This is an optimization exercise on Yosys and OpenROAD, whose aim is small area, a short achievable clock period and few clock cycles, not a production implementation. Where RTL was checked, it was by simulation tests only, not by an equivalence proof against the original. Some runs may be left out. An edit can pass the tests and still lose a function that they never use. For runs 2 to 4, 6, 7 and 10 to 12, only the layout was checked, not whether the RTL still works. No activity file was given, so power comes from the tool's default toggle rates.

[flow/config.mk]
export PLATFORM = sky130hd
export DESIGN_NAME = mips_core
export DESIGN_NICKNAME = mips_core
export VERILOG_FILES = /design/flow/design.v
export SDC_FILE = /design/flow/constraint.sdc
export NUM_CORES = 4
export LEC_CHECK = 0
export CAP_MARGIN = 20
export CORE_MARGIN = 2
export CORE_UTILIZATION = 40
export SLEW_MARGIN = 20
[flow/constraint.sdc]
create_clock -name core_clock -period 10.0 [get_ports {clk}]
set_input_delay 2.0000 -clock core_clock [delete_from_list [all_inputs] [get_ports {clk}]]
set_output_delay 2.0000 -clock core_clock [all_outputs]
set_load 0.01 [all_outputs]
[flow/design.v]
module mips_core (
    input         clk,
    input         rst,         
    output [31:0] imem_addr,
    input  [31:0] imem_data,
    output [31:0] dmem_addr,
    output [31:0] dmem_wdata,
    output        dmem_we,
    input  [31:0] dmem_rdata
);
reg  [29:0] pc;                  
reg         r1;                  
reg         v2;                  
reg  [31:0] a2, b2;              
reg  [15:0] imm2;
reg         fa2, fb2;            
reg         imm_sel2, sub2, and2, or2, slt2;
reg         wr2, ld2, st2, beq2, bne2, pred2;
reg  [4:0]  rd2;
reg  [29:0] alt2;                
reg  [31:0] res3, sd3;
reg  [4:0]  rd3;
reg         wr3, ld3, st3;
reg  [31:0] rf [1:31];
wire [31:0] wbv = ld3 ? dmem_rdata : res3;
always @(posedge clk)
    if (wr3) rf[rd3] <= wbv;
assign dmem_addr  = res3;
assign dmem_wdata = sd3;
assign dmem_we    = st3;
wire [31:0] A = fa2 ? wbv : a2;
wire [31:0] B = fb2 ? wbv : b2;
wire [31:0] Bop = imm_sel2 ? {{16{imm2[15]}}, imm2} : B;
wire [32:0] sum = {1'b0, A} + {1'b0, sub2 ? ~Bop : Bop} + {32'd0, sub2};
wire [31:0] res = slt2 ? {31'd0, ~sum[32]} :
                  and2 ? (A & Bop) :
                  or2  ? (A | Bop) : sum[31:0];
wire        eq = (A == B);
wire        taken = beq2 ? eq : ~eq;
wire        misp = v2 & (beq2 | bne2) & (taken ^ pred2);
always @(posedge clk) begin
    res3 <= res;
    sd3  <= B;
    rd3  <= rd2;
    ld3  <= ld2;
    wr3  <= ~rst & v2 & wr2;
    st3  <= ~rst & v2 & st2;
end
wire [31:0] ins = imem_data;
wire [5:0]  op  = ins[31:26];
wire [4:0]  rs  = ins[25:21];
wire [4:0]  rt  = ins[20:16];
wire [5:0]  fn  = ins[5:0];
wire        is_r    = (op == 6'b000000);
wire        is_addi = (op == 6'b001000);
wire        is_andi = (op == 6'b001100);
wire        is_lw   = (op == 6'b100011);
wire        is_sw   = (op == 6'b101011);
wire        is_beq  = (op == 6'b000100);
wire        is_bne  = (op == 6'b000101);
wire        is_j    = (op == 6'b000010);
wire        f_add = (fn == 6'b100000);
wire        f_sub = (fn == 6'b100010);
wire        f_or  = (fn == 6'b100101);
wire        f_slt = (fn == 6'b101010);
wire [4:0]  dst = is_r ? ins[15:11] : rt;
wire        wr  = (is_r | is_addi | is_andi | is_lw) & (dst != 5'd0);
wire        same = (rs == rt);
wire        pred = (is_beq & same) | (ins[15] & (is_beq | (is_bne & ~same)));
wire [29:0] pc1  = pc + 30'd1;
wire [29:0] btgt = pc1 + {{14{ins[15]}}, ins[15:0]};
wire [29:0] jtgt = {pc1[29:26], ins[25:0]};
wire [31:0] ra = (wr3 && rd3 == rs) ? wbv : (rs == 5'd0) ? 32'd0 : rf[rs];
wire [31:0] rb = (wr3 && rd3 == rt) ? wbv : (rt == 5'd0) ? 32'd0 : rf[rt];
always @(posedge clk) begin
    r1 <= rst;
    if (rst)
        pc <= 30'h3FFFFFFF;
    else if (r1)
        pc <= 30'd0;
    else if (misp)
        pc <= alt2;
    else if (is_j)
        pc <= jtgt;
    else if (pred)
        pc <= btgt;
    else
        pc <= pc1;
    v2       <= ~rst & ~r1 & ~misp;
    a2       <= ra;
    b2       <= rb;
    imm2     <= ins[15:0];
    fa2      <= v2 & wr2 & (rd2 == rs);
    fb2      <= v2 & wr2 & (rd2 == rt);
    imm_sel2 <= ~is_r;
    sub2     <= is_r & (f_sub | f_slt);
    slt2     <= is_r & f_slt;
    or2      <= is_r & f_or;
    and2     <= is_andi | (is_r & ~f_add & ~f_sub & ~f_or & ~f_slt);
    wr2      <= wr;
    rd2      <= dst;
    ld2      <= is_lw;
    st2      <= is_sw;
    beq2     <= is_beq;
    bne2     <= is_bne;
    pred2    <= pred;
    alt2     <= pred ? pc1 : btgt;
end
assign imem_addr = {pc, 2'b00};
endmodule
[flow/run.sh]
#!/bin/bash
# synth_recipe.tcl (not shown) runs the flow's synth.tcl, then flattens the netlist and writes it again
# the make line also repeats each setting of config.mk as NAME=value (left out here)
make -C /OpenROAD-flow-scripts/flow DESIGN_CONFIG=/design/flow/config.mk WORK_HOME=/design/flow/orfs CLKGATE_MAP_FILE= SYNTH_SCRIPT=/design/flow/synth_recipe.tcl finish
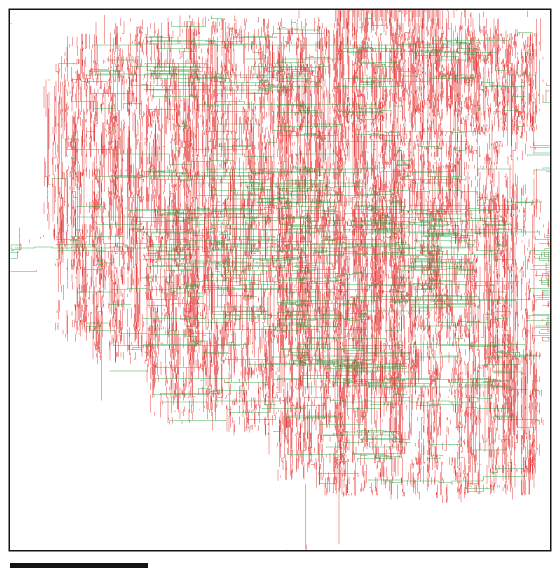
Run 1: wiring by layer
The bar under the picture is 100 um long. Two of the layers only.
| color | layer | wire length |
|---|---|---|
| green | metal 3 | 19700 um |
| red | metal 2 | 89.7 mm |

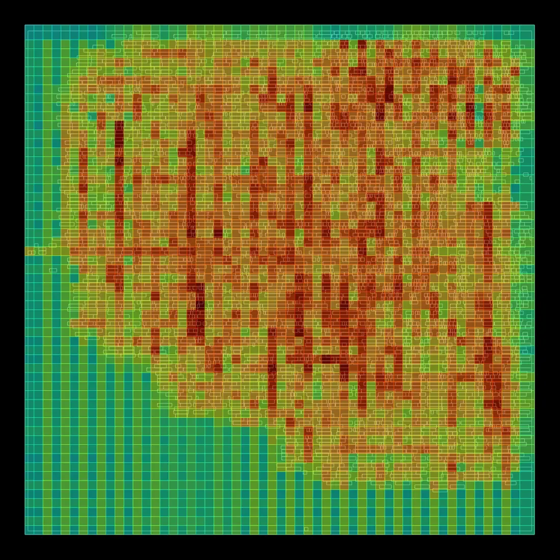
Run 1: routing congestion map
grt met2 use: 0.393
M1 GR Usage: 0.362
Top Usage Layer GRT: met2
all-layer global routing usage: 0.258

==> flow_metrics.py, run 1 <==
metrics = {
    "synthesis": {
        "ys_ff_latch": 1224,
        "syn_inst": 3985,
        "synth_common_cells": "edfxtp_1 (992), mux4_2 (436), mux2i_1 (271)",
        "netlist_area_mm2": 0.0598,
        "yosysSeqAreaShare": 0.575,
    },
    "grt": {
        "antenna_found_initial": 5,
        "met3_usage": 0.0549,
        "grt_pass1_wl_mm": 281,
    },
    "layout": {
        "area_growth_pct": 14.1,
        "multiInputGateArea_mm2": 0.0242,
        "nNetsFinal": 4229,
    },
    "cts": {
        "clk_latency_ps": 780,
        "cts_buffers": 135,
        "cts-resized-gates": 0,
        "numClockSinks": 1224,
        "post_cts_buffers": 0,
        "path_clk_slew_ps": 60,
    },
    "worst_setup_path": {
        "cp.required_ps": 10660,
        "crit_path_start": "dmem_rdata[23]",
        "r2r_start": "ld3",
        "slowest_delay_ps": 910,
        "cp_slowest_cell": "nor4_1",
        "reg2reg_depth": 14,
    },
    "placed_design": {
        "io_buffers": 160,
        "gp_congestion": 0.974,
    },
    "sta": {
        "fin_ws_ps": 3560,
        "fin_crit_sh": 0.644,
        "final_hold_viol_count": 0,
        "hold_slack_ps": 323,
    },
    "detailed_routing": {
        "routedWlPerCell_um": 32.5,
        "ant_nets": 0,
        "dr_wl_met2_mm": 89.7,
        "drcViolationCount": 0,
        "dr_total_vias": 39300,
    },
    "hold_path": {
        "whs_endpoint": "ld3",
        "hold_path_class": "reg -> reg",
    },
    "floorplanning": {
        "rows": 141,
        "core_mm2": 0.148,
        "boundaryPins": 163,
    },
    "outcome": {
        "outcome": "timing/DRC/antenna clean",
    },
    "power_and_ir_drop": {
        "p_leak_nw": 23.0,
    },
}
Testbench counts for the RTL of run 1, summed over its fixed seeds: cycles 36,541.
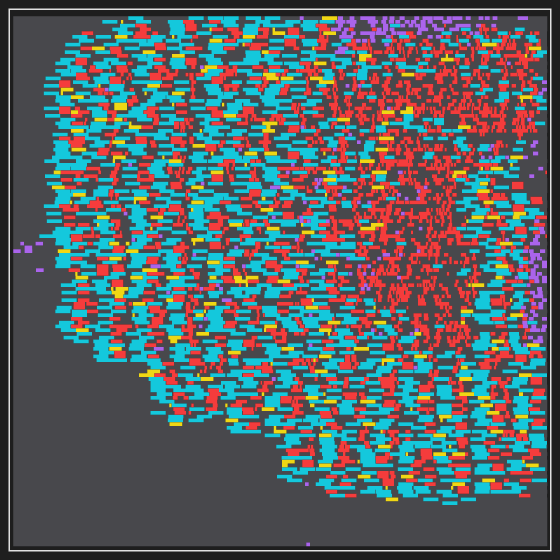
Run 1: cell classes on the final placement
Fill, decap, tap and diode cells in gray.
| color | class | cells | share of their area |
|---|---|---|---|
| yellow | clock drivers and dummy loads | 248 | 6.8% |
| purple | remaining buffers and delay cells | 257 | 3.6% |
| cyan | sequential cells | 1224 | 52% |
| red | combinational and other logic | 2473 | 37% |

==> run 1: layout make-up <==
| class | instances | share of cell area |
|---|---|---|
| Sequential cell | 1224 | 0.504 |
| Multi-Input combinational cell | 2362 | 0.354 |
| Clock buffer | 191 | 0.0565 |
| Tap cell | 1930 | 0.0354 |
| Timing Repair Buffer | 257 | 0.0349 |
| Clock inverter | 57 | 0.00883 |
| Inverter | 111 | 0.00610 |
| Antenna cell | 1 | 0.0000366 |
==> run 1: power breakdown <==
group          internal, W  switching (W)
sequential         0.00608       0.000137
clock              0.00289        0.00210
combinational     0.000739        0.00143
==> run 1: logic make-up (layout without fill, tap and decap cells) <==
logic type	after synthesis	count (layout)	synth area share
flops	1224	1224	0.575
mux	795	795	0.228
compound gates	791	791	0.0870
simple gates	534	534	0.0435
buf+inv	400	616	0.0266
xor+xnor	168	168	0.0246
fa+ha+maj	72	72	0.0153
other cells	1	3	0.0000627
==> run 1: state kept, by name, summed over array words and instances (netlist names), 5 cells and up <==
register,cells
rf,992
a2,32
b2,32
res3,32
sd3,32
alt2,30
pc,30
imm2,16
rd2,5
rd3,5
## Run 2: what changed since run 1
--- a/flow/design.v
+++ b/flow/design.v
@@ -58,4 +58,5 @@
 wire        is_sw   = (op == 6'b101011);
-wire        is_beq  = (op == 6'b000100);
-wire        is_bne  = (op == 6'b000101);
+wire        off0    = (ins[15:0] == 16'd0);    
+wire        is_beq  = (op == 6'b000100) & ~off0;
+wire        is_bne  = (op == 6'b000101) & ~off0;
 wire        is_j    = (op == 6'b000010);
@@ -68,3 +69,3 @@
 wire        same = (rs == rt);
-wire        pred = (is_beq & same) | (ins[15] & (is_beq | (is_bne & ~same)));
+wire        pred = (is_beq & (same | ins[15])) | (is_bne & ~same);
 wire [29:0] pc1  = pc + 30'd1;
--- a/flow/config.mk
+++ b/flow/config.mk
@@ -7,2 +7,3 @@
 export LEC_CHECK = 0
+export ABC_CLOCK_PERIOD_IN_PS = 3000
 export CAP_MARGIN = 20
@@ -10,2 +11,3 @@
 export CORE_UTILIZATION = 40
+export SETUP_SLACK_MARGIN = 5
 export SLEW_MARGIN = 20
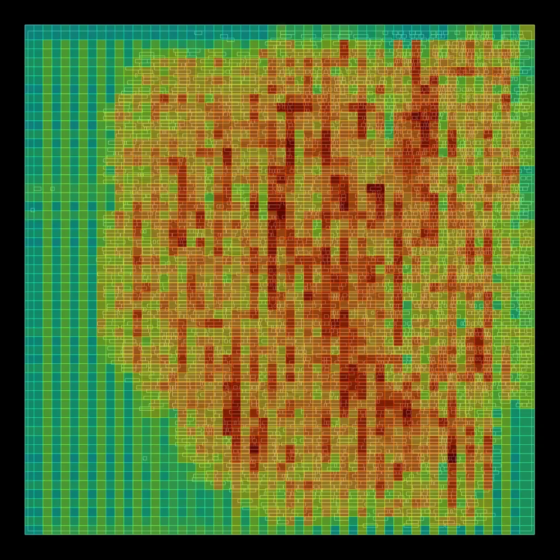
Run 2: routing congestion map
Final Util: 0.471
Wirelength per Cell: 31.2 um

==> run 2 against run 1 <==
Compared with the run above:
- sequential cell count is the same
- sequential power about the same
- clock skew is 2.5 ps higher
- largest power group unchanged
==> flow_metrics.py, run 2 <==
metrics = {
    "sta": {
        "hold_slack_ps": 324,
        "fin_crit_sh": 0.501,
        "fin_ws_ps": 4990,
        "rsz0062_at_grt": "true",
    },
    "layout": {
        "seq_cell_count": 1224,
        "area_growth_pct": 16.6,
        "num-nonclk-inverters": 125,
        "clock_buffers": 171,
        "clkCellAreaFrac": 0.0609,
        "buffers_excl_clock": 335,
        "registers.top_by_ff_count": "rf",
        "num-multi-input-gates": 2377,
        "biggestCellCategory": "flip-flops and latches",
        "n_antenna_cell": 2,
        "nNetsFinal": 4331,
        "multi_input_area_share": 0.359,
        "largest_register_ffs": 992,
    },
    "grt": {
        "grt_pass1_wl_mm": 275,
        "antenna_found_initial": 7,
        "grtUsageTotal": 0.250,
    },
    "floorplanning": {
        "core_mm2": 0.148,
        "die_y_um": 391,
        "well_tap_count": 1930,
        "boundaryPins": 163,
    },
    "detailed_routing": {
        "ant_nets": 0,
        "drcViolationCount": 0,
        "dr_total_vias": 39400,
    },
    "placed_design": {
        "io_buffers": 160,
    },
    "worst_setup_path": {
        "cp.required_ps": 10650,
        "crit_path_start": "dmem_rdata[30]",
        "cp_slowest_cell": "or4_1",
        "reg2reg_depth": 16,
        "r2r_start": "ld3",
        "slowest_delay_ps": 590,
    },
    "power_and_ir_drop": {
        "swShare": 0.277,
        "p_comb_frac": 0.187,
        "seqPwrFrac": 0.457,
        "p_int_w": 0.00983,
        "p_leak_nw": 23.4,
    },
    "synthesis": {
        "synthMuxAreaShare": 0.225,
        "synth_xor_area_frac": 0.0255,
        "ys_ff_latch": 1224,
        "syn_inst": 3999,
        "netlist_area_mm2": 0.0599,
        "yosysSeqAreaShare": 0.575,
        "synth_fa_ha_area_frac": 0.0153,
        "synth_top_family_by_area": "multiplexers",
        "synthSimpleGateAreaFrac": 0.0470,
        "synth_common_cells": "edfxtp_1 (992), mux4_2 (442), mux2i_1 (243)",
    },
    "cts": {
        "path_clk_slew_ps": 60,
        "post_cts_buffers": 38,
        "cts_buffers": 130,
        "clk_latency_ps": 770,
        "numClockSinks": 1224,
    },
    "hold_path": {
        "hold_path_class": "reg -> reg",
        "whs_endpoint": "ld3",
    },
    "outcome": {
        "outcome": "timing/DRC/antenna clean",
    },
}
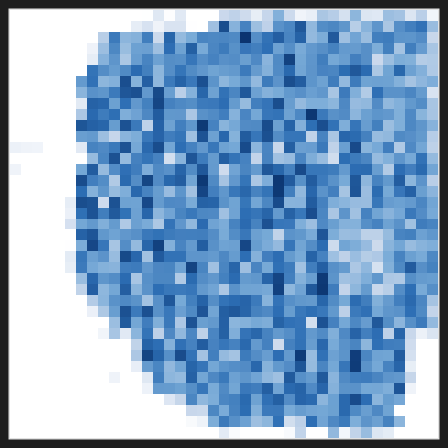
Run 2: placement density heat map
39 x 39 tiles, from white (low) to dark blue (high), 0 to 100% covered.
densest ninth of the die: center
tiles over 75% full: 13%
emptiest ninth of the die: lower left
mean over tiles: 44%
nearly empty tiles: 23%

## run 2: cell types whose count changed in the layout (fill, tap and decap cells not counted), moves of 24 or more
cell and change:
a21oi_1 -36, buf_4 +65, mux2i_1 -72, mux2i_4 +35, nand2_1 +24, nor2_1 +25
## run 2: routing by layer
layer	global-route usage	part of all wire	up-vias
li1	-	-	16500
met1	0.348	0.41	20400
met2	0.393	0.46	2086
met3	0.0460	0.096	376
met4	0.0885	0.034	8
met5	0.00287	0.00047	-
## run 2: worst max-delay path, delay by kind of cell
| family | cells | cell delay [ps] |
|---|---|---|
| multiplexers | 2 | 730 |
| buffers and inverters | 3 | 890 |
| AO/OA/AOI/OAI | 2 | 390 |
| XOR/XNOR | 1 | 170 |
| AND/OR/NAND/NOR | 5 | 1410 |
## run 2: power by group through the flow
stage | clock [W] | combinational, W | sequential [W]
after floorplan | 0 | 0.00129 | 0.00629
after global placement | 0 | 0.00214 | 0.00631
after detailed placement | 0 | 0.00216 | 0.00631
after CTS | 0.00490 | 0.00235 | 0.00621
after global routing | 0.00509 | 0.00270 | 0.00622
final | 0.00484 | 0.00254 | 0.00621
## Run 3: what changed since run 2
--- a/flow/design.v
+++ b/flow/design.v
@@ -30,4 +30,4 @@
 assign dmem_we    = st3;
-wire [31:0] A = fa2 ? wbv : a2;
-wire [31:0] B = fb2 ? wbv : b2;
+wire [31:0] A = fa2 ? res3 : a2;
+wire [31:0] B = fb2 ? res3 : b2;
 wire [31:0] Bop = imm_sel2 ? {{16{imm2[15]}}, imm2} : B;
@@ -69,2 +69,7 @@
 wire        same = (rs == rt);
+wire        use_rs = is_r | is_addi | is_andi | is_lw | is_sw | is_beq | is_bne;
+wire        use_rt = is_r | is_sw | is_beq | is_bne;
+wire        hit_rs = v2 & wr2 & (rd2 == rs) & use_rs;
+wire        hit_rt = v2 & wr2 & (rd2 == rt) & use_rt;
+wire        lu = ld2 & (hit_rs | hit_rt);
 wire        pred = (is_beq & (same | ins[15])) | (is_bne & ~same);
@@ -83,2 +88,4 @@
         pc <= alt2;
+    else if (lu)
+        pc <= pc;
     else if (is_j)
@@ -89,3 +96,3 @@
         pc <= pc1;
-    v2       <= ~rst & ~r1 & ~misp;
+    v2       <= ~rst & ~r1 & ~misp & ~lu;
     a2       <= ra;
@@ -93,4 +100,4 @@
     imm2     <= ins[15:0];
-    fa2      <= v2 & wr2 & (rd2 == rs);
-    fb2      <= v2 & wr2 & (rd2 == rt);
+    fa2      <= hit_rs;
+    fb2      <= hit_rt;
     imm_sel2 <= ~is_r;
==> flow/flow/run.sh (new file) <==
#!/bin/bash
set -eo pipefail
extra=$(grep -v '^#' flow/extra_vars | tr '\n' ' ')
bash standard.sh $extra finish > flow_standard.log 2>&1
==> flow/flow/extra_vars (new file) <==
SETUP_SLACK_MARGIN=6.8
TNS_END_PERCENT=20
==> flow/standard.sh (new file) <==
#!/bin/bash
# synth_recipe.tcl (not shown) runs the flow's synth.tcl, then flattens the netlist and writes it again
# the make line also repeats each setting of config.mk as NAME=value (left out here)
make -C /OpenROAD-flow-scripts/flow DESIGN_CONFIG=/design/flow/config.mk WORK_HOME=/design/flow/orfs CLKGATE_MAP_FILE= SYNTH_SCRIPT=/design/flow/synth_recipe.tcl "${@:-finish}"
--- a/flow/config.mk
+++ b/flow/config.mk
@@ -11,3 +11,2 @@
 export CORE_UTILIZATION = 40
-export SETUP_SLACK_MARGIN = 5
 export SLEW_MARGIN = 20
removed: flow/run.sh
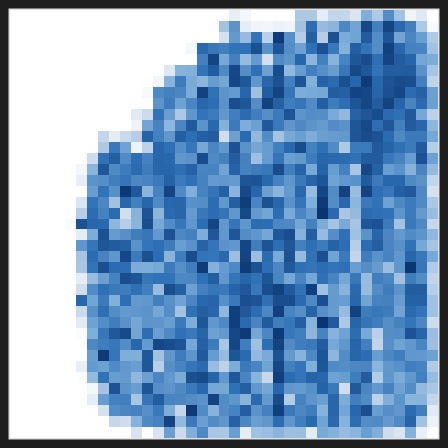
Run 3: placement density heat map
39 x 39 tiles, from white (low) to dark blue (high), 0 to 100% covered.
mean over tiles: 48%
nearly empty tiles: 24%
emptiest ninth of the die: upper left
tiles over 75% full: 22%

==> run 3 against run 2 <==
Compared with the run above:
- still clean
- non-clock buffer count up 244
- global-route usage up 3.5 points
- worst setup slack better by 960 ps
- worst hold slack better by 83 ps
- critical path type unchanged
- largest cell class unchanged
- largest power group unchanged
==> flow_metrics.py, run 3 <==
metrics = {
    "sta": {
        "worstMarginPinSlew_ps": 1120,
        "final_hold_viol_count": 0,
        "fin_ws_ps": 5950,
        "slew_headroom": 0.256,
        "fin_crit_sh": 0.405,
        "rsz0062_at_grt": "true",
    },
    "layout": {
        "clock_buffers": 177,
        "area_growth_pct": 26.5,
        "multi_input_area_share": 0.352,
        "nNetsFinal": 4624,
        "buffers_excl_clock": 579,
        "biggestCellCategory": "flip-flops and latches",
        "layout.nonclk_buf_frac": 0.0958,
        "largest_register_ffs": 992,
        "multiInputGateArea_mm2": 0.0268,
        "seq_share": 0.456,
        "num-nonclk-inverters": 113,
        "registers.top_by_ff_count": "rf",
        "clkCellAreaFrac": 0.0569,
        "num-multi-input-gates": 2435,
        "n_antenna_cell": 3,
    },
    "power_and_ir_drop": {
        "seqPwrFrac": 0.451,
        "power-top-group": "registers",
        "swShare": 0.288,
        "powerComb_w": 0.00279,
        "p_leak_nw": 26.3,
        "p_int_w": 0.0100,
        "p_clk_w": 0.00494,
        "seq_power_w": 0.00636,
        "clkPwrFrac": 0.351,
    },
    "cts": {
        "numClockSinks": 1224,
        "path_clk_slew_ps": 60,
        "cts_buffers": 133,
        "clk_latency_ps": 790,
    },
    "detailed_routing": {
        "ant_nets": 0,
        "dr_total_vias": 42900,
        "routedWlPerCell_um": 33.8,
    },
    "grt": {
        "top_usage_layer": "met2",
        "grt_use_met1": 0.356,
        "grt_pass1_wl_mm": 310,
        "met3_usage": 0.0766,
    },
    "hold_path": {
        "hold_path_class": "reg -> reg",
    },
    "worst_setup_path": {
        "cp_num_buf_inv": 1,
        "cp_slowest_cell": "a2111o_1",
        "critPathTopFamily": "compound AO/OA/AOI/OAI gates",
        "cp.required_ps": 10670,
    },
    "outcome": {
        "outcome": "timing/DRC/antenna clean",
    },
    "placed_design": {
        "io_buffers": 160,
        "gp_congestion": 0.908,
    },
    "synthesis": {
        "netlist_area_mm2": 0.0602,
        "synth_common_cells": "edfxtp_1 (992), mux4_2 (414), mux2i_1 (304)",
        "ys_ff_latch": 1224,
        "syn_inst": 4056,
    },
    "floorplanning": {
        "rows": 142,
        "core_mm2": 0.150,
        "die_y_um": 392,
    },
}
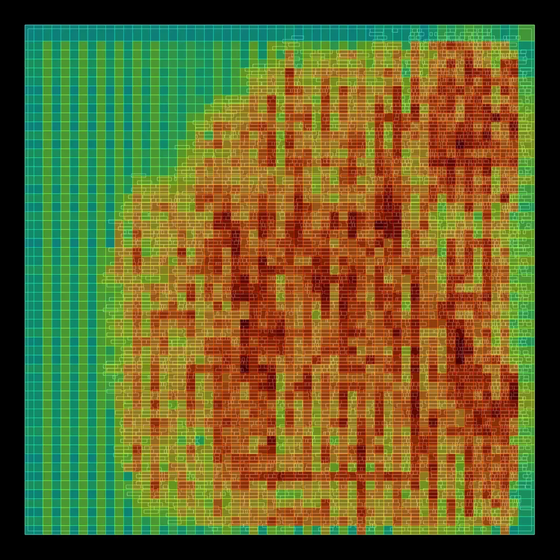
Run 3: routing congestion map
Final Util: 0.509
all-layer global routing usage: 0.286
grt met2 use: 0.458

==> run 3: timing repair <==
action / CTS / global route
cloned: 61 / 6
pin swaps: 151 / 90
endpoints found under the setup margin: 692 / 857
setup buffers: 202 / 60
resized for setup: 736 / 369
==> run 3: metal layers <==
layer	up-vias	part of all wire
met5	-	0.00021
met4	6	0.058
met3	624	0.11
met2	2814	0.47
met1	22100	0.36
li1	17300	-
==> run 3: logic make-up after synthesis <==
logic type | Yosys count | synth area share
muxes | 825 | 0.226
and+or+nand+nor | 509 | 0.0409
DFF | 1224 | 0.572
buffers and inverters | 402 | 0.0268
xor gates and xnor gates | 201 | 0.0293
AOI/OAI and AO/OA | 822 | 0.0900
other | 1 | 0.0000623
adders and majority gates | 72 | 0.0152
==> run 3: path summary, 6_finish.rpt <==
path                            slack (ps)      to          from  cells past startpoint
worst max-delay path                  5950  pc[29]  imem_data[1]                     12
worst min-delay path                   410  rd3[1]        rd2[1]                      0
worst max register to register        6000  pc[29]         pc[5]                     15
worst min register to register         410  rd3[1]        rd2[1]                      0
## Run 4: what changed since run 3
--- a/flow/design.v
+++ b/flow/design.v
@@ -1 +1,71 @@
+module g_nand2 (input a, input b, output y); assign y = ~(a & b); endmodule
+module g_nor2  (input a, input b, output y); assign y = ~(a | b); endmodule
+module g_and2  (input a, input b, output y); assign y = a & b; endmodule
+module g_or2   (input a, input b, output y); assign y = a | b; endmodule
+module g_xor2  (input a, input b, output y); assign y = a ^ b; endmodule
+module g_inv   (input a, output y); assign y = ~a; endmodule
+module g_a21oi (input a1, input a2, input b1, output y); assign y = ~((a1 & a2) | b1); endmodule
+module g_o21ai (input a1, input a2, input b1, output y); assign y = ~((a1 | a2) & b1); endmodule
+module ks_add32 (
+    input  [31:0] x,
+    input  [31:0] y,
+    input         ci,
+    output [31:0] s,
+    output        co
+);
+wire [31:0] gn0, tn0, p;
+wire        g0b, t0b;
+genvar i, l;
+generate
+    for (i = 0; i < 32; i = i + 1) begin : pg
+        g_xor2 u_p (.a(x[i]), .b(y[i]), .y(p[i]));
+        g_nor2 u_t (.a(x[i]), .b(y[i]), .y(tn0[i]));
+        if (i > 0) begin : gb
+            g_nand2 u_g (.a(x[i]), .b(y[i]), .y(gn0[i]));
+        end
+    end
+endgenerate
+g_and2  u_g0 (.a(x[0]), .b(y[0]), .y(g0b));
+g_or2   u_t0 (.a(x[0]), .b(y[0]), .y(t0b));
+g_a21oi u_c0 (.a1(t0b), .a2(ci), .b1(g0b), .y(gn0[0]));
+wire [31:0] gv [0:5];
+wire [31:0] tv [0:5];
+assign gv[0] = gn0;
+assign tv[0] = tn0;
+generate
+    for (l = 1; l <= 5; l = l + 1) begin : lv
+        localparam integer D = 1 << (l - 1);
+        for (i = 0; i < 32; i = i + 1) begin : nd
+            if (i < D) begin : pass
+                g_inv u_i (.a(gv[l-1][i]), .y(gv[l][i]));
+                assign tv[l][i] = 1'b0;
+            end else if (l % 2 == 1) begin : oai
+                g_o21ai u_g (.a1(tv[l-1][i]), .a2(gv[l-1][i-D]), .b1(gv[l-1][i]), .y(gv[l][i]));
+                if (i >= 2 * D) begin : t
+                    g_nor2 u_t (.a(tv[l-1][i]), .b(tv[l-1][i-D]), .y(tv[l][i]));
+                end else begin : tz
+                    assign tv[l][i] = 1'b0;
+                end
+            end else begin : aoi
+                g_a21oi u_g (.a1(tv[l-1][i]), .a2(gv[l-1][i-D]), .b1(gv[l-1][i]), .y(gv[l][i]));
+                if (i >= 2 * D) begin : t
+                    g_nand2 u_t (.a(tv[l-1][i]), .b(tv[l-1][i-D]), .y(tv[l][i]));
+                end else begin : tz
+                    assign tv[l][i] = 1'b0;
+                end
+            end
+        end
+    end
+endgenerate
+generate
+    for (i = 0; i < 32; i = i + 1) begin : sm
+        if (i == 0) begin : s0
+            g_xor2 u_s (.a(p[0]), .b(ci), .y(s[0]));
+        end else begin : sn
+            g_xor2 u_s (.a(p[i]), .b(gv[5][i-1]), .y(s[i]));
+        end
+    end
+endgenerate
+assign co = gv[5][31];
+endmodule
 module mips_core (
@@ -30,9 +100,11 @@
 assign dmem_we    = st3;
-wire [31:0] A = fa2 ? res3 : a2;
-wire [31:0] B = fb2 ? res3 : b2;
+wire [31:0] A = fa2 ? wbv : a2;
+wire [31:0] B = fb2 ? wbv : b2;
 wire [31:0] Bop = imm_sel2 ? {{16{imm2[15]}}, imm2} : B;
-wire [32:0] sum = {1'b0, A} + {1'b0, sub2 ? ~Bop : Bop} + {32'd0, sub2};
-wire [31:0] res = slt2 ? {31'd0, ~sum[32]} :
+wire [31:0] sum;
+wire        cout;
+ks_add32 u_add (.x(A), .y(Bop ^ {32{sub2}}), .ci(sub2), .s(sum), .co(cout));
+wire [31:0] res = slt2 ? {31'd0, ~cout} :
                   and2 ? (A & Bop) :
-                  or2  ? (A | Bop) : sum[31:0];
+                  or2  ? (A | Bop) : sum;
 wire        eq = (A == B);
@@ -69,7 +141,2 @@
 wire        same = (rs == rt);
-wire        use_rs = is_r | is_addi | is_andi | is_lw | is_sw | is_beq | is_bne;
-wire        use_rt = is_r | is_sw | is_beq | is_bne;
-wire        hit_rs = v2 & wr2 & (rd2 == rs) & use_rs;
-wire        hit_rt = v2 & wr2 & (rd2 == rt) & use_rt;
-wire        lu = ld2 & (hit_rs | hit_rt);
 wire        pred = (is_beq & (same | ins[15])) | (is_bne & ~same);
@@ -88,4 +155,2 @@
         pc <= alt2;
-    else if (lu)
-        pc <= pc;
     else if (is_j)
@@ -96,3 +161,3 @@
         pc <= pc1;
-    v2       <= ~rst & ~r1 & ~misp & ~lu;
+    v2       <= ~rst & ~r1 & ~misp;
     a2       <= ra;
@@ -100,4 +165,4 @@
     imm2     <= ins[15:0];
-    fa2      <= hit_rs;
-    fb2      <= hit_rt;
+    fa2      <= v2 & wr2 & (rd2 == rs);
+    fb2      <= v2 & wr2 & (rd2 == rt);
     imm_sel2 <= ~is_r;
--- a/flow/config.mk
+++ b/flow/config.mk
@@ -12 +12,3 @@
 export SLEW_MARGIN = 20
+export SYNTH_HIERARCHICAL = 1
+export SYNTH_MINIMUM_KEEP_SIZE = 0
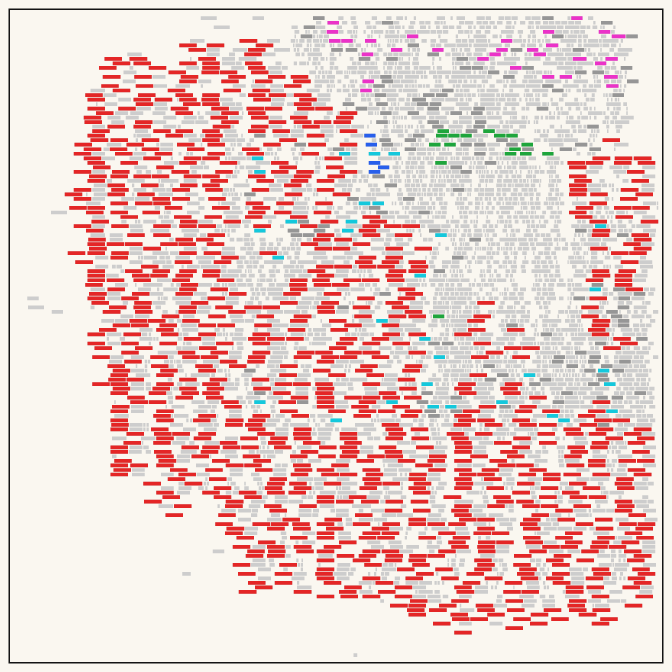
Run 4: sequential cells colored by netlist name
Other sequential cells in the stronger gray, the rest of the logic in the fainter gray.
| color | signal | flops |
|---|---|---|
| blue | rd2 | 5 |
| green | imm2 | 16 |
| red | rf | 992 |
| cyan | a2 | 32 |
| magenta | pc | 30 |
not colored: 149

==> run 4 against run 3 <==
Compared with the run above:
- still clean
- worst hold slack got worse by 86 ps
- global-route usage up 1.7 points
- sequential power decreased by 0.6%
- core utilization grew 1.1 points
- die area grew 0.34%
- final cell count up 2.9%
- critical endpoint is now pc[12]
- largest power group unchanged
==> flow_metrics.py, run 4 <==
metrics = {
    "synthesis": {
        "synth_fa_ha_area_frac": 0.00841,
        "ys_ff_latch": 1224,
        "synth_top_family_by_area": "multiplexers",
        "yosysSeqAreaShare": 0.570,
        "syn_inst": 4198,
        "synth_xor_area_frac": 0.0309,
        "synth_common_cells": "edfxtp_1 (992), mux4_2 (416), nor2_1 (295)",
        "netlist_area_mm2": 0.0604,
        "synthMuxAreaShare": 0.219,
        "synth_compound_area_frac": 0.0935,
        "synthSimpleGateAreaFrac": 0.0497,
    },
    "power_and_ir_drop": {
        "p_int_w": 0.0104,
        "p_switching_w": 0.00435,
        "powerComb_w": 0.00342,
        "p_clk_w": 0.00498,
        "p_comb_frac": 0.232,
        "p_leak_nw": 26.9,
        "swShare": 0.296,
        "seq_power_w": 0.00632,
        "power-top-group": "registers",
    },
    "floorplanning": {
        "boundaryPins": 163,
        "die_y_um": 393,
        "core_mm2": 0.150,
    },
    "layout": {
        "area_growth_pct": 29.1,
        "largest_register_ffs": 992,
        "instances_no_fill": 6802,
        "registers.top_by_ff_count": "rf",
        "nNetsFinal": 4779,
        "final_core_util": 0.520,
        "final_cell_mix": "edfxtp_1 (992), mux4_2 (416), buf_4 (302)",
    },
    "cts": {
        "cts-resized-gates": 984,
        "post_cts_buffers": 251,
        "clk_latency_ps": 790,
        "path_clk_slew_ps": 60,
        "cts_buffers": 134,
    },
    "sta": {
        "hold_slack_ps": 320,
        "final_hold_viol_count": 0,
        "slew_headroom": 0.257,
        "rsz0062_at_grt": "true",
        "fin_crit_sh": 0.422,
        "worstMarginPinSlew_ps": 1120,
    },
    "placed_design": {
        "gp_congestion": 0.964,
        "io_buffers": 160,
    },
    "detailed_routing": {
        "dr.pass1.iters": 6,
        "ant_nets": 0,
        "dr_total_vias": 44200,
    },
    "worst_setup_path": {
        "rr_endpoint": "pc[12]",
        "r2r_start": "ld3",
        "cp.required_ps": 10720,
        "endpoint": "pc[12]",
        "r2r_setup_slack_ps": 5910,
        "crit_path_start": "dmem_rdata[4]",
    },
    "grt": {
        "grt_pass1_wl_mm": 327,
    },
    "outcome": {
        "outcome": "timing/DRC/antenna clean",
    },
    "hold_path": {
        "hold_path_class": "reg -> reg",
        "whs_endpoint": "ld3",
    },
}
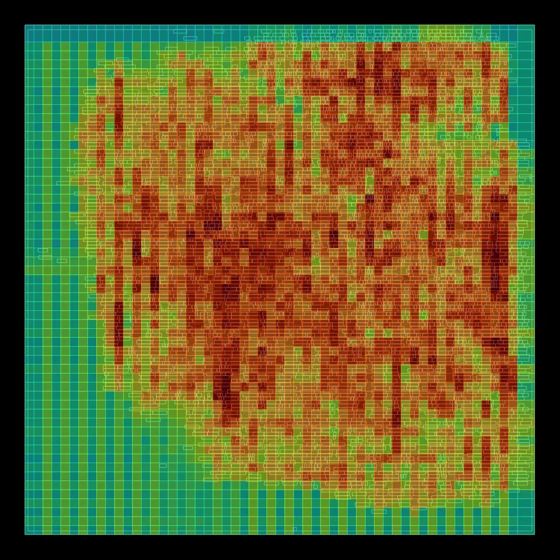
Run 4: routing congestion map
Wirelength per Cell: 34.7 um
grt met2 use: 0.466
all-layer global routing usage: 0.302
M1 GR Usage: 0.393

## run 4: metrics by stage
stage / power [W] / setup WS (ps)
final: 0.0147 / 5780
after global routing: 0.0151 / 5810
after CTS: 0.0145 / 5860
after detailed placement: 0.00872 / 3160
after global placement: 0.00871 / 3260
after floorplan: 0.00778 / 5590
## run 4: metal layers
layer,track usage,routed length (um),vias up
met3,0.0736,27000,773
met2,0.466,106000,3056
li1,-,-,17700
met5,0.00319,67,-
met4,0.165,15400,2
met1,0.393,87000,22700
## run 4: critical path, cell delays in order
cell and delay [ps]:
buf_8 100, mux2i_4 270, a21o_1 240, xor2_2 250
nand4_1 230, nor3_4 330, o211ai_1 140, buf_4 190
mux2i_4 260, nand2_8 140, buf_4 170, buf_6 130
a2111oi_4 310, a311o_1 150
## run 4: final cells by class
cell class,count,area [um2]
Antenna cell,2,5.00
Clock buffer,185,3800
Clock inverter,62,572
Fill cell,12200,72000
Inverter,140,678
Multi-Input combinational cell,2546,28500
Sequential cell,1224,34500
Tap cell,2016,2520
Timing Repair Buffer,613,7290
Timing Repair inverter,14,96.3
## Run 5: files that changed since run 4, shown whole
==> flow/design.v <==
module ao32 (
    input  [31:0] s,
    input  [31:0] d,
    output        y
);
assign y = |(s & d);
endmodule
module rf_read (
    input  [31:1]      sel,
    input              byp,
    input  [31:0]      bv,
    input  [32*32-1:0] q,       
    output [31:0]      y
);
genvar j, k;
generate
    for (j = 0; j < 32; j = j + 1) begin : b
        wire [31:0] d;
        assign d[0] = bv[j];
        for (k = 1; k < 32; k = k + 1) begin : c
            assign d[k] = q[32*k + j];
        end
        ao32 u (.s({sel, byp}), .d(d), .y(y[j]));
    end
endgenerate
endmodule
module g_nand2 (input a, input b, output y); assign y = ~(a & b); endmodule
module g_nor2  (input a, input b, output y); assign y = ~(a | b); endmodule
module g_and2  (input a, input b, output y); assign y = a & b; endmodule
module g_or2   (input a, input b, output y); assign y = a | b; endmodule
module g_xor2  (input a, input b, output y); assign y = a ^ b; endmodule
module g_inv   (input a, output y); assign y = ~a; endmodule
module g_a21oi (input a1, input a2, input b1, output y); assign y = ~((a1 & a2) | b1); endmodule
module g_o21ai (input a1, input a2, input b1, output y); assign y = ~((a1 | a2) & b1); endmodule
module ks_add #(parameter W = 32) (
    input  [W-1:0] x,
    input  [W-1:0] y,
    input          ci,
    output [W-1:0] s,
    output         co
);
wire [W-1:0] gn0, tn0, p;
wire        g0b, t0b;
genvar i, l;
generate
    for (i = 0; i < W; i = i + 1) begin : pg
        g_xor2 u_p (.a(x[i]), .b(y[i]), .y(p[i]));
        g_nor2 u_t (.a(x[i]), .b(y[i]), .y(tn0[i]));
        if (i > 0) begin : gb
            g_nand2 u_g (.a(x[i]), .b(y[i]), .y(gn0[i]));
        end
    end
endgenerate
g_and2  u_g0 (.a(x[0]), .b(y[0]), .y(g0b));
g_or2   u_t0 (.a(x[0]), .b(y[0]), .y(t0b));
g_a21oi u_c0 (.a1(t0b), .a2(ci), .b1(g0b), .y(gn0[0]));
wire [W-1:0] gv [0:5];
wire [W-1:0] tv [0:5];
assign gv[0] = gn0;
assign tv[0] = tn0;
generate
    for (l = 1; l <= 5; l = l + 1) begin : lv
        localparam integer D = 1 << (l - 1);
        for (i = 0; i < W; i = i + 1) begin : nd
            if (i < D) begin : pass
                g_inv u_i (.a(gv[l-1][i]), .y(gv[l][i]));
                assign tv[l][i] = 1'b0;
            end else if (l % 2 == 1) begin : oai
                g_o21ai u_g (.a1(tv[l-1][i]), .a2(gv[l-1][i-D]), .b1(gv[l-1][i]), .y(gv[l][i]));
                if (i >= 2 * D) begin : t
                    g_nor2 u_t (.a(tv[l-1][i]), .b(tv[l-1][i-D]), .y(tv[l][i]));
                end else begin : tz
                    assign tv[l][i] = 1'b0;
                end
            end else begin : aoi
                g_a21oi u_g (.a1(tv[l-1][i]), .a2(gv[l-1][i-D]), .b1(gv[l-1][i]), .y(gv[l][i]));
                if (i >= 2 * D) begin : t
                    g_nand2 u_t (.a(tv[l-1][i]), .b(tv[l-1][i-D]), .y(tv[l][i]));
                end else begin : tz
                    assign tv[l][i] = 1'b0;
                end
            end
        end
    end
endgenerate
generate
    for (i = 0; i < W; i = i + 1) begin : sm
        if (i == 0) begin : s0
            g_xor2 u_s (.a(p[0]), .b(ci), .y(s[0]));
        end else begin : sn
            g_xor2 u_s (.a(p[i]), .b(gv[5][i-1]), .y(s[i]));
        end
    end
endgenerate
assign co = gv[5][W-1];
endmodule
module g_a22oi (input a1, input a2, input b1, input b2, output y); assign y = ~((a1 & a2) | (b1 & b2)); endmodule
module g_nand4 (input a, input b, input c, input d, output y); assign y = ~(a & b & c & d); endmodule
module g_nor4  (input a, input b, input c, input d, output y); assign y = ~(a | b | c | d); endmodule
module g_xnor2 (input a, input b, output y); assign y = ~(a ^ b); endmodule
module ne32 (
    input  [31:0] a,
    input  [31:0] b,
    output        ne
);
assign ne = (a != b);
endmodule
module mips_core (
    input         clk,
    input         rst,         
    output [31:0] imem_addr,
    input  [31:0] imem_data,
    output [31:0] dmem_addr,
    output [31:0] dmem_wdata,
    output        dmem_we,
    input  [31:0] dmem_rdata
);
reg  [29:0] pc;                  
reg         r1;                  
reg         v2;                  
reg  [31:0] a2, b2;              
reg  [15:0] imm2;
reg         fla2, faa2;          
reg         flb2, fab2;          
reg         imm_sel2, sub2, and2, or2, slt2;
reg         wr2, ld2, st2;
reg         meq2, mne2;          
reg  [4:0]  rd2;
reg  [29:0] alt2;                
reg  [31:0] res3, sd3;
reg  [4:0]  rd3;
reg         wr3, ld3, st3;
reg  [31:0] rf [1:31];
wire [31:0] wbv = ld3 ? dmem_rdata : res3;
wire [31:1] wm;                  
genvar k;
generate
    for (k = 1; k < 32; k = k + 1) begin : w
        assign wm[k] = wr3 & (rd3 == k);
        always @(posedge clk)
            if (wm[k]) rf[k] <= wbv;
    end
endgenerate
assign dmem_addr  = res3;
assign dmem_wdata = sd3;
assign dmem_we    = st3;
wire [31:0] A = fla2 ? dmem_rdata : faa2 ? res3 : a2;
wire [31:0] B = flb2 ? dmem_rdata : fab2 ? res3 : b2;
wire [31:0] Bop = imm_sel2 ? {{16{imm2[15]}}, imm2} : B;
wire [31:0] sum;
wire        cout;
ks_add #(32) u_add (.x(A), .y(Bop ^ {32{sub2}}), .ci(sub2), .s(sum), .co(cout));
wire [31:0] res = slt2 ? {31'd0, ~cout} :
                  and2 ? (A & Bop) :
                  or2  ? (A | Bop) : sum;
wire        ne;
ne32 u_ne (.a(A), .b(B), .ne(ne));
wire        misp = ne ? mne2 : meq2;
always @(posedge clk) begin
    res3 <= res;
    sd3  <= B;
    rd3  <= rd2;
    ld3  <= ld2;
    wr3  <= ~rst & v2 & wr2;
    st3  <= ~rst & v2 & st2;
end
wire [31:0] ins = imem_data;
wire [5:0]  op  = ins[31:26];
wire [4:0]  rs  = ins[25:21];
wire [4:0]  rt  = ins[20:16];
wire [5:0]  fn  = ins[5:0];
wire        off0    = (ins[15:0] == 16'd0);    
wire        is_r    = (op == 6'b000000);
wire        is_addi = (op == 6'b001000);
wire        is_andi = (op == 6'b001100);
wire        is_lw   = (op == 6'b100011);
wire        is_sw   = (op == 6'b101011);
wire        is_beq  = (op == 6'b000100) & ~off0;
wire        is_bne  = (op == 6'b000101) & ~off0;
wire        is_j    = (op == 6'b000010);
wire        f_add = (fn == 6'b100000);
wire        f_sub = (fn == 6'b100010);
wire        f_or  = (fn == 6'b100101);
wire        f_slt = (fn == 6'b101010);
wire [4:0]  dst = is_r ? ins[15:11] : rt;
wire        wr  = (is_r | is_addi | is_andi | is_lw) & (dst != 5'd0);
wire        same = (rs == rt);
wire        pred = (is_beq & (same | ins[15])) | (is_bne & ~same);
wire [29:0] pc1  = pc + 30'd1;
wire [29:0] btgt;
wire        btgt_co;
ks_add #(30) u_btgt (.x(pc), .y({{14{ins[15]}}, ins[15:0]}), .ci(1'b1), .s(btgt), .co(btgt_co));
wire [29:0] jtgt = {pc1[29:26], ins[25:0]};
wire [31:1] sa, sb;
generate
    for (k = 1; k < 32; k = k + 1) begin : s
        assign sa[k] = (rs == k) & ~wm[k];
        assign sb[k] = (rt == k) & ~wm[k];
    end
endgenerate
wire        bya = wr3 & (rd3 == rs);
wire        byb = wr3 & (rd3 == rt);
wire [32*32-1:0] rfq;
generate
    assign rfq[31:0] = 32'd0;
    for (k = 1; k < 32; k = k + 1) begin : q
        assign rfq[32*k +: 32] = rf[k];
    end
endgenerate
wire [31:0] ra, rb;
rf_read u_ra (.sel(sa), .byp(bya), .bv(wbv), .q(rfq), .y(ra));
rf_read u_rb (.sel(sb), .byp(byb), .bv(wbv), .q(rfq), .y(rb));
wire        hit_rs = v2 & wr2 & (rd2 == rs);
wire        hit_rt = v2 & wr2 & (rd2 == rt);
wire        v_next = ~rst & ~r1 & ~misp;
always @(posedge clk) begin
    r1 <= rst;
    if (rst)
        pc <= 30'h3FFFFFFF;
    else if (r1)
        pc <= 30'd0;
    else if (misp)
        pc <= alt2;
    else if (is_j)
        pc <= jtgt;
    else if (pred)
        pc <= btgt;
    else
        pc <= pc1;
    v2       <= v_next;
    a2       <= ra;
    b2       <= rb;
    imm2     <= ins[15:0];
    fla2     <= hit_rs & ld2;
    faa2     <= hit_rs & ~ld2;
    flb2     <= hit_rt & ld2;
    fab2     <= hit_rt & ~ld2;
    imm_sel2 <= ~is_r;
    sub2     <= is_r & (f_sub | f_slt);
    slt2     <= is_r & f_slt;
    or2      <= is_r & f_or;
    and2     <= is_andi | (is_r & ~f_add & ~f_sub & ~f_or & ~f_slt);
    wr2      <= wr;
    rd2      <= dst;
    ld2      <= is_lw;
    st2      <= is_sw;
    meq2     <= v_next & ((is_beq & ~pred) | (is_bne & pred));
    mne2     <= v_next & ((is_beq & pred) | (is_bne & ~pred));
    alt2     <= pred ? pc1 : btgt;
end
assign imem_addr = {pc, 2'b00};
endmodule
==> flow/flow/extra_vars <==
SETUP_SLACK_MARGIN=6.5
TNS_END_PERCENT=10
==> flow/config.mk <==
export PLATFORM = sky130hd
export DESIGN_NAME = mips_core
export DESIGN_NICKNAME = mips_core
export VERILOG_FILES = /design/flow/design.v
export SDC_FILE = /design/flow/constraint.sdc
export NUM_CORES = 4
export LEC_CHECK = 0
export ABC_CLOCK_PERIOD_IN_PS = 3000
export CAP_MARGIN = 20
export CORE_MARGIN = 2
export CORE_UTILIZATION = 55
export CTS_CLUSTER_DIAMETER = 60
export CTS_CLUSTER_SIZE = 30
export SLEW_MARGIN = 20
export SYNTH_HIERARCHICAL = 1
export SYNTH_MINIMUM_KEEP_SIZE = 0
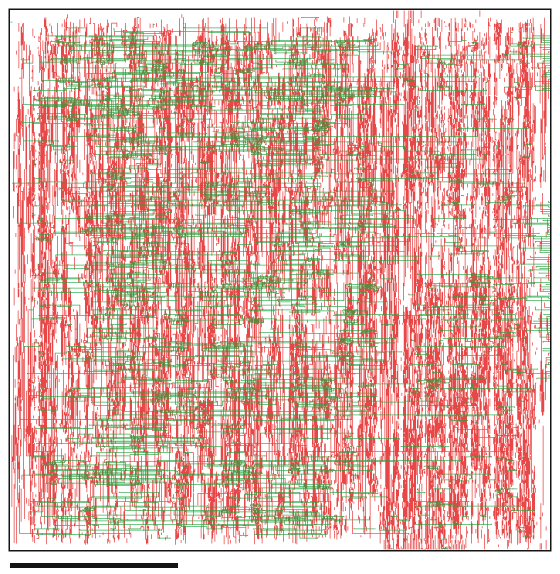
Run 5: wiring by layer
The bar under the picture is 100 um long. Two of the layers only.
| color | layer | wire length |
|---|---|---|
| green | metal 3 | 29.5 mm |
| red | metal 2 | 95.4 mm |

==> run 5 against run 4 <==
Compared with the run above:
- global-route usage rose by 10 points
- non-clock buffer count shrank 164
- still clean on timing, DRC and antenna
- sequential share of layout area rose by 6.9 points
- sequential cell count increased by 1
- synthesized area fell by 8.1%
==> flow_metrics.py, run 5 <==
metrics = {
    "sta": {
        "finalSetupViolCount": 0,
        "fin_crit_sh": 0.386,
        "setup_tns_ps": 0,
        "drv_slew": 0,
        "slew_headroom": 0.0375,
        "worstMarginPinSlew_ps": 1440,
        "rsz0062_at_grt": "true",
        "fin_ws_ps": 6140,
        "final_hold_viol_count": 0,
    },
    "hold_path": {
        "hold_path_class": "reg -> reg",
        "min_delay_path_depth": 0,
        "hp-start": "rd2[3]",
        "whs_endpoint": "rd3[3]",
    },
    "layout": {
        "largest_register_ffs": 992,
        "final_cell_mix": "edfxtp_1 (992), a22oi_1 (959), nand4_1 (271)",
        "final_common_cell": "edfxtp_1",
        "final_core_util": 0.675,
        "area_growth_pct": 21.7,
        "nNetsFinal": 4973,
        "registers.top_by_ff_count": "rf",
    },
    "detailed_routing": {
        "met3_length_mm": 29.5,
        "ant_nets": 0,
        "dr.pass1.iters": 8,
        "wl_met1_mm": 80.2,
        "dr_wl_met2_mm": 95.4,
        "drcViolationCount": 0,
        "dr_total_vias": 45400,
        "highest_layer": "met5",
        "routedWlPerCell_um": 34.2,
    },
    "placed_design": {
        "gp_congestion": 0.980,
        "io_buffers": 160,
        "place_ws_ps": 4200,
    },
    "worst_setup_path": {
        "r2r_start": "wr3",
        "crit_type": "in -> reg",
        "crit_path_start": "imem_data[16]",
        "rr_endpoint": "b2[25]",
        "endpoint": "b2[8]",
        "r2r_setup_slack_ps": 6160,
        "cp.required_ps": 10550,
        "reg2reg_depth": 9,
    },
    "floorplanning": {
        "boundaryPins": 163,
        "rows": 116,
        "core_mm2": 0.100,
        "die_y_um": 322,
    },
    "cts": {
        "post_cts_buffers": 122,
        "path_clk_slew_ps": 80,
        "cts-resized-gates": 573,
        "numClockSinks": 1225,
        "clk_latency_ps": 740,
        "cts_buffers": 102,
    },
    "run": {
        "drv_cap": 0,
    },
    "grt": {
        "grt_pass1_wl_mm": 301,
        "grtUsageTotal": 0.405,
        "antenna_found_initial": 33,
    },
    "outcome": {
        "outcome": "timing/DRC/antenna clean",
    },
    "power_and_ir_drop": {
        "power_density_mw_per_mm2": 199,
        "p_leak_nw": 22.0,
    },
    "synthesis": {
        "syn_inst": 4450,
        "netlist_area_mm2": 0.0555,
    },
}
Testbench counts for the RTL of run 5, summed over its fixed seeds: cycles 35,934.
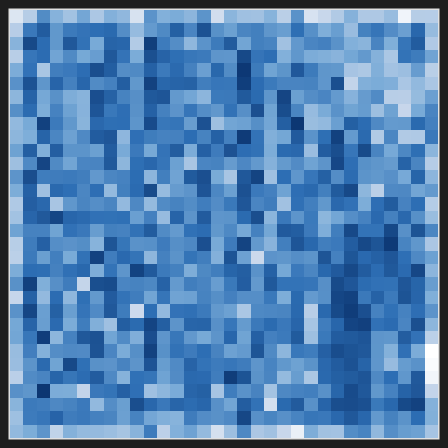
Run 5: placement density heat map
32 x 32 tiles, from white (low) to dark blue (high), 0 to 100% covered.
nearly empty tiles: 0.10%
fullest tile: 97%
tiles over 75% full: 27%
mean over tiles: 64%

run 5: layer usage:
layer | vias up | track usage
met1 | 22400 | 0.547
met2 | 3425 | 0.611
li1 | 18900 | -
met3 | 633 | 0.118
met4 | 20 | 0.175
met5 | - | 0
run 5: layout make-up:
cell class              instances  area, um2
diodes                         11       27.5
clock buffers                 110       2640
clock inverters                83       1070
fillers                      7179      32600
inverters                     100        380
multi-input cells            3028      23100
flip-flops and latches       1225      34500
well taps                    1298       1620
repair buffers                449       4150
run 5: worst max-delay path, stage by stage:
cell and delay, ps:
buf_2 320, nor2_1 110, nand2_2 190, nor3_2 50
buf_4 340, a22oi_1 270, nand4_1 400, or4_4 700
run 5: per-stage QoR:
| stage | hold WS [ps] | total power, W | std cells |
|---|---|---|---|
| after detailed placement | 399 | 0.00873 | 5923 |
| final | 404 | 0.0134 | 6304 |
| after global placement | 396 | 0.00872 | 5923 |
| after global routing | 410 | 0.0138 | 6295 |
| after floorplan | 367 | 0.00763 | 4452 |
| after CTS | 405 | 0.0132 | 6244 |
run 5: power by group:
part	total (W)	internal, W	leakage, nW	switching [W]
clock	0.00437	0.00215	1.79	0.00222
sequential	0.00649	0.00626	10.9	0.000230
combinational	0.00258	0.000795	9.30	0.00179
## Run 6: what changed since run 5
--- a/flow/design.v
+++ b/flow/design.v
@@ -1,8 +1 @@
-module ao32 (
-    input  [31:0] s,
-    input  [31:0] d,
-    output        y
-);
-assign y = |(s & d);
-endmodule
 module rf_read (
@@ -17,8 +10,20 @@
     for (j = 0; j < 32; j = j + 1) begin : b
-        wire [31:0] d;
-        assign d[0] = bv[j];
-        for (k = 1; k < 32; k = k + 1) begin : c
-            assign d[k] = q[32*k + j];
-        end
-        ao32 u (.s({sel, byp}), .d(d), .y(y[j]));
+        wire [15:0] t;
+        wire [3:0]  n4;
+        wire [1:0]  n2;
+        for (k = 0; k < 16; k = k + 1) begin : p
+            if (k < 15) begin : r
+                g_a22oi u (.a1(sel[2*k+1]), .a2(q[32*(2*k+1) + j]),
+                           .b1(sel[2*k+2]), .b2(q[32*(2*k+2) + j]), .y(t[k]));
+            end else begin : l
+                g_a22oi u (.a1(sel[31]), .a2(q[32*31 + j]),
+                           .b1(byp), .b2(bv[j]), .y(t[k]));
+            end
+        end
+        for (k = 0; k < 4; k = k + 1) begin : n
+            g_nand4 u (.a(t[4*k]), .b(t[4*k+1]), .c(t[4*k+2]), .d(t[4*k+3]), .y(n4[k]));
+        end
+        g_nor2  u0 (.a(n4[0]), .b(n4[1]), .y(n2[0]));
+        g_nor2  u1 (.a(n4[2]), .b(n4[3]), .y(n2[1]));
+        g_nand2 u2 (.a(n2[0]), .b(n2[1]), .y(y[j]));
     end
@@ -105,3 +110,18 @@
 );
-assign ne = (a != b);
+wire [31:0] e;
+wire [7:0]  n4;
+wire [1:0]  z;
+genvar i;
+generate
+    for (i = 0; i < 32; i = i + 1) begin : x
+        g_xnor2 u (.a(a[i]), .b(b[i]), .y(e[i]));
+    end
+    for (i = 0; i < 8; i = i + 1) begin : n
+        g_nand4 u (.a(e[4*i]), .b(e[4*i+1]), .c(e[4*i+2]), .d(e[4*i+3]), .y(n4[i]));
+    end
+    for (i = 0; i < 2; i = i + 1) begin : r
+        g_nor4 u (.a(n4[4*i]), .b(n4[4*i+1]), .c(n4[4*i+2]), .d(n4[4*i+3]), .y(z[i]));
+    end
+endgenerate
+g_nand2 u_ne (.a(z[0]), .b(z[1]), .y(ne));
 endmodule
--- a/flow/config.mk
+++ b/flow/config.mk
@@ -10,5 +10,3 @@
 export CORE_MARGIN = 2
-export CORE_UTILIZATION = 55
-export CTS_CLUSTER_DIAMETER = 60
-export CTS_CLUSTER_SIZE = 30
+export CORE_UTILIZATION = 40
 export SLEW_MARGIN = 20
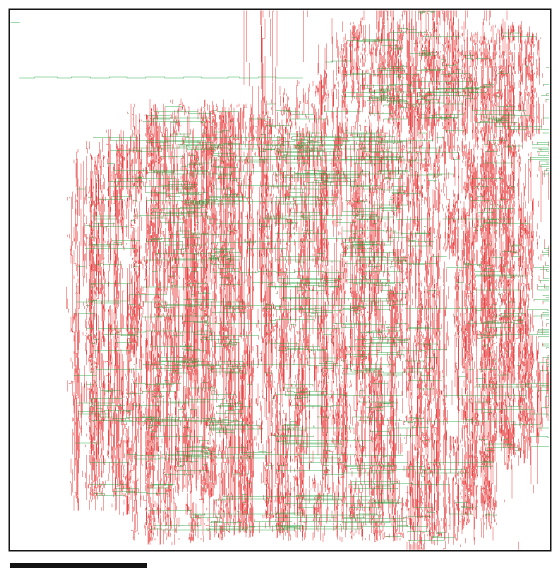
Run 6: wiring by layer
The bar under the picture is 100 um long. Two of the layers only.
| color | layer | wire length |
|---|---|---|
| red | metal 2 | 103 mm |
| green | metal 3 | 18000 um |

==> run 6 against run 5 <==
Compared with the run above:
- worst hold slack worse by 2.8 ps
- global-route usage down 13 points
- die area up 49%
- clock power up 18%
- sequential power down 0.9%
- final area up 8.8%
- sequential cell count unchanged
- sequential share of layout area down 4.1 points
- core utilization down 18 points
- final cell count up 14%
- worst setup slack worse by 120 ps
==> flow_metrics.py, run 6 <==
metrics = {
    "placed_design": {
        "gp_congestion": 0.943,
        "dp.cells": 6793,
    },
    "detailed_routing": {
        "routedWlPerCell_um": 30.6,
    },
    "layout": {
        "registers.top_by_ff_count": "rf",
        "instances_no_fill": 7169,
        "largest_register_ffs": 992,
        "final_common_cell": "a22oi_2",
    },
    "worst_setup_path": {
        "reg2reg_depth": 14,
        "critPathTopFamily": "simple AND/OR/NAND/NOR gates",
        "slowest_delay_ps": 580,
        "path_cells": "buf_2 > a21oi_2 > inv_2 > xnor2_2 > nand4_1 > nor4_4 > nand2_2 > mux2i_4 > nor2b_4 > buf_6 > buf_12 > nand2b_4 > o211ai_1",
        "rr_endpoint": "pc[28]",
        "r2r_setup_slack_ps": 6170,
    },
    "sta": {
        "fin_ws_ps": 6020,
        "worstMarginPinSlew_ps": 1090,
        "rsz0062_at_grt": "true",
        "finalSetupViolCount": 0,
    },
    "cts": {
        "clk_latency_ps": 790,
        "cts_buffers": 136,
    },
    "power_and_ir_drop": {
        "p_leak_nw": 22.7,
    },
    "outcome": {
        "outcome": "timing/DRC/antenna clean",
    },
    "grt": {
        "antenna_found_initial": 17,
        "top_usage_layer": "met2",
    },
    "hold_path": {
        "hp-start": "rd2[1]",
        "hold_path_class": "reg -> reg",
    },
}
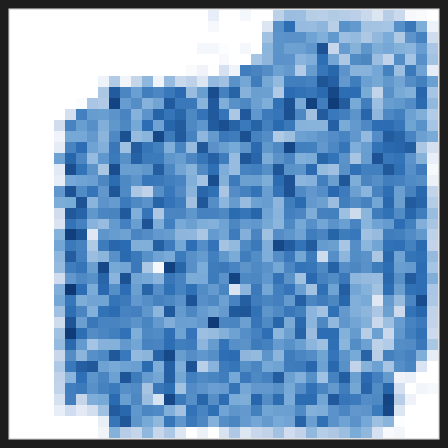
Run 6: placement density heat map
39 x 39 tiles, from white (low) to dark blue (high), 0 to 100% covered.
nearly empty tiles: 20%
mean over tiles: 46%
tiles over 75% full: 12%
fullest tile: 97%
emptiest ninth of the die: upper left

==> run 6: metal layers <==
metal	wire, um	up-vias
met2	103000	2245
met3	18000	506
met4	8860	2
met1	89600	23100
met5	13	-
li1	-	19200
==> run 6: layout make-up <==
type | instances | area share
clock buffer | 174 | 0.0488
tap | 2016 | 0.0343
antenna | 6 | 0.000204
timing repair buffer | 418 | 0.0531
inverter | 100 | 0.00511
multi-input combinational | 3157 | 0.376
sequential | 1225 | 0.470
clock inverter | 73 | 0.0126
==> run 6: how the worst max path moves through the flow <==
| stage | start | to | slack [ps] | cells past startpoint |
|---|---|---|---|---|
| 6_report | dmem_rdata[19] | pc[28] | 6020 | 13 |
| 5_1_grt | dmem_rdata[19] | res3[24] | 6060 | 14 |
| 4_1_cts | dmem_rdata[31] | pc[17] | 6180 | 12 |
| 3_5_place_dp | dmem_rdata[31] | pc[24] | 3800 | 12 |
| 3_3_place_gp | dmem_rdata[31] | pc[23] | 3810 | 12 |
| 2_1_floorplan | imem_data[25] | a2[10] | 3960 | 7 |
==> run 6: where the power goes <==
group	total (W)	switching, W	internal (W)
combinational	0.00261	0.00182	0.000791
clock	0.00514	0.00214	0.00300
sequential	0.00643	0.000175	0.00626
## Run 7: what changed since run 6
--- a/flow/design.v
+++ b/flow/design.v
@@ -1 +1,8 @@
+module ao32 (
+    input  [31:0] s,
+    input  [31:0] d,
+    output        y
+);
+assign y = |(s & d);
+endmodule
 module rf_read (
@@ -10,20 +17,8 @@
     for (j = 0; j < 32; j = j + 1) begin : b
-        wire [15:0] t;
-        wire [3:0]  n4;
-        wire [1:0]  n2;
-        for (k = 0; k < 16; k = k + 1) begin : p
-            if (k < 15) begin : r
-                g_a22oi u (.a1(sel[2*k+1]), .a2(q[32*(2*k+1) + j]),
-                           .b1(sel[2*k+2]), .b2(q[32*(2*k+2) + j]), .y(t[k]));
-            end else begin : l
-                g_a22oi u (.a1(sel[31]), .a2(q[32*31 + j]),
-                           .b1(byp), .b2(bv[j]), .y(t[k]));
-            end
-        end
-        for (k = 0; k < 4; k = k + 1) begin : n
-            g_nand4 u (.a(t[4*k]), .b(t[4*k+1]), .c(t[4*k+2]), .d(t[4*k+3]), .y(n4[k]));
-        end
-        g_nor2  u0 (.a(n4[0]), .b(n4[1]), .y(n2[0]));
-        g_nor2  u1 (.a(n4[2]), .b(n4[3]), .y(n2[1]));
-        g_nand2 u2 (.a(n2[0]), .b(n2[1]), .y(y[j]));
+        wire [31:0] d;
+        assign d[0] = bv[j];
+        for (k = 1; k < 32; k = k + 1) begin : c
+            assign d[k] = q[32*k + j];
+        end
+        ao32 u (.s({sel, byp}), .d(d), .y(y[j]));
     end
@@ -101,5 +96,3 @@
 endmodule
-module g_a22oi (input a1, input a2, input b1, input b2, output y); assign y = ~((a1 & a2) | (b1 & b2)); endmodule
 module g_nand4 (input a, input b, input c, input d, output y); assign y = ~(a & b & c & d); endmodule
-module g_nor4  (input a, input b, input c, input d, output y); assign y = ~(a | b | c | d); endmodule
 module g_xnor2 (input a, input b, output y); assign y = ~(a ^ b); endmodule
@@ -111,4 +104,4 @@
 wire [31:0] e;
-wire [7:0]  n4;
-wire [1:0]  z;
+wire [7:0]  d4;
+wire [3:0]  z8;
 genvar i;
@@ -119,9 +112,9 @@
     for (i = 0; i < 8; i = i + 1) begin : n
-        g_nand4 u (.a(e[4*i]), .b(e[4*i+1]), .c(e[4*i+2]), .d(e[4*i+3]), .y(n4[i]));
-    end
-    for (i = 0; i < 2; i = i + 1) begin : r
-        g_nor4 u (.a(n4[4*i]), .b(n4[4*i+1]), .c(n4[4*i+2]), .d(n4[4*i+3]), .y(z[i]));
-    end
-endgenerate
-g_nand2 u_ne (.a(z[0]), .b(z[1]), .y(ne));
+        g_nand4 u (.a(e[4*i]), .b(e[4*i+1]), .c(e[4*i+2]), .d(e[4*i+3]), .y(d4[i]));
+    end
+    for (i = 0; i < 4; i = i + 1) begin : r
+        g_nor2 u (.a(d4[2*i]), .b(d4[2*i+1]), .y(z8[i]));
+    end
+endgenerate
+g_nand4 u_ne (.a(z8[0]), .b(z8[1]), .c(z8[2]), .d(z8[3]), .y(ne));
 endmodule
@@ -146,3 +139,4 @@
 reg         wr2, ld2, st2;
-reg         meq2, mne2;          
+reg         bx2;                 
+reg         k2;                  
 reg  [4:0]  rd2;
@@ -177,3 +171,3 @@
 ne32 u_ne (.a(A), .b(B), .ne(ne));
-wire        misp = ne ? mne2 : meq2;
+wire        misp = bx2 & (ne ^ k2);
 always @(posedge clk) begin
@@ -207,3 +201,5 @@
 wire        same = (rs == rt);
-wire        pred = (is_beq & (same | ins[15])) | (is_bne & ~same);
+wire        beq_o   = (op == 6'b000100);
+wire        bne_o   = (op == 6'b000101);
+wire        pred = (beq_o & (same | ins[15])) | (bne_o & ~same);
 wire [29:0] pc1  = pc + 30'd1;
@@ -266,4 +262,4 @@
     st2      <= is_sw;
-    meq2     <= v_next & ((is_beq & ~pred) | (is_bne & pred));
-    mne2     <= v_next & ((is_beq & pred) | (is_bne & ~pred));
+    bx2      <= v_next & (is_beq | is_bne);
+    k2       <= beq_o ^ pred;
     alt2     <= pred ? pc1 : btgt;
==> flow/flow/run.sh (replaced) <==
#!/bin/bash
set -eo pipefail
mapfile -t extra < <(grep -v '^#' flow/extra_vars | grep -v '^\s*$')
bash standard.sh "${extra[@]}" finish > flow_standard.log 2>&1
==> flow/flow/extra_vars (replaced) <==
SETUP_SLACK_MARGIN=6.6
TNS_END_PERCENT=10
BUFFER_PORTS_ARGS=-buffer_cell sky130_fd_sc_hd__buf_4
--- a/flow/config.mk
+++ b/flow/config.mk
@@ -10,3 +10,5 @@
 export CORE_MARGIN = 2
-export CORE_UTILIZATION = 40
+export CORE_UTILIZATION = 55
+export CTS_CLUSTER_DIAMETER = 60
+export CTS_CLUSTER_SIZE = 30
 export SLEW_MARGIN = 20
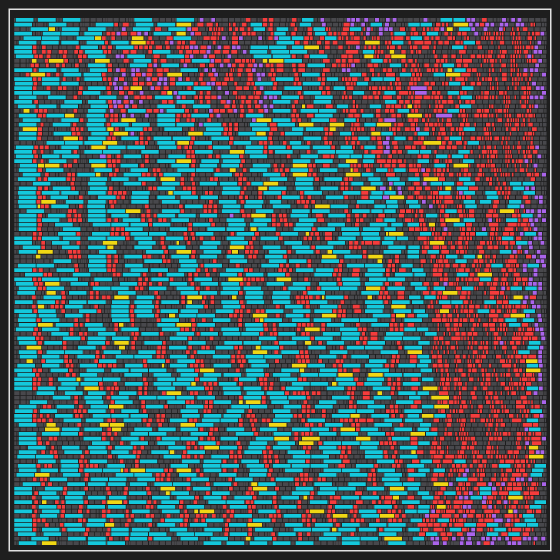
Run 7: cell classes on the final placement
Fill, decap, tap and diode cells in gray.
| color | class | cells | share of their area |
|---|---|---|---|
| purple | remaining buffers and delay cells | 308 | 3.8% |
| yellow | clock drivers and dummy loads | 197 | 6.0% |
| cyan | sequential cells | 1225 | 55% |
| red | combinational and other logic | 3143 | 36% |

==> run 7 against run 6 <==
Compared with the run above:
- still clean on timing, DRC and antenna
- worst setup slack worse by 85 ps
- count of clock-buffer cells in the layout is 65 lower
- via count is 1.3% lower
- worst hold slack better by 12 ps
- power is 6.6% lower
- clock power is 14% lower
- global-route usage is 10 points higher
- synthesized cell count is 2.3% lower
- critical endpoint is now pc[2]
==> flow_metrics.py, run 7 <==
metrics = {
    "outcome": {
        "outcome": "timing/DRC/antenna clean",
    },
    "cts": {
        "cts_buffers": 104,
        "cts-resized-gates": 104,
        "clk_latency_ps": 730,
        "numClockSinks": 1225,
        "post_cts_buffers": 24,
    },
    "detailed_routing": {
        "routedWlPerCell_um": 32.4,
        "wl_met1_mm": 79.5,
        "ant_nets": 0,
        "dr.pass1.iters": 6,
        "dr_total_vias": 44500,
    },
    "worst_setup_path": {
        "cp_num_buf_inv": 2,
        "path_depth": 13,
        "endpoint": "pc[2]",
        "cp.required_ps": 10560,
        "critPathTopFamily": "simple AND/OR/NAND/NOR gates",
        "reg2reg_depth": 14,
        "rr_endpoint": "pc[2]",
        "cp_slowest_cell": "nand4_1",
    },
    "layout": {
        "registers.top_by_ff_count": "rf",
        "largest_register_ffs": 992,
        "final_cell_mix": "edfxtp_1 (992), a22oi_1 (960), buf_4 (294)",
        "n_fill_cell": 7759,
    },
    "sta": {
        "slew_headroom": 0.252,
        "fin_crit_sh": 0.406,
        "fin_ws_ps": 5940,
        "drv_slew": 0,
        "finalSetupViolCount": 0,
    },
    "placed_design": {
        "place_ws_ps": 4480,
        "gp_congestion": 0.988,
    },
    "grt": {
        "met3_usage": 0.0906,
    },
    "synthesis": {
        "syn_inst": 4474,
    },
    "hold_path": {
        "hp-start": "rd2[2]",
        "min_delay_path_depth": 0,
    },
    "run": {
        "drv_cap": 0,
    },
    "floorplanning": {
        "die_y_um": 323,
    },
    "power_and_ir_drop": {
        "p_leak_nw": 21.0,
    },
}
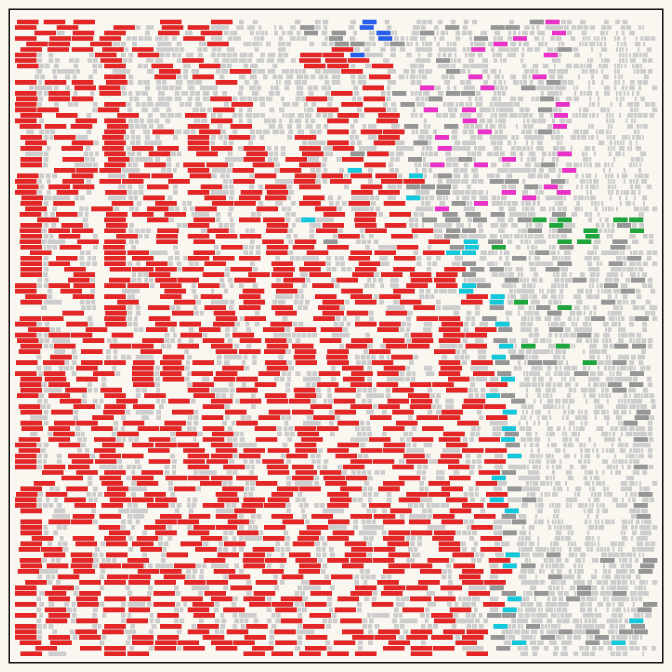
Run 7: sequential cells colored by netlist name
Other sequential cells in the stronger gray, the rest of the logic in the fainter gray.
| color | signal | flops |
|---|---|---|
| red | rf | 992 |
| green | imm2 | 16 |
| blue | rd2 | 5 |
| cyan | a2 | 32 |
| magenta | pc | 30 |
not colored: 150

[run 7: changes by cell type in the layout (fill, tap and decap cells not counted), sizes merged, moves of 48 or more]
cell           change
clkdlybuf4s50     -83
or4               +63
nor2             -126
clkbuf            -72
nand2             -93
inv               +48
[run 7: area by class of cell]
type                    count  area (um2)  share of cell area
diodes                     12        30.0            0.000464
flip-flops and latches   1225       34500               0.532
well taps                1357        1700              0.0262
repair buffers            308        2420              0.0374
clock buffers             109        2660              0.0411
clock inverters            88        1090              0.0168
inverters                 105         394             0.00608
multi-input cells        3038       22000               0.340
[run 7: metrics by stage]
stage / hold WS (ps) / total power (W) / cells / utilization
final: 413 / 0.0132 / 6242 / 0.645
after floorplan: 367 / 0.00772 / 4476 / -
after detailed placement: 395 / 0.00873 / 5995 / 0.595
after global routing: 413 / 0.0136 / 6237 / 0.645
after global placement: 399 / 0.00870 / 5995 / 0.595
after CTS: 410 / 0.0131 / 6218 / 0.638
[run 7: power breakdown]
part           internal, W  leakage, nW  total, W  switching (W)
combinational     0.000662         8.30   0.00236        0.00169
sequential         0.00626         10.9   0.00647       0.000210
clock              0.00218         1.82   0.00442        0.00224
total              0.00910         21.0    0.0132        0.00414
## Run 8: what changed since run 7
--- a/flow/design.v
+++ b/flow/design.v
@@ -1,5 +1,5 @@
-module ao32 (
-    input  [31:0] s,
-    input  [31:0] d,
-    output        y
+module ao8 (
+    input  [7:0] s,
+    input  [7:0] d,
+    output       y
 );
@@ -14,2 +14,3 @@
 );
+wire [31:0] s = {sel, byp};
 genvar j, k;
@@ -18,2 +19,4 @@
         wire [31:0] d;
+        wire [3:0]  o;
+        wire [1:0]  z;
         assign d[0] = bv[j];
@@ -22,3 +25,8 @@
         end
-        ao32 u (.s({sel, byp}), .d(d), .y(y[j]));
+        for (k = 0; k < 4; k = k + 1) begin : g
+            ao8 u (.s(s[8*k +: 8]), .d(d[8*k +: 8]), .y(o[k]));
+        end
+        g_nor2  u0 (.a(o[0]), .b(o[1]), .y(z[0]));
+        g_nor2  u1 (.a(o[2]), .b(o[3]), .y(z[1]));
+        g_nand2 u2 (.a(z[0]), .b(z[1]), .y(y[j]));
     end
@@ -98,2 +106,3 @@
 module g_xnor2 (input a, input b, output y); assign y = ~(a ^ b); endmodule
+module g_a21o  (input a1, input a2, input b1, output y); assign y = (a1 & a2) | b1; endmodule
 module ne32 (
@@ -137,3 +146,4 @@
 reg         flb2, fab2;          
-reg         imm_sel2, sub2, and2, or2, slt2;
+reg         fly2, fay2;          
+reg         imm_sel2, sub2, and2, or2, slt2, sa2;
 reg         wr2, ld2, st2;
@@ -149,3 +159,2 @@
 wire [31:1] wm;                  
-genvar k;
 generate
@@ -162,9 +171,16 @@
 wire [31:0] B = flb2 ? dmem_rdata : fab2 ? res3 : b2;
-wire [31:0] Bop = imm_sel2 ? {{16{imm2[15]}}, imm2} : B;
+wire [31:0] Y = fly2 ? dmem_rdata : fay2 ? res3 :
+                imm_sel2 ? {{16{imm2[15]}}, imm2} : b2;
 wire [31:0] sum;
 wire        cout;
-ks_add #(32) u_add (.x(A), .y(Bop ^ {32{sub2}}), .ci(sub2), .s(sum), .co(cout));
-wire [31:0] res = slt2 ? {31'd0, ~cout} :
-                  and2 ? (A & Bop) :
-                  or2  ? (A | Bop) : sum;
+ks_add #(32) u_add (.x(A), .y(Y ^ {32{sub2}}), .ci(sub2), .s(sum), .co(cout));
+wire [31:0] lg = ({32{and2}} & A & Y) | ({32{or2}} & (A | Y)) |
+                 {31'd0, slt2 & ~cout};
+wire [31:0] res;
+genvar k;
+generate
+    for (k = 0; k < 32; k = k + 1) begin : rs_
+        g_a21o u (.a1(sa2), .a2(sum[k]), .b1(lg[k]), .y(res[k]));
+    end
+endgenerate
 wire        ne;
@@ -253,3 +269,6 @@
     fab2     <= hit_rt & ~ld2;
+    fly2     <= hit_rt & ld2 & is_r;
+    fay2     <= hit_rt & ~ld2 & is_r;
     imm_sel2 <= ~is_r;
+    sa2      <= (~is_r & ~is_andi) | (is_r & (f_add | f_sub));
     sub2     <= is_r & (f_sub | f_slt);
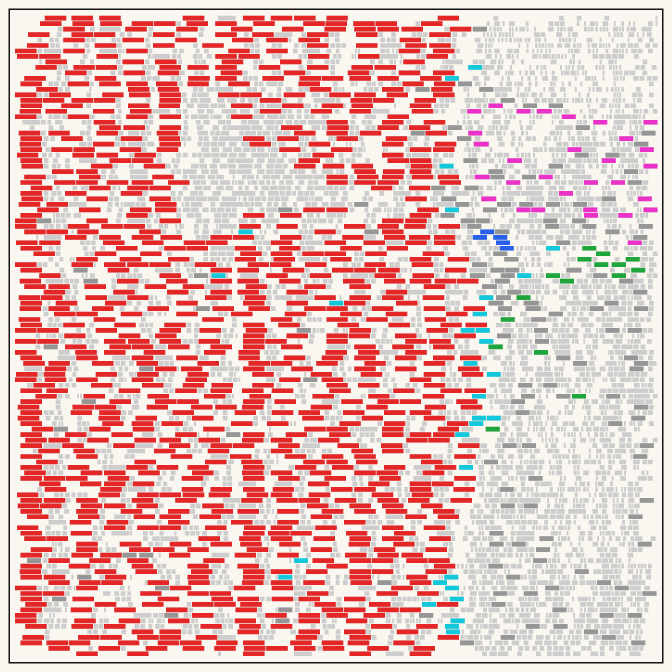
Run 8: sequential cells colored by netlist name
Other sequential cells in the stronger gray, the rest of the logic in the fainter gray.
| color | signal | flops |
|---|---|---|
| green | imm2 | 16 |
| red | rf | 992 |
| cyan | a2 | 32 |
| magenta | pc | 30 |
| blue | rd2 | 5 |

==> run 8 against run 7 <==
Compared with the run above:
- still clean on timing, DRC and antenna
- clock power hardly changed
- worst setup slack better by 370 ps
- first-iteration DRC count rose by 1.9%
- count of clock-buffer cells in the layout unchanged
- sequential power increased by 1%
- via count grew 5.3%
- global-route usage up 2.2 points
- power grew 0.80%
- routed wire length is 6.8% higher
- critical endpoint is now pc[1]
- highest routed layer unchanged
==> flow_metrics.py, run 8 <==
metrics = {
    "power_and_ir_drop": {
        "finalPower_w": 0.0134,
        "power-top-group": "registers",
        "seqPwrFrac": 0.490,
        "p_switching_w": 0.00416,
        "seq_power_w": 0.00654,
        "p_clk_w": 0.00441,
    },
    "detailed_routing": {
        "ant_nets": 0,
        "routedWlPerCell_um": 32.9,
        "drcViolationCount": 0,
        "dr_total_vias": 46800,
    },
    "sta": {
        "setup_tns_ps": 0,
        "rsz0062_at_grt": "true",
        "drv_slew": 0,
        "fin_ws_ps": 6310,
    },
    "placed_design": {
        "place_ws_ps": 4860,
        "gp_congestion": 0.967,
        "dp.cells": 6261,
        "io_buffers": 160,
    },
    "synthesis": {
        "syn_inst": 4699,
    },
    "outcome": {
        "outcome": "timing/DRC/antenna clean",
    },
    "worst_setup_path": {
        "critPathTopFamily": "simple AND/OR/NAND/NOR gates",
    },
    "floorplanning": {
        "die_y_um": 324,
        "rows": 117,
    },
    "cts": {
        "cts_buffers": 102,
        "path_clk_slew_ps": 80,
        "numClockSinks": 1228,
    },
    "grt": {
        "grt_pass1_wl_mm": 302,
        "grtUsageTotal": 0.402,
    },
    "layout": {
        "area_growth_pct": 19.5,
        "nNetsFinal": 5175,
        "instances_no_fill": 6569,
        "final_cell_mix": "a22oi_1 (1024), edfxtp_1 (992), nor2_1 (347)",
    },
}
Testbench counts for the RTL of run 8, summed over its fixed seeds: cycles 35,934.
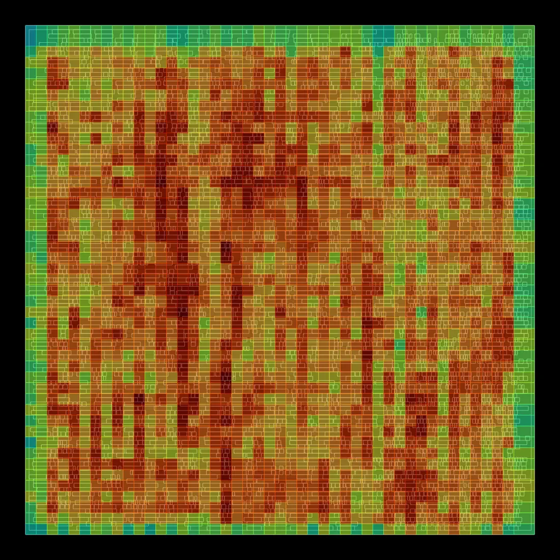
Run 8: routing congestion map
Final Util: 0.661
M1 GR Usage: 0.540

run 8: cell type report:
cell class | instances | area [um2]
diodes | 3 | 7.51
flip-flops and latches | 1228 | 34500
clock buffers | 109 | 2680
well taps | 1368 | 1710
inverters | 84 | 315
multi-input cells | 3281 | 23100
clock inverters | 85 | 1070
repair buffers | 411 | 3730
fillers | 7790 | 34400
run 8: metal layers:
metal | vias to the layer above | global-route usage | routed length [um]
met5 | - | 0 | 23
met4 | 4 | 0.178 | 10100
met3 | 620 | 0.107 | 28400
met2 | 3403 | 0.615 | 96600
met1 | 23200 | 0.540 | 81100
li1 | 19600 | - | -
run 8: final timing paths:
kind / from / endpoint / slack, ps
setup / recovery: dmem_rdata[31] / pc[1] / 6310
hold reg to reg: ld2 / ld3 / 400
hold / removal: ld2 / ld3 / 400
setup reg to reg: fla2 / pc[1] / 6440
run 8: what timing repair did:
item	4_1_cts	5_1_grt
hold buffers	0	0
setup buffers	40	66
cloned	3	2
gates resized for setup	334	194
pin swaps	75	69
endpoints found under the setup margin	157	175
## Run 9: what changed since run 8
--- a/flow/config.mk
+++ b/flow/config.mk
@@ -11,4 +11,4 @@
 export CORE_UTILIZATION = 55
-export CTS_CLUSTER_DIAMETER = 60
-export CTS_CLUSTER_SIZE = 30
+export CTS_CLUSTER_DIAMETER = 80
+export CTS_CLUSTER_SIZE = 25
 export SLEW_MARGIN = 20
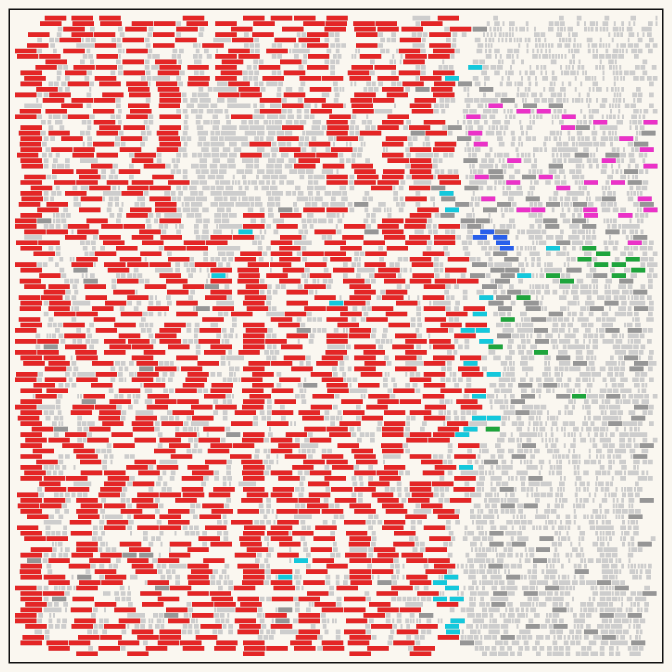
Run 9: sequential cells colored by netlist name
Other sequential cells in the stronger gray, the rest of the logic in the fainter gray.
| color | signal | flops |
|---|---|---|
| magenta | pc | 30 |
| green | imm2 | 16 |
| blue | rd2 | 5 |
| cyan | a2 | 32 |
| red | rf | 992 |

==> run 9 against run 8 <==
Compared with the run above:
- power down 12%
- clock power down 34%
- largest cell class unchanged
- routed wire length down 0.19%
- still clean on timing, DRC and antenna
- synthesized area unchanged
- die area unchanged
- worst setup slack worse by 68 ps
- highest routed layer unchanged
- sequential share of layout area up 1.8 points
- non-clock buffer count down 27
- worst hold slack better by 4.5 ps
==> flow_metrics.py, run 9 <==
metrics = {
    "grt": {
        "met3_usage": 0.111,
        "top_usage_layer": "met2",
        "grt_use_met1": 0.535,
        "antenna_found_initial": 10,
    },
    "placed_design": {
        "io_buffers": 160,
        "dp.cells": 6261,
    },
    "cts": {
        "postCtsHoldBufs": 0,
        "cts_buffers": 60,
        "numClockSinks": 1228,
    },
    "sta": {
        "fin_ws_ps": 6240,
        "setup_tns_ps": 0,
        "finalSetupViolCount": 0,
    },
    "power_and_ir_drop": {
        "seq_power_w": 0.00653,
        "power-top-group": "registers",
        "p_clk_w": 0.00290,
        "clkPwrFrac": 0.246,
        "seqPwrFrac": 0.553,
    },
    "layout": {
        "instances_no_fill": 6466,
        "nNetsFinal": 5106,
        "final_common_cell": "a22oi_1",
        "area_growth_pct": 15.4,
    },
    "outcome": {
        "outcome": "timing/DRC/antenna clean",
    },
    "floorplanning": {
        "die_y_um": 324,
        "boundaryPins": 163,
        "rows": 117,
    },
    "detailed_routing": {
        "ant_nets": 0,
        "drcViolationCount": 0,
    },
    "worst_setup_path": {
        "path_cells": "buf_8 > nand2_4 > o21ai_4 > xnor2_1 > nand4_1 > nor2_2 > nand4_1 > xor2_2 > nand2_2 > nor2_4 > buf_12 > a21o_1 > a31oi_1 > o31ai_2",
        "path_depth": 14,
        "cp_slowest_cell": "nand4_1",
        "cp_num_buf_inv": 2,
        "reg2reg_depth": 14,
        "critPathTopFamily": "simple AND/OR/NAND/NOR gates",
    },
    "hold_path": {
        "hold_path_class": "reg -> reg",
        "min_delay_path_depth": 0,
    },
    "synthesis": {
        "syn_inst": 4699,
    },
}
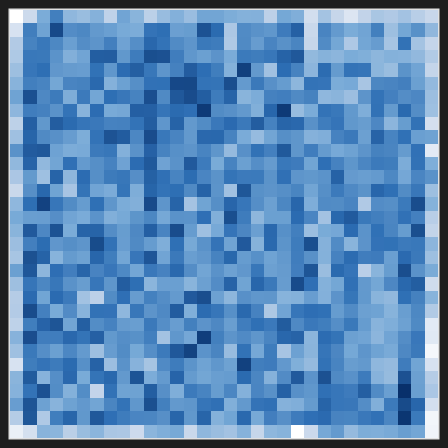
Run 9: placement density heat map
32 x 32 tiles, from white (low) to dark blue (high), 0 to 100% covered.
tiles over 75% full: 16%
fullest tile: 100%
nearly empty tiles: 0.20%

## run 9: repair_timing
item,CTS,global route
setup buffers,51,28
gates resized for setup,349,153
gates cloned,2,3
endpoints found under the setup margin,161,179
pin swaps,73,56
## run 9: final timing paths
path	startpoint	end	slack (ps)
hold reg to reg	ld2	ld3	400
setup / recovery	dmem_rdata[22]	pc[29]	6240
setup reg to reg	fla2	pc[29]	6360
hold / removal	ld2	ld3	400
## run 9: cell type report
type	instances	area (um2)
diodes	10	25.0
clock buffers	91	1630
clock inverters	20	230
fillers	8075	36800
inverters	84	315
multi-input cells	3281	22900
flip-flops and latches	1228	34500
well taps	1368	1710
repair buffers	384	3460
## run 9: through the flow
stage | utilization | total power, W
4_1_cts | 0.629 | 0.0117
2_1_floorplan | - | 0.00766
6_report | 0.638 | 0.0118
3_3_place_gp | 0.594 | 0.00876
3_5_place_dp | 0.594 | 0.00878
5_1_grt | 0.638 | 0.0121
## run 9: per-layer routing
| layer | wire length, um | part of all wire |
|---|---|---|
| met1 | 80100 | 0.37 |
| met2 | 96400 | 0.45 |
| met3 | 28700 | 0.13 |
| met4 | 10600 | 0.049 |
| met5 | 52 | 0.00024 |
## Run 10: what changed since run 9
--- a/flow/design.v
+++ b/flow/design.v
@@ -106,2 +106,3 @@
 module g_xnor2 (input a, input b, output y); assign y = ~(a ^ b); endmodule
+module g_mux2  (input a, input b, input s, output y); assign y = s ? b : a; endmodule
 module g_a21o  (input a1, input a2, input b1, output y); assign y = (a1 & a2) | b1; endmodule
@@ -247,16 +248,14 @@
 wire        v_next = ~rst & ~r1 & ~misp;
+wire [29:0] pc_f  = is_j ? jtgt : pred ? btgt : pc1;
+wire [29:0] pc_eq = rst ? 30'h3FFFFFFF : r1 ? 30'd0 : (bx2 & k2)  ? alt2 : pc_f;
+wire [29:0] pc_ne = rst ? 30'h3FFFFFFF : r1 ? 30'd0 : (bx2 & ~k2) ? alt2 : pc_f;
+wire [29:0] pc_n;
+generate
+    for (k = 0; k < 30; k = k + 1) begin : pm
+        g_mux2 u (.a(pc_eq[k]), .b(pc_ne[k]), .s(ne), .y(pc_n[k]));
+    end
+endgenerate
 always @(posedge clk) begin
     r1 <= rst;
-    if (rst)
-        pc <= 30'h3FFFFFFF;
-    else if (r1)
-        pc <= 30'd0;
-    else if (misp)
-        pc <= alt2;
-    else if (is_j)
-        pc <= jtgt;
-    else if (pred)
-        pc <= btgt;
-    else
-        pc <= pc1;
+    pc <= pc_n;
     v2       <= v_next;
--- a/flow/config.mk
+++ b/flow/config.mk
@@ -11,4 +11,4 @@
 export CORE_UTILIZATION = 55
-export CTS_CLUSTER_DIAMETER = 80
-export CTS_CLUSTER_SIZE = 25
+export CTS_CLUSTER_DIAMETER = 60
+export CTS_CLUSTER_SIZE = 30
 export SLEW_MARGIN = 20
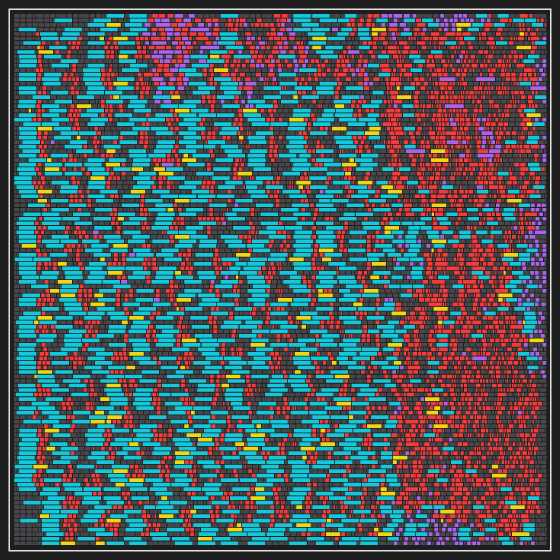
Run 10: cell classes on the final placement
Fill, decap, tap and diode cells in gray.
| color | class | cells | share of their area |
|---|---|---|---|
| cyan | sequential cells | 1228 | 53% |
| yellow | clock drivers and dummy loads | 188 | 5.4% |
| purple | remaining buffers and delay cells | 331 | 4.8% |
| red | combinational and other logic | 3378 | 37% |

==> run 10 against run 9 <==
Compared with the run above:
- non-clock buffer count down 53
- clock skew decreased by 3.3 ps
- still clean
- via count is 0.89% lower
- critical endpoint is now b2[17]
- synthesized cell count up 0.34%
- register-to-register slack improved by 120 ps
- critical path type unchanged
- final area grew 2.8%
==> flow_metrics.py, run 10 <==
metrics = {
    "layout": {
        "registers.top_by_ff_count": "rf",
        "area_growth_pct": 17.0,
        "largest_register_ffs": 992,
        "final_core_util": 0.646,
        "buffers_excl_clock": 331,
        "clock_buffers": 103,
        "num-multi-input-gates": 3282,
        "clkCellAreaFrac": 0.0531,
        "n_fill_cell": 7963,
        "seq_share": 0.518,
        "multi_input_area_share": 0.351,
        "instances_no_fill": 6507,
    },
    "hold_path": {
        "hold_path_class": "reg -> reg",
    },
    "grt": {
        "antenna_found_initial": 10,
        "grt_pass1_wl_mm": 295,
    },
    "worst_setup_path": {
        "cp_num_buf_inv": 3,
        "timing.critical_path.mode_cell": "buf_6",
        "cp.required_ps": 10560,
        "critPathTopFamily": "simple AND/OR/NAND/NOR gates",
    },
    "cts": {
        "clk_latency_ps": 730,
        "numClockSinks": 1228,
        "path_clk_slew_ps": 80,
    },
    "detailed_routing": {
        "routedWlPerCell_um": 32.1,
    },
    "run": {
        "drv_cap": 0,
    },
    "sta": {
        "rsz0062_at_grt": "true",
        "final_hold_viol_count": 0,
        "slew_headroom": 0.341,
    },
    "outcome": {
        "outcome": "timing/DRC/antenna clean",
    },
    "power_and_ir_drop": {
        "clkPwrFrac": 0.322,
        "p_comb_frac": 0.181,
    },
}
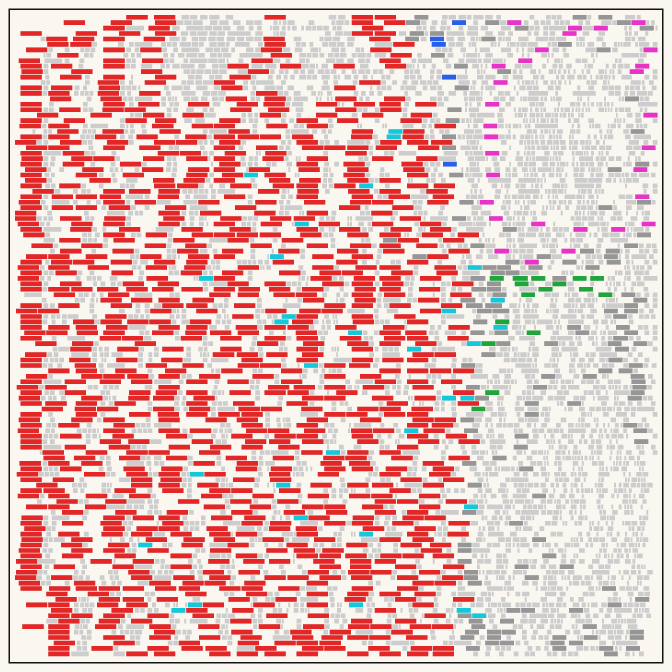
Run 10: sequential cells colored by netlist name
Other sequential cells in the stronger gray, the rest of the logic in the fainter gray.
| color | signal | flops |
|---|---|---|
| magenta | pc | 30 |
| cyan | a2 | 32 |
| red | rf | 992 |
| blue | rd2 | 5 |
| green | imm2 | 16 |
not colored: 153

## run 10: cell count changes in the layout (fill, tap and decap cells not counted), moves of 28 or more
cell	delta
a221o_1	+48
buf_4	-31
buf_6	-35
clkbuf_1	-28
clkbuf_16	+43
mux2_4	+30
nor2_1	-76
nor2_2	+58
o21ai_4	-30
o31ai_1	-39
## run 10: worst paths after layout
kind | start | endpoint | slack, ps | cells after the start
hold / removal | ld2 | ld3 | 400 | 0
setup / recovery | imem_data[17] | b2[17] | 6330 | 10
hold reg to reg | ld2 | ld3 | 400 | 0
setup reg to reg | wr3 | b2[17] | 6480 | 11
## run 10: power groups by stage
stage	registers (W)	clock network, W	logic (W)
3_3_place_gp	0.00660	0	0.00214
2_1_floorplan	0.00652	0	0.00121
4_1_cts	0.00648	0.00424	0.00222
5_1_grt	0.00651	0.00444	0.00250
3_5_place_dp	0.00660	0	0.00218
6_report	0.00650	0.00421	0.00236
## run 10: per-layer routing
layer | track usage | vias up | routed length (um)
li1 | - | 19600 | -
met1 | 0.501 | 22800 | 79400
met2 | 0.606 | 3054 | 97100
met3 | 0.0818 | 602 | 23500
met4 | 0.155 | 8 | 9110
met5 | 0 | - | 56
## Run 11: what changed since run 10
--- a/flow/design.v
+++ b/flow/design.v
@@ -42,3 +42,3 @@
 module g_o21ai (input a1, input a2, input b1, output y); assign y = ~((a1 | a2) & b1); endmodule
-module ks_add #(parameter W = 32) (
+module ks_add #(parameter W = 32, parameter NOCI = 0) (
     input  [W-1:0] x,
@@ -49,2 +49,3 @@
 );
+localparam integer LV = $clog2(W);
 wire [W-1:0] gn0, tn0, p;
@@ -56,3 +57,3 @@
         g_nor2 u_t (.a(x[i]), .b(y[i]), .y(tn0[i]));
-        if (i > 0) begin : gb
+        if (i > 0 || NOCI) begin : gb
             g_nand2 u_g (.a(x[i]), .b(y[i]), .y(gn0[i]));
@@ -60,8 +61,10 @@
     end
-endgenerate
-g_and2  u_g0 (.a(x[0]), .b(y[0]), .y(g0b));
-g_or2   u_t0 (.a(x[0]), .b(y[0]), .y(t0b));
-g_a21oi u_c0 (.a1(t0b), .a2(ci), .b1(g0b), .y(gn0[0]));
-wire [W-1:0] gv [0:5];
-wire [W-1:0] tv [0:5];
+    if (!NOCI) begin : c0
+        g_and2  u_g0 (.a(x[0]), .b(y[0]), .y(g0b));
+        g_or2   u_t0 (.a(x[0]), .b(y[0]), .y(t0b));
+        g_a21oi u_c0 (.a1(t0b), .a2(ci), .b1(g0b), .y(gn0[0]));
+    end
+endgenerate
+wire [W-1:0] gv [0:LV];
+wire [W-1:0] tv [0:LV];
 assign gv[0] = gn0;
@@ -69,3 +72,3 @@
 generate
-    for (l = 1; l <= 5; l = l + 1) begin : lv
+    for (l = 1; l <= LV; l = l + 1) begin : lv
         localparam integer D = 1 << (l - 1);
@@ -96,9 +99,19 @@
         if (i == 0) begin : s0
-            g_xor2 u_s (.a(p[0]), .b(ci), .y(s[0]));
+            if (NOCI) begin : z
+                assign s[0] = p[0];
+            end else begin : c
+                g_xor2 u_s (.a(p[0]), .b(ci), .y(s[0]));
+            end
+        end else if (LV % 2 == 1) begin : sp
+            g_xor2 u_s (.a(p[i]), .b(gv[LV][i-1]), .y(s[i]));
         end else begin : sn
-            g_xor2 u_s (.a(p[i]), .b(gv[5][i-1]), .y(s[i]));
-        end
-    end
-endgenerate
-assign co = gv[5][W-1];
+            g_xnor2 u_s (.a(p[i]), .b(gv[LV][i-1]), .y(s[i]));
+        end
+    end
+    if (LV % 2 == 1) begin : cp
+        assign co = gv[LV][W-1];
+    end else begin : cn
+        g_inv u_co (.a(gv[LV][W-1]), .y(co));
+    end
+endgenerate
 endmodule
@@ -223,4 +236,13 @@
 wire [29:0] btgt;
-wire        btgt_co;
-ks_add #(30) u_btgt (.x(pc), .y({{14{ins[15]}}, ins[15:0]}), .ci(1'b1), .s(btgt), .co(btgt_co));
+wire        c16;
+ks_add #(16, 1) u_btgt (.x(pc1[15:0]), .y(ins[15:0]), .ci(1'b0), .s(btgt[15:0]), .co(c16));
+wire [13:0] hinc = pc1[29:16] + 14'd1;
+wire [13:0] hdec = pc1[29:16] - 14'd1;
+wire [13:0] hc1  = ins[15] ? pc1[29:16] : hinc;     
+wire [13:0] hc0  = ins[15] ? hdec : pc1[29:16];     
+generate
+    for (k = 0; k < 14; k = k + 1) begin : bh
+        g_mux2 u (.a(hc0[k]), .b(hc1[k]), .s(c16), .y(btgt[16 + k]));
+    end
+endgenerate
 wire [29:0] jtgt = {pc1[29:26], ins[25:0]};
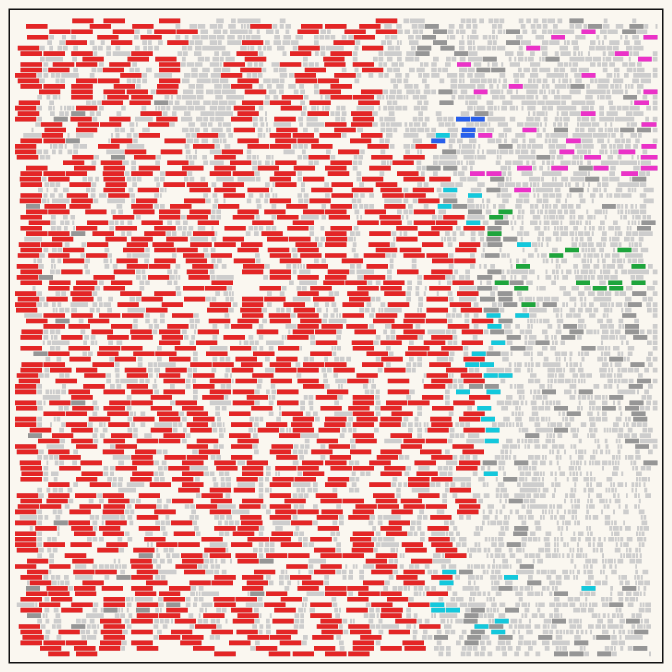
Run 11: sequential cells colored by netlist name
Other sequential cells in the stronger gray, the rest of the logic in the fainter gray.
| color | signal | flops |
|---|---|---|
| red | rf | 992 |
| blue | rd2 | 5 |
| green | imm2 | 16 |
| cyan | a2 | 32 |
| magenta | pc | 30 |
not colored: 153

==> run 11 against run 10 <==
Compared with the run above:
- clock power grew 5%
- global-route usage grew 1.3 points
- count of clock-buffer cells in the layout grew 8
- largest power group unchanged
- combinational power is essentially flat
- largest cell class unchanged
- synthesized area shrank 0.56%
- still clean on timing, DRC and antenna
- non-clock buffer count grew 5
- worst setup slack lost 240 ps
- highest routed layer unchanged
==> flow_metrics.py, run 11 <==
metrics = {
    "worst_setup_path": {
        "crit_path_start": "imem_data[17]",
        "r2r_setup_slack_ps": 6100,
    },
    "power_and_ir_drop": {
        "seqPwrFrac": 0.490,
        "power_density_mw_per_mm2": 202,
        "p_comb_frac": 0.179,
        "swShare": 0.311,
    },
    "detailed_routing": {
        "routedWlPerCell_um": 33.1,
        "highest_layer": "met5",
        "met3_length_mm": 28.2,
        "wl_met1_mm": 79.1,
    },
    "cts": {
        "post_cts_buffers": 21,
        "postCtsHoldBufs": 0,
        "numClockSinks": 1228,
    },
    "placed_design": {
        "io_buffers": 160,
        "gp_congestion": 0.922,
    },
    "outcome": {
        "outcome": "timing/DRC/antenna clean",
    },
    "floorplanning": {
        "rows": 117,
        "boundaryPins": 163,
    },
    "layout": {
        "n_antenna_cell": 0,
        "final_cell_mix": "a22oi_1 (1024), edfxtp_1 (992), nand2_1 (359)",
        "final_common_cell": "a22oi_1",
        "nNetsFinal": 5046,
    },
    "hold_path": {
        "min_delay_path_depth": 0,
    },
    "sta": {
        "worstMarginPinSlew_ps": 1140,
    },
    "synthesis": {
        "synth_fa_ha_area_frac": 0.000662,
        "synth_xor_area_frac": 0.0363,
        "synth_compound_area_frac": 0.196,
    },
}
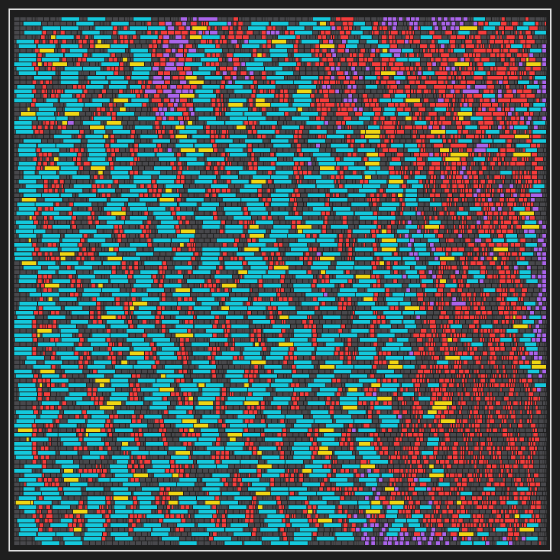
Run 11: cell classes on the final placement
Fill, decap, tap and diode cells in gray.
| color | class | cells | share of their area |
|---|---|---|---|
| red | combinational and other logic | 3308 | 36% |
| cyan | sequential cells | 1228 | 54% |
| yellow | clock drivers and dummy loads | 196 | 5.8% |
| purple | remaining buffers and delay cells | 336 | 4.4% |

run 11: power groups by stage:
stage	logic (W)	registers, W	clock network (W)
5_1_grt	0.00250	0.00653	0.00463
3_3_place_gp	0.00218	0.00662	0
2_1_floorplan	0.00121	0.00651	0
6_report	0.00238	0.00652	0.00441
4_1_cts	0.00226	0.00650	0.00443
3_5_place_dp	0.00220	0.00661	0
run 11: worst max-delay path, stage by stage:
cell     delay (ps)
buf_4           190
xor2_1          180
nor4_1          600
and3_1          330
buf_4           530
a22oi_1         190
nand4_1         120
nor2_1          120
nand2_1         180
run 11: stage by stage:
step                      std cells   util  setup slack (ps)
after floorplan                4659      -              4450
after global placement         6198  0.595              4970
after detailed placement       6198  0.595              5010
after CTS                      6416  0.640              6260
after global routing           6436  0.647              6150
final                          6436  0.647              6090
run 11: cell type report:
class / instances / area [um2] / share of cell area
clock buffers: 111 / 2650 / 0.0401
clock inverters: 85 / 1070 / 0.0162
inverters: 73 / 278 / 0.00421
multi-input cells: 3235 / 22900 / 0.347
flip-flops and latches: 1228 / 34600 / 0.524
well taps: 1368 / 1710 / 0.0259
repair buffers: 336 / 2860 / 0.0433
## Run 12: what changed since run 11
--- a/flow/design.v
+++ b/flow/design.v
@@ -34,2 +34,46 @@
 endmodule
+module g_nand3 (input a, input b, input c, output y); assign y = ~(a & b & c); endmodule
+module g_nor3  (input a, input b, input c, output y); assign y = ~(a | b | c); endmodule
+module rdec (
+    input  [4:0]  r,
+    input  [31:1] m,
+    output [31:1] sel
+);
+wire [4:0] rn;
+wire [3:0] pan;
+wire [7:0] pbn;
+genvar k;
+generate
+    for (k = 0; k < 5; k = k + 1) begin : iv
+        g_inv u (.a(r[k]), .y(rn[k]));
+    end
+    for (k = 0; k < 4; k = k + 1) begin : pa
+        g_nand2 u (.a(k[1] ? r[1] : rn[1]), .b(k[0] ? r[0] : rn[0]), .y(pan[k]));
+    end
+    for (k = 0; k < 8; k = k + 1) begin : pb
+        g_nand3 u (.a(k[2] ? r[4] : rn[4]), .b(k[1] ? r[3] : rn[3]), .c(k[0] ? r[2] : rn[2]), .y(pbn[k]));
+    end
+    for (k = 1; k < 32; k = k + 1) begin : s
+        g_nor3 u (.a(pan[k % 4]), .b(pbn[k / 4]), .c(m[k]), .y(sel[k]));
+    end
+endgenerate
+endmodule
+module eq5w (
+    input  [4:0] a,
+    input  [4:0] b,
+    input        w,
+    output       y
+);
+wire [4:0] e;
+wire [1:0] n;
+genvar k;
+generate
+    for (k = 0; k < 5; k = k + 1) begin : x
+        g_xnor2 u (.a(a[k]), .b(b[k]), .y(e[k]));
+    end
+endgenerate
+g_nand3 u0 (.a(e[0]), .b(e[1]), .c(e[2]), .y(n[0]));
+g_nand3 u1 (.a(e[3]), .b(e[4]), .c(w), .y(n[1]));
+g_nor2  u2 (.a(n[0]), .b(n[1]), .y(y));
+endmodule
 module g_nand2 (input a, input b, output y); assign y = ~(a & b); endmodule
@@ -249,10 +293,7 @@
 wire [31:1] sa, sb;
-generate
-    for (k = 1; k < 32; k = k + 1) begin : s
-        assign sa[k] = (rs == k) & ~wm[k];
-        assign sb[k] = (rt == k) & ~wm[k];
-    end
-endgenerate
-wire        bya = wr3 & (rd3 == rs);
-wire        byb = wr3 & (rd3 == rt);
+rdec u_da (.r(rs), .m(wm), .sel(sa));
+rdec u_db (.r(rt), .m(wm), .sel(sb));
+wire        bya, byb;
+eq5w u_ea (.a(rs), .b(rd3), .w(wr3), .y(bya));
+eq5w u_eb (.a(rt), .b(rd3), .w(wr3), .y(byb));
 wire [32*32-1:0] rfq;
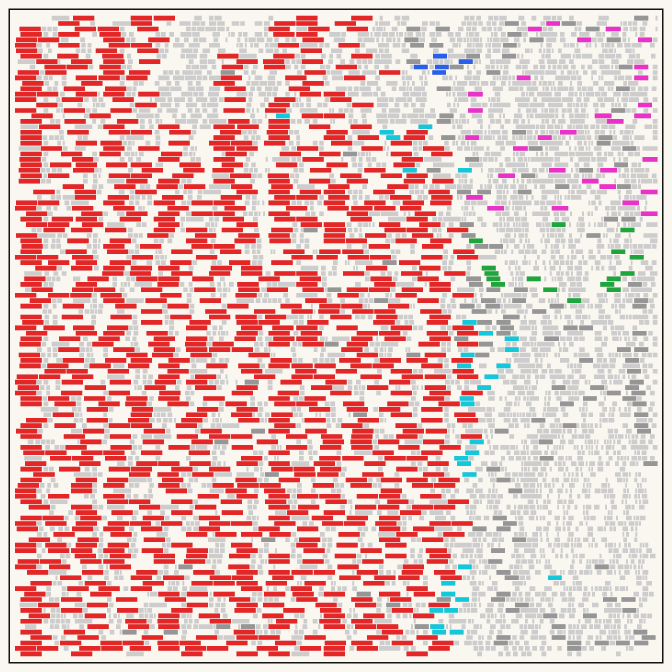
Run 12: sequential cells colored by netlist name
Other sequential cells in the stronger gray, the rest of the logic in the fainter gray.
| color | signal | flops |
|---|---|---|
| green | imm2 | 16 |
| magenta | pc | 30 |
| cyan | a2 | 32 |
| blue | rd2 | 5 |
| red | rf | 992 |
not colored: 153

==> run 12 against run 11 <==
Compared with the run above:
- final area increased by 2.0%
- highest routed layer unchanged
- non-clock buffer count grew 27
- synthesized area grew 0.86%
- via count is 0.72% higher
- sequential cell count stayed put
- fmax is 2.7% higher
- worst setup slack improved by 100 ps
- first-iteration DRC count increased by 2.4%
==> flow_metrics.py, run 12 <==
metrics = {
    "outcome": {
        "outcome": "timing/DRC/antenna clean",
    },
    "detailed_routing": {
        "dr.pass1.iters": 6,
    },
    "power_and_ir_drop": {
        "p_leak_nw": 22.0,
        "seqPwrFrac": 0.485,
        "p_comb_frac": 0.182,
    },
    "synthesis": {
        "ys_ff_latch": 1228,
    },
    "worst_setup_path": {
        "crit_type": "in -> reg",
        "cp.required_ps": 10520,
        "endpoint": "b2[0]",
        "cp_num_buf_inv": 3,
    },
    "grt": {
        "grtUsageTotal": 0.385,
        "antenna_found_initial": 12,
        "grt_pass1_wl_mm": 299,
    },
    "layout": {
        "seq_share": 0.514,
        "registers.top_by_ff_count": "rf",
        "biggestCellCategory": "flip-flops and latches",
        "seq_cell_count": 1228,
        "final_core_util": 0.651,
        "num-nonclk-inverters": 95,
        "final_common_cell": "a22oi_1",
        "clock_buffers": 110,
    },
    "hold_path": {
        "hold_path_class": "reg -> reg",
    },
    "floorplanning": {
        "rows": 118,
    },
    "placed_design": {
        "io_buffers": 160,
        "gp_congestion": 0.932,
    },
    "sta": {
        "final_hold_viol_count": 0,
        "drv_slew": 0,
        "finalSetupViolCount": 0,
        "hold_slack_ps": 399,
        "worstMarginPinSlew_ps": 1420,
    },
    "cts": {
        "numClockSinks": 1228,
    },
}
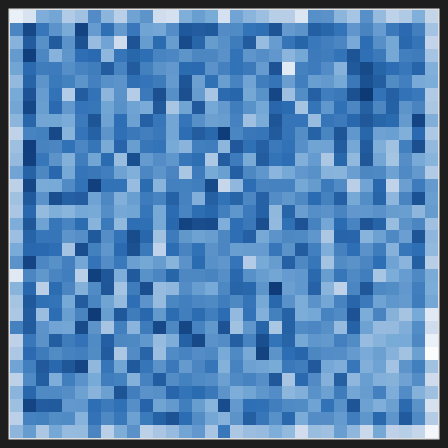
Run 12: placement density heat map
33 x 33 tiles, from white (low) to dark blue (high), 0 to 100% covered.
tiles over 75% full: 22%
mean over tiles: 62%
nearly empty tiles: 0.10%
fullest tile: 97%

[run 12: repair_timing]
item,CTS,global route
cloned,5,0
setup endpoints to repair,167,137
hold buffers,0,0
gates resized for setup,163,141
pin swaps,47,56
setup buffers,48,23
[run 12: per-layer routing]
layer	GRT usage	up-vias	wire length [um]	part of all wire
met5	0	-	44	0.00021
li1	-	19700	-	-
met4	0.165	6	9480	0.045
met2	0.607	3228	97100	0.46
met3	0.0945	616	26300	0.12
met1	0.511	22800	78100	0.37
[run 12: power groups by stage]
| stage | Clock [W] | Sequential [W] | Combinational (W) |
|---|---|---|---|
| final | 0.00449 | 0.00654 | 0.00246 |
| after global routing | 0.00471 | 0.00656 | 0.00259 |
| after CTS | 0.00452 | 0.00653 | 0.00234 |
| after detailed placement | 0 | 0.00663 | 0.00225 |
| after global placement | 0 | 0.00663 | 0.00222 |
| after floorplan | 0 | 0.00654 | 0.00125 |
[run 12: kinds of logic (layout without fill, tap and decap cells)]
group	count (synthesis)	after routing	share of synthesized area
fa+ha+maj	3	3	0.000657
mux	175	175	0.0353
flops	1228	1228	0.604
simple gates	1316	1317	0.116
compound gates	1542	1542	0.194
other cells	1	6	0.0000656
buf+inv	198	652	0.0134
xor+xnor	239	239	0.0373
## Run 13: what changed since run 12
--- a/flow/design.v
+++ b/flow/design.v
@@ -93,3 +93,3 @@
 );
-localparam integer LV = $clog2(W);
+localparam integer LV = (W > 16) ? 5 : (W > 8) ? 4 : (W > 4) ? 3 : (W > 2) ? 2 : 1;
 wire [W-1:0] gn0, tn0, p;
@@ -311,9 +311,19 @@
 wire        v_next = ~rst & ~r1 & ~misp;
-wire [29:0] pc_f  = is_j ? jtgt : pred ? btgt : pc1;
-wire [29:0] pc_eq = rst ? 30'h3FFFFFFF : r1 ? 30'd0 : (bx2 & k2)  ? alt2 : pc_f;
-wire [29:0] pc_ne = rst ? 30'h3FFFFFFF : r1 ? 30'd0 : (bx2 & ~k2) ? alt2 : pc_f;
-wire [29:0] pc_n;
+wire [29:0] pc_nj = is_j ? jtgt : pc1;
+wire [13:0] ph1   = pred ? hc1 : pc_nj[29:16];
+wire [13:0] ph0   = pred ? hc0 : pc_nj[29:16];
+wire        feq   = rst | r1 | (bx2 & k2);
+wire        fne   = rst | r1 | (bx2 & ~k2);
+wire [29:0] altx  = rst ? 30'h3FFFFFFF : r1 ? 30'd0 : alt2;
+wire [29:0] pc_f, pc_eq, pc_ne, pc_n;
 generate
     for (k = 0; k < 30; k = k + 1) begin : pm
-        g_mux2 u (.a(pc_eq[k]), .b(pc_ne[k]), .s(ne), .y(pc_n[k]));
+        if (k < 16) begin : lo
+            g_mux2 uf (.a(pc_nj[k]), .b(btgt[k]), .s(pred), .y(pc_f[k]));
+        end else begin : hi
+            g_mux2 uf (.a(ph0[k-16]), .b(ph1[k-16]), .s(c16), .y(pc_f[k]));
+        end
+        g_mux2 ue (.a(pc_f[k]), .b(altx[k]), .s(feq), .y(pc_eq[k]));
+        g_mux2 un (.a(pc_f[k]), .b(altx[k]), .s(fne), .y(pc_ne[k]));
+        g_mux2 u  (.a(pc_eq[k]), .b(pc_ne[k]), .s(ne), .y(pc_n[k]));
     end
--- a/flow/config.mk
+++ b/flow/config.mk
@@ -11,4 +11,4 @@
 export CORE_UTILIZATION = 55
-export CTS_CLUSTER_DIAMETER = 60
-export CTS_CLUSTER_SIZE = 30
+export CTS_CLUSTER_DIAMETER = 80
+export CTS_CLUSTER_SIZE = 25
 export SLEW_MARGIN = 20
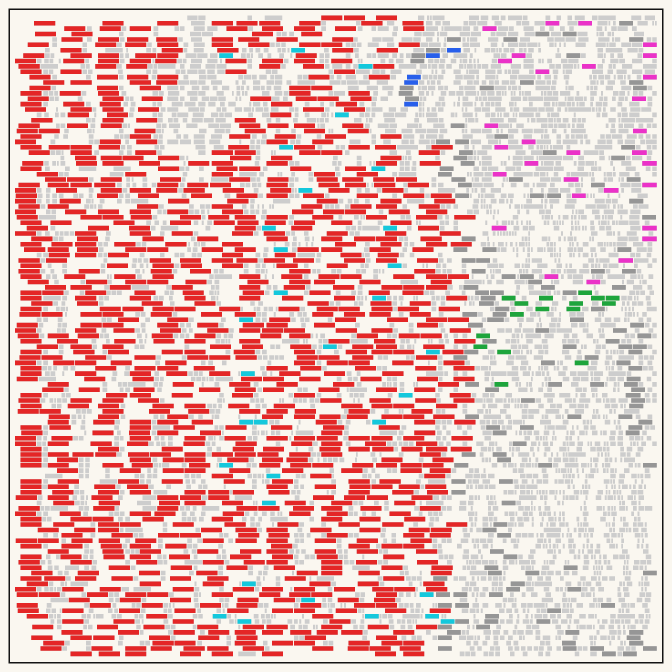
Run 13: sequential cells colored by netlist name
Other sequential cells in the stronger gray, the rest of the logic in the fainter gray.
| color | signal | flops |
|---|---|---|
| cyan | a2 | 32 |
| red | rf | 992 |
| magenta | pc | 30 |
| blue | rd2 | 5 |
| green | imm2 | 16 |

==> run 13 against run 12 <==
Compared with the run above:
- still clean
- clock power decreased by 31%
- register-to-register slack improved by 40 ps
- die area grew 1.6%
- sequential share of layout area increased by 0.82 points
- fmax rose by 0.57%
- largest cell class unchanged
==> flow_metrics.py, run 13 <==
metrics = {
    "layout": {
        "n_fill_cell": 8131,
        "multiInputGateArea_mm2": 0.0244,
        "n_antenna_cell": 3,
        "final_common_cell": "a22oi_1",
        "buffers_excl_clock": 332,
        "largest_register_ffs": 992,
        "final_core_util": 0.630,
        "num-multi-input-gates": 3296,
        "instances_no_fill": 6454,
        "multi_input_area_share": 0.369,
        "seq_share": 0.522,
        "area_growth_pct": 13.9,
        "biggestCellCategory": "flip-flops and latches",
        "layout.nonclk_buf_frac": 0.0456,
    },
    "power_and_ir_drop": {
        "powerComb_w": 0.00301,
        "p_leak_nw": 21.8,
        "power_density_mw_per_mm2": 193,
        "p_comb_frac": 0.236,
        "finalPower_w": 0.0127,
        "seqPwrFrac": 0.520,
    },
    "floorplanning": {
        "core_mm2": 0.105,
        "die_y_um": 329,
        "boundaryPins": 163,
    },
    "placed_design": {
        "place_ws_ps": 4680,
        "gp_congestion": 0.923,
        "dp.cells": 6307,
    },
    "detailed_routing": {
        "routedWlPerCell_um": 33.2,
        "dr_wl_met2_mm": 97.3,
        "wl_met1_mm": 80.9,
        "met3_length_mm": 26.6,
        "drcViolationCount": 0,
    },
    "grt": {
        "grt_use_met1": 0.520,
        "antenna_found_initial": 10,
        "top_usage_layer": "met2",
    },
    "hold_path": {
        "min_delay_path_depth": 0,
        "hp-start": "rd2[1]",
    },
    "worst_setup_path": {
        "crit_type": "in -> reg",
        "critPathTopFamily": "multiplexers",
        "slowest_delay_ps": 350,
        "path_depth": 11,
        "rr_endpoint": "pc[29]",
    },
    "synthesis": {
        "netlist_area_mm2": 0.0581,
        "syn_inst": 4712,
        "yosysSeqAreaShare": 0.594,
        "synth_common_cells": "a22oi_1 (1025), edfxtp_1 (992), nand2_1 (367)",
    },
    "cts": {
        "cts_buffers": 67,
        "clk_latency_ps": 700,
    },
    "sta": {
        "fin_crit_sh": 0.379,
        "drv_slew": 0,
        "hold_slack_ps": 409,
    },
    "outcome": {
        "outcome": "timing/DRC/antenna clean",
    },
}
Testbench counts for the RTL of run 13, summed over its fixed seeds: cycles 35,934.
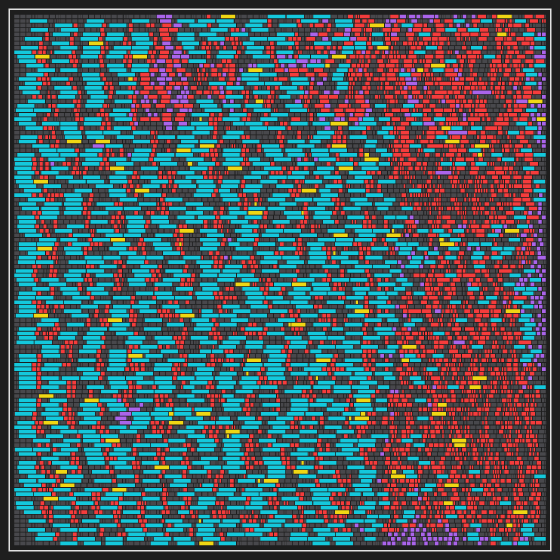
Run 13: cell classes on the final placement
Fill, decap, tap and diode cells in gray.
| color | class | cells | share of their area |
|---|---|---|---|
| red | combinational and other logic | 3395 | 39% |
| cyan | sequential cells | 1228 | 54% |
| yellow | clock drivers and dummy loads | 105 | 3.2% |
| purple | remaining buffers and delay cells | 332 | 4.7% |

==> run 13: changes by cell type after synthesis, moves of 12 or more <==
cell,previous run,this run
a21oi_1,60,76
nor4_1,6,19
mux2_4,44,135
a311oi_1,46,0
o211ai_1,22,5
a21o_1,32,63
nor2_1,348,360
nor3_1,59,13
nand2_1,406,367
clkbuf_1,72,56
==> run 13: worst max-delay path by stage <==
stage / start / end / slack [ps]
4_1_cts: imem_data[29] / pc[29] / 6300
3_3_place_gp: imem_data[25] / pc[29] / 4690
5_1_grt: imem_data[18] / pc[16] / 6160
2_1_floorplan: dmem_rdata[13] / bx2 / 5140
6_report: imem_data[25] / pc[21] / 6210
3_5_place_dp: imem_data[25] / pc[29] / 4680
==> run 13: logic make-up (layout without fill, tap and decap cells) <==
group,after synthesis,count (layout),synth area share
flops,1228,1228,0.594
xor+xnor,241,241,0.0363
fa+ha+maj,3,3,0.000646
other cells,1,5,0.0000645
simple gates,1236,1236,0.108
mux,274,274,0.0597
compound gates,1540,1540,0.188
buf+inv,189,536,0.0133
==> run 13: repair_timing <==
action,in CTS,in global routing
hold buffers,0,0
pin swaps,19,27
gates cloned,3,0
setup buffers,34,2
gates resized for setup,83,214
endpoints found under the setup margin,147,154
--- run 14: outline of the changes from run 13 ---
flow/design.v: 359 -> 328 lines; modules unchanged: 18
  ks_add: edited, 75 -> 62 lines
  mips_core: edited, 172 -> 155 lines
  removed: g_mux2
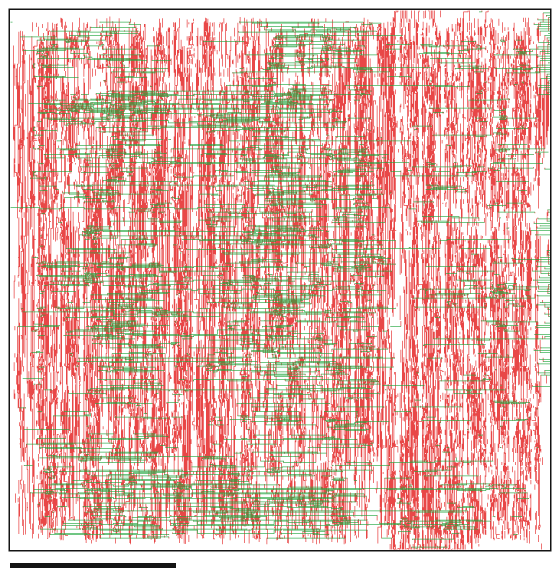
Run 14: wiring by layer
The bar under the picture is 100 um long. Two of the layers only.
| color | layer | wire length |
|---|---|---|
| green | metal 3 | 26.4 mm |
| red | metal 2 | 96.8 mm |

==> run 14 against run 13 <==
Compared with the run above:
- critical path depth shrank 2
- core utilization increased by 0.98 points
- final cell count shrank 0.91%
- power down 7.9%
- still clean on timing, DRC and antenna
- die area is 2.7% lower
- highest routed layer unchanged
- global-route usage shrank 0.58 points
- sequential share of layout area up 0.77 points
==> flow_metrics.py, run 14 <==
metrics = {
    "synthesis": {
        "netlist_area_mm2": 0.0565,
    },
    "grt": {
        "grtUsageTotal": 0.381,
    },
    "outcome": {
        "outcome": "timing/DRC/antenna clean",
    },
    "sta": {
        "fin_ws_ps": 6390,
        "hold_slack_ps": 436,
        "final_hold_viol_count": 0,
        "drv_slew": 0,
        "slew_headroom": 0.263,
        "setup_tns_ps": 0,
        "worstMarginPinSlew_ps": 1110,
    },
    "layout": {
        "instances_no_fill": 6395,
        "area_growth_pct": 15.5,
        "n_fill_cell": 7884,
        "nNetsFinal": 5037,
        "largest_register_ffs": 992,
        "final_cell_mix": "a22oi_1 (1022), edfxtp_1 (992), nand2_1 (309)",
        "multiInputGateArea_mm2": 0.0238,
    },
    "placed_design": {
        "gp_congestion": 0.938,
    },
    "detailed_routing": {
        "ant_nets": 0,
        "dr_total_vias": 45400,
        "routedWlPerCell_um": 32.6,
        "dr.pass1.iters": 6,
        "drcViolationCount": 0,
    },
    "worst_setup_path": {
        "reg2reg_depth": 13,
        "rr_endpoint": "pc[25]",
        "slowest_delay_ps": 330,
        "r2r_setup_slack_ps": 6540,
        "cp_num_buf_inv": 3,
        "cp.required_ps": 10550,
        "cp_slowest_cell": "nor2_1",
        "path_cells": "buf_4 > clkinvlp_4 > nand2_8 > nor3_4 > buf_6 > a22oi_1 > nand4_1 > nor2_1 > nand2_1",
    },
    "power_and_ir_drop": {
        "power_density_mw_per_mm2": 180,
    },
    "cts": {
        "cts_buffers": 60,
        "numClockSinks": 1228,
        "clk_latency_ps": 740,
        "post_cts_buffers": 29,
    },
    "floorplanning": {
        "core_mm2": 0.102,
        "boundaryPins": 163,
    },
    "hold_path": {
        "hp-start": "rd2[1]",
    },
}
Testbench counts for the RTL of run 14, summed over its fixed seeds: cycles 35,934.
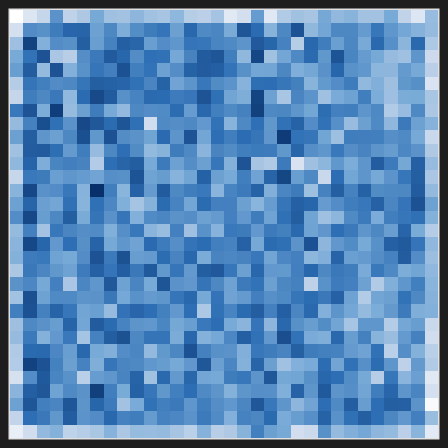
Run 14: placement density heat map
32 x 32 tiles, from white (low) to dark blue (high), 0 to 100% covered.
nearly empty tiles: 0.10%
mean over tiles: 60%
tiles over 75% full: 18%
fullest tile: 100%

run 14: area by class of cell:
type,count,share of cell area
well taps,1368,0.0262
flip-flops and latches,1228,0.530
clock buffers,97,0.0252
clock inverters,15,0.00320
multi-input cells,3244,0.365
inverters,96,0.00610
repair buffers,340,0.0445
diodes,7,0.000269
run 14: worst register-to-register path: cells and delay by family, from the launching register on:
family | cells | cell delay, ps
mux | 1 | 420
flops | 1 | 320
compound gates | 3 | 470
buf+inv | 1 | 560
simple gates | 6 | 1130
xor+xnor | 2 | 480
run 14: where the power goes:
group	internal (W)	total [W]	switching, W
logic	0.000693	0.00236	0.00167
registers	0.00626	0.00650	0.000243
clock network	0.00118	0.00287	0.00170
total	0.00813	0.0117	0.00361
run 14: metrics by stage:
stage               power [W]  utilization
global route           0.0120        0.640
global placement      0.00876        0.606
CTS                    0.0116        0.629
detailed placement    0.00878        0.606
finish                 0.0117        0.640
floorplan             0.00771            -
run 14: layer usage:
layer | track usage | vias to the layer above | wire length (um)
met1 | 0.501 | 22500 | 76800
met5 | 0 | - | 49
li1 | - | 19200 | -
met2 | 0.607 | 3169 | 96800
met4 | 0.153 | 8 | 8360
met3 | 0.0954 | 516 | 26400

==> notes/layouts.md <==
Pictures saved along the way, in no particular order.

Placement density heat map.
shot_01.png
32 x 32 tiles, from white (low) to dark blue (high), 0 to 100% covered.
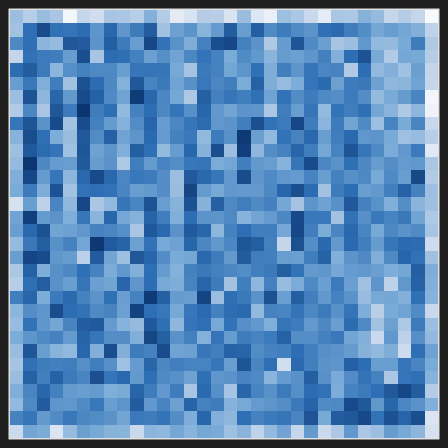
shot_02.png
39 x 39 tiles, from white (low) to dark blue (high), 0 to 100% covered.
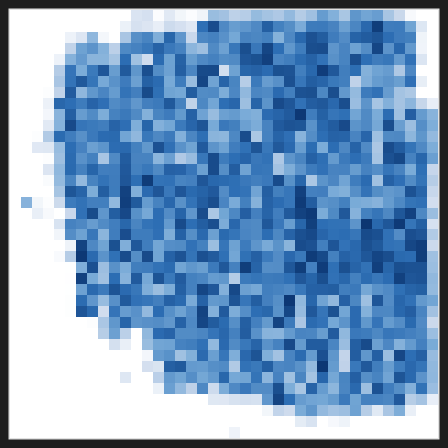
shot_03.png
33 x 33 tiles, from white (low) to dark blue (high), 0 to 100% covered.
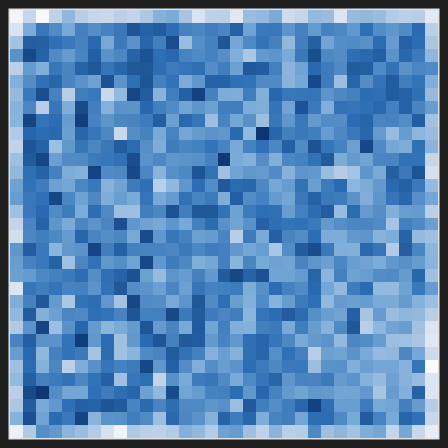
shot_04.png
33 x 33 tiles, from white (low) to dark blue (high), 0 to 100% covered.
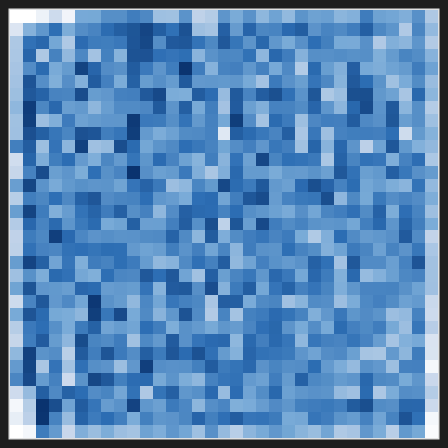
shot_05.png
33 x 33 tiles, from white (low) to dark blue (high), 0 to 100% covered.
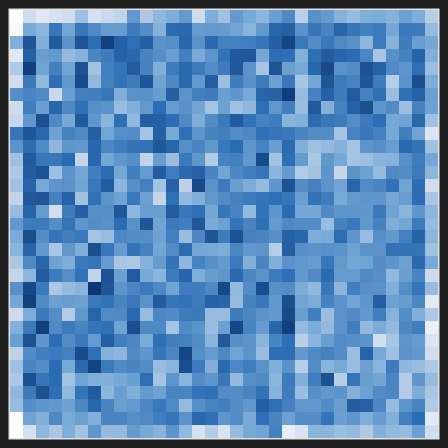
shot_06.png
32 x 32 tiles, from white (low) to dark blue (high), 0 to 100% covered.
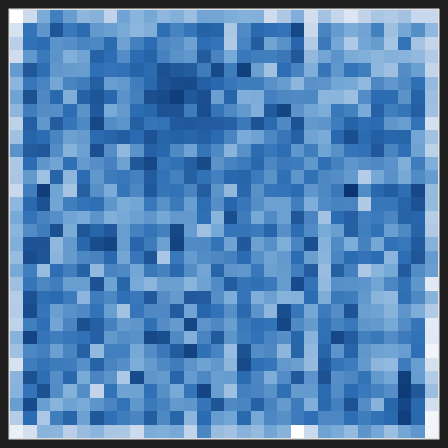
shot_05.png comes from run 13.
shot_02.png comes from run 4.
shot_03.png comes from run 11.
shot_01.png comes from run 7.
shot_04.png comes from run 10.
shot_06.png comes from run 8.
The one with the lowest utilization is shot_02.png.


==> layout pictures side by side <==
Wiring by layer.
The bar under the picture is 100 um long. Two of the layers only.
panel A
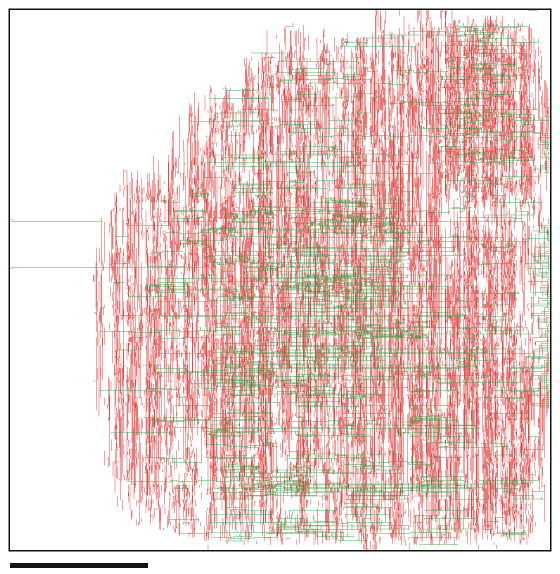
panel B
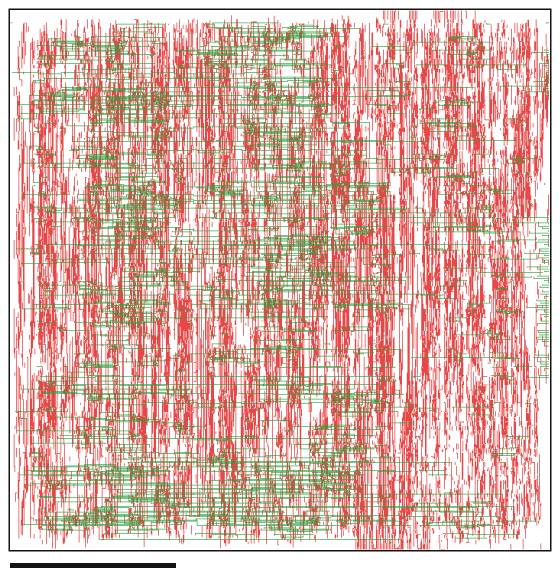
panel C
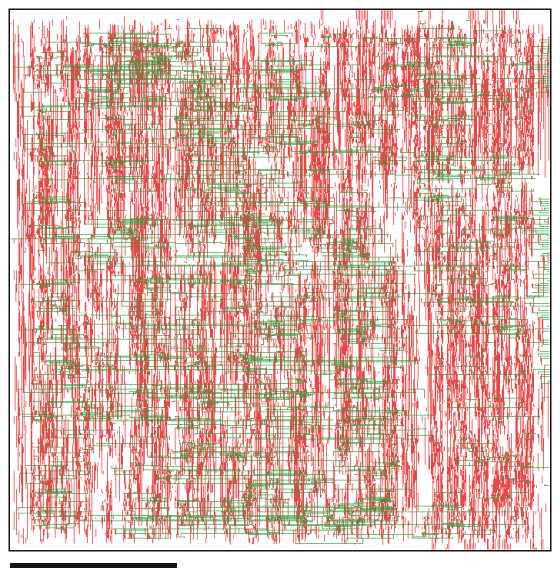
panel D
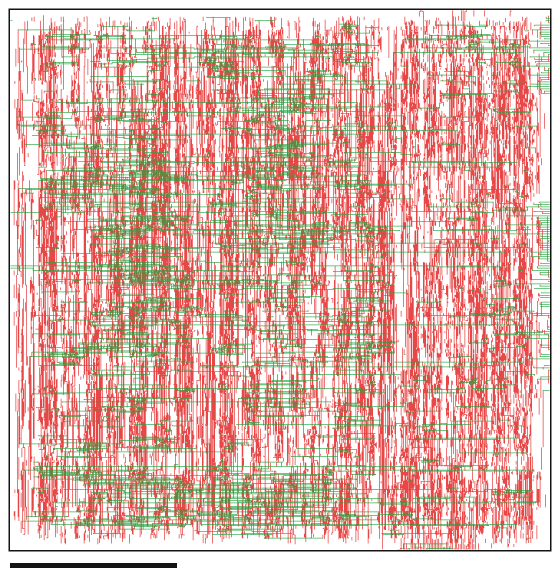
panel E
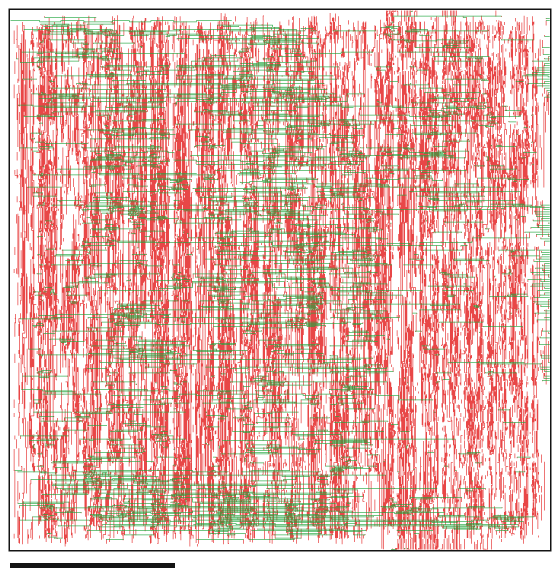
panel F
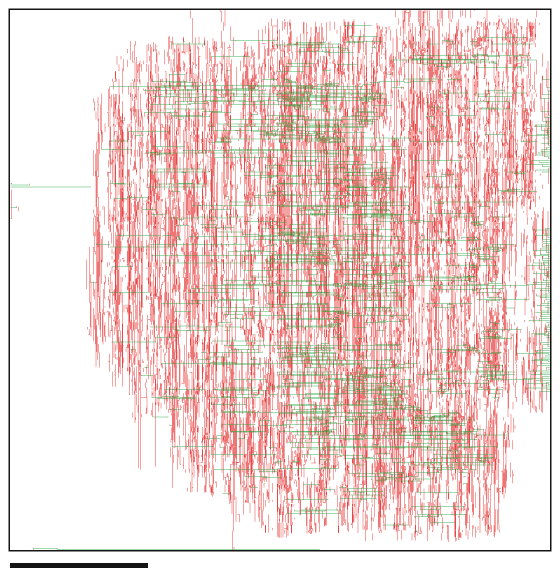
Run 9 is panel D.
Run 11 is panel B.
Run 3 is panel A.
Run 12 is panel E.
Run 7 is panel C.
Run 2 is panel F.

Key to panel C:
| color | layer | wire length |
|---|---|---|
| green | metal 3 | 26.7 mm |
| red | metal 2 | 89.3 mm |

[afterwards: timing with drivers on the ports]
The flow's constraints put no driver on any port. The routed layouts listed below were extracted and timed again, unchanged, in two steps.
Step 1 sets driving cells, clkbuf_16 on the clock port and buf_2 on the other inputs (assumed; they add their load-dependent delay and slew).
Step 2, shift: input delay + t, output delay - t, t = (earliest + latest rising clock arrival at the registers) / 2. This alone moves slack from input paths to output paths.
Three values: ideal ports, drivers, drivers and shift; two values: the first two.
run | shift t [ns] | slack for setup (ns) | latest minus earliest clock arrival (ns) | worst slew at a driven data input, ns
run 1 | 0.840 | 3.558 / 3.611 / 2.771 | 0.030 / 0.030 | 0.13
run 2 | 0.841 | 4.988 / 5.045 / 4.204 | 0.035 / 0.035 | 0.19
run 3 | 0.863 | 5.953 / 5.989 / 5.126 | 0.032 / 0.033 | 0.31
run 4 | 0.859 | 5.782 / 5.834 / 4.975 | 0.036 / 0.036 | 0.32
run 5 | 0.791 | 6.139 / 6.080 / 5.289 | 0.063 / 0.062 | 0.14
run 6 | 0.857 | 6.022 / 6.023 / 5.166 | 0.032 / 0.032 | 0.19
run 7 | 0.792 | 5.937 / 5.968 / 5.176 | 0.035 / 0.036 | 0.13
run 8 | 0.788 | 6.311 / 6.309 / 5.520 | 0.060 / 0.059 | 0.15
run 9 | 0.798 | 6.243 / 6.264 / 5.466 | 0.053 / 0.053 | 0.17
run 10 | 0.789 | 6.325 / 6.287 / 5.498 | 0.048 / 0.048 | 0.22
run 11 | 0.786 | 6.087 / 6.103 / 5.356 | 0.067 / 0.067 | 0.08
run 12 | 0.799 | 6.189 / 6.238 / 5.439 | 0.080 / 0.080 | 0.11
run 13 | 0.751 | 6.210 / 6.189 / 5.438 | 0.053 / 0.054 | 0.17
run 14 | 0.802 | 6.395 / 6.381 / 5.640 | 0.043 / 0.042 | 0.12
After both steps every run listed still meets setup and hold. For run 6, which loses most, drivers alone change the setup slack by +0.001 ns; drivers and shift together by -0.856 ns.
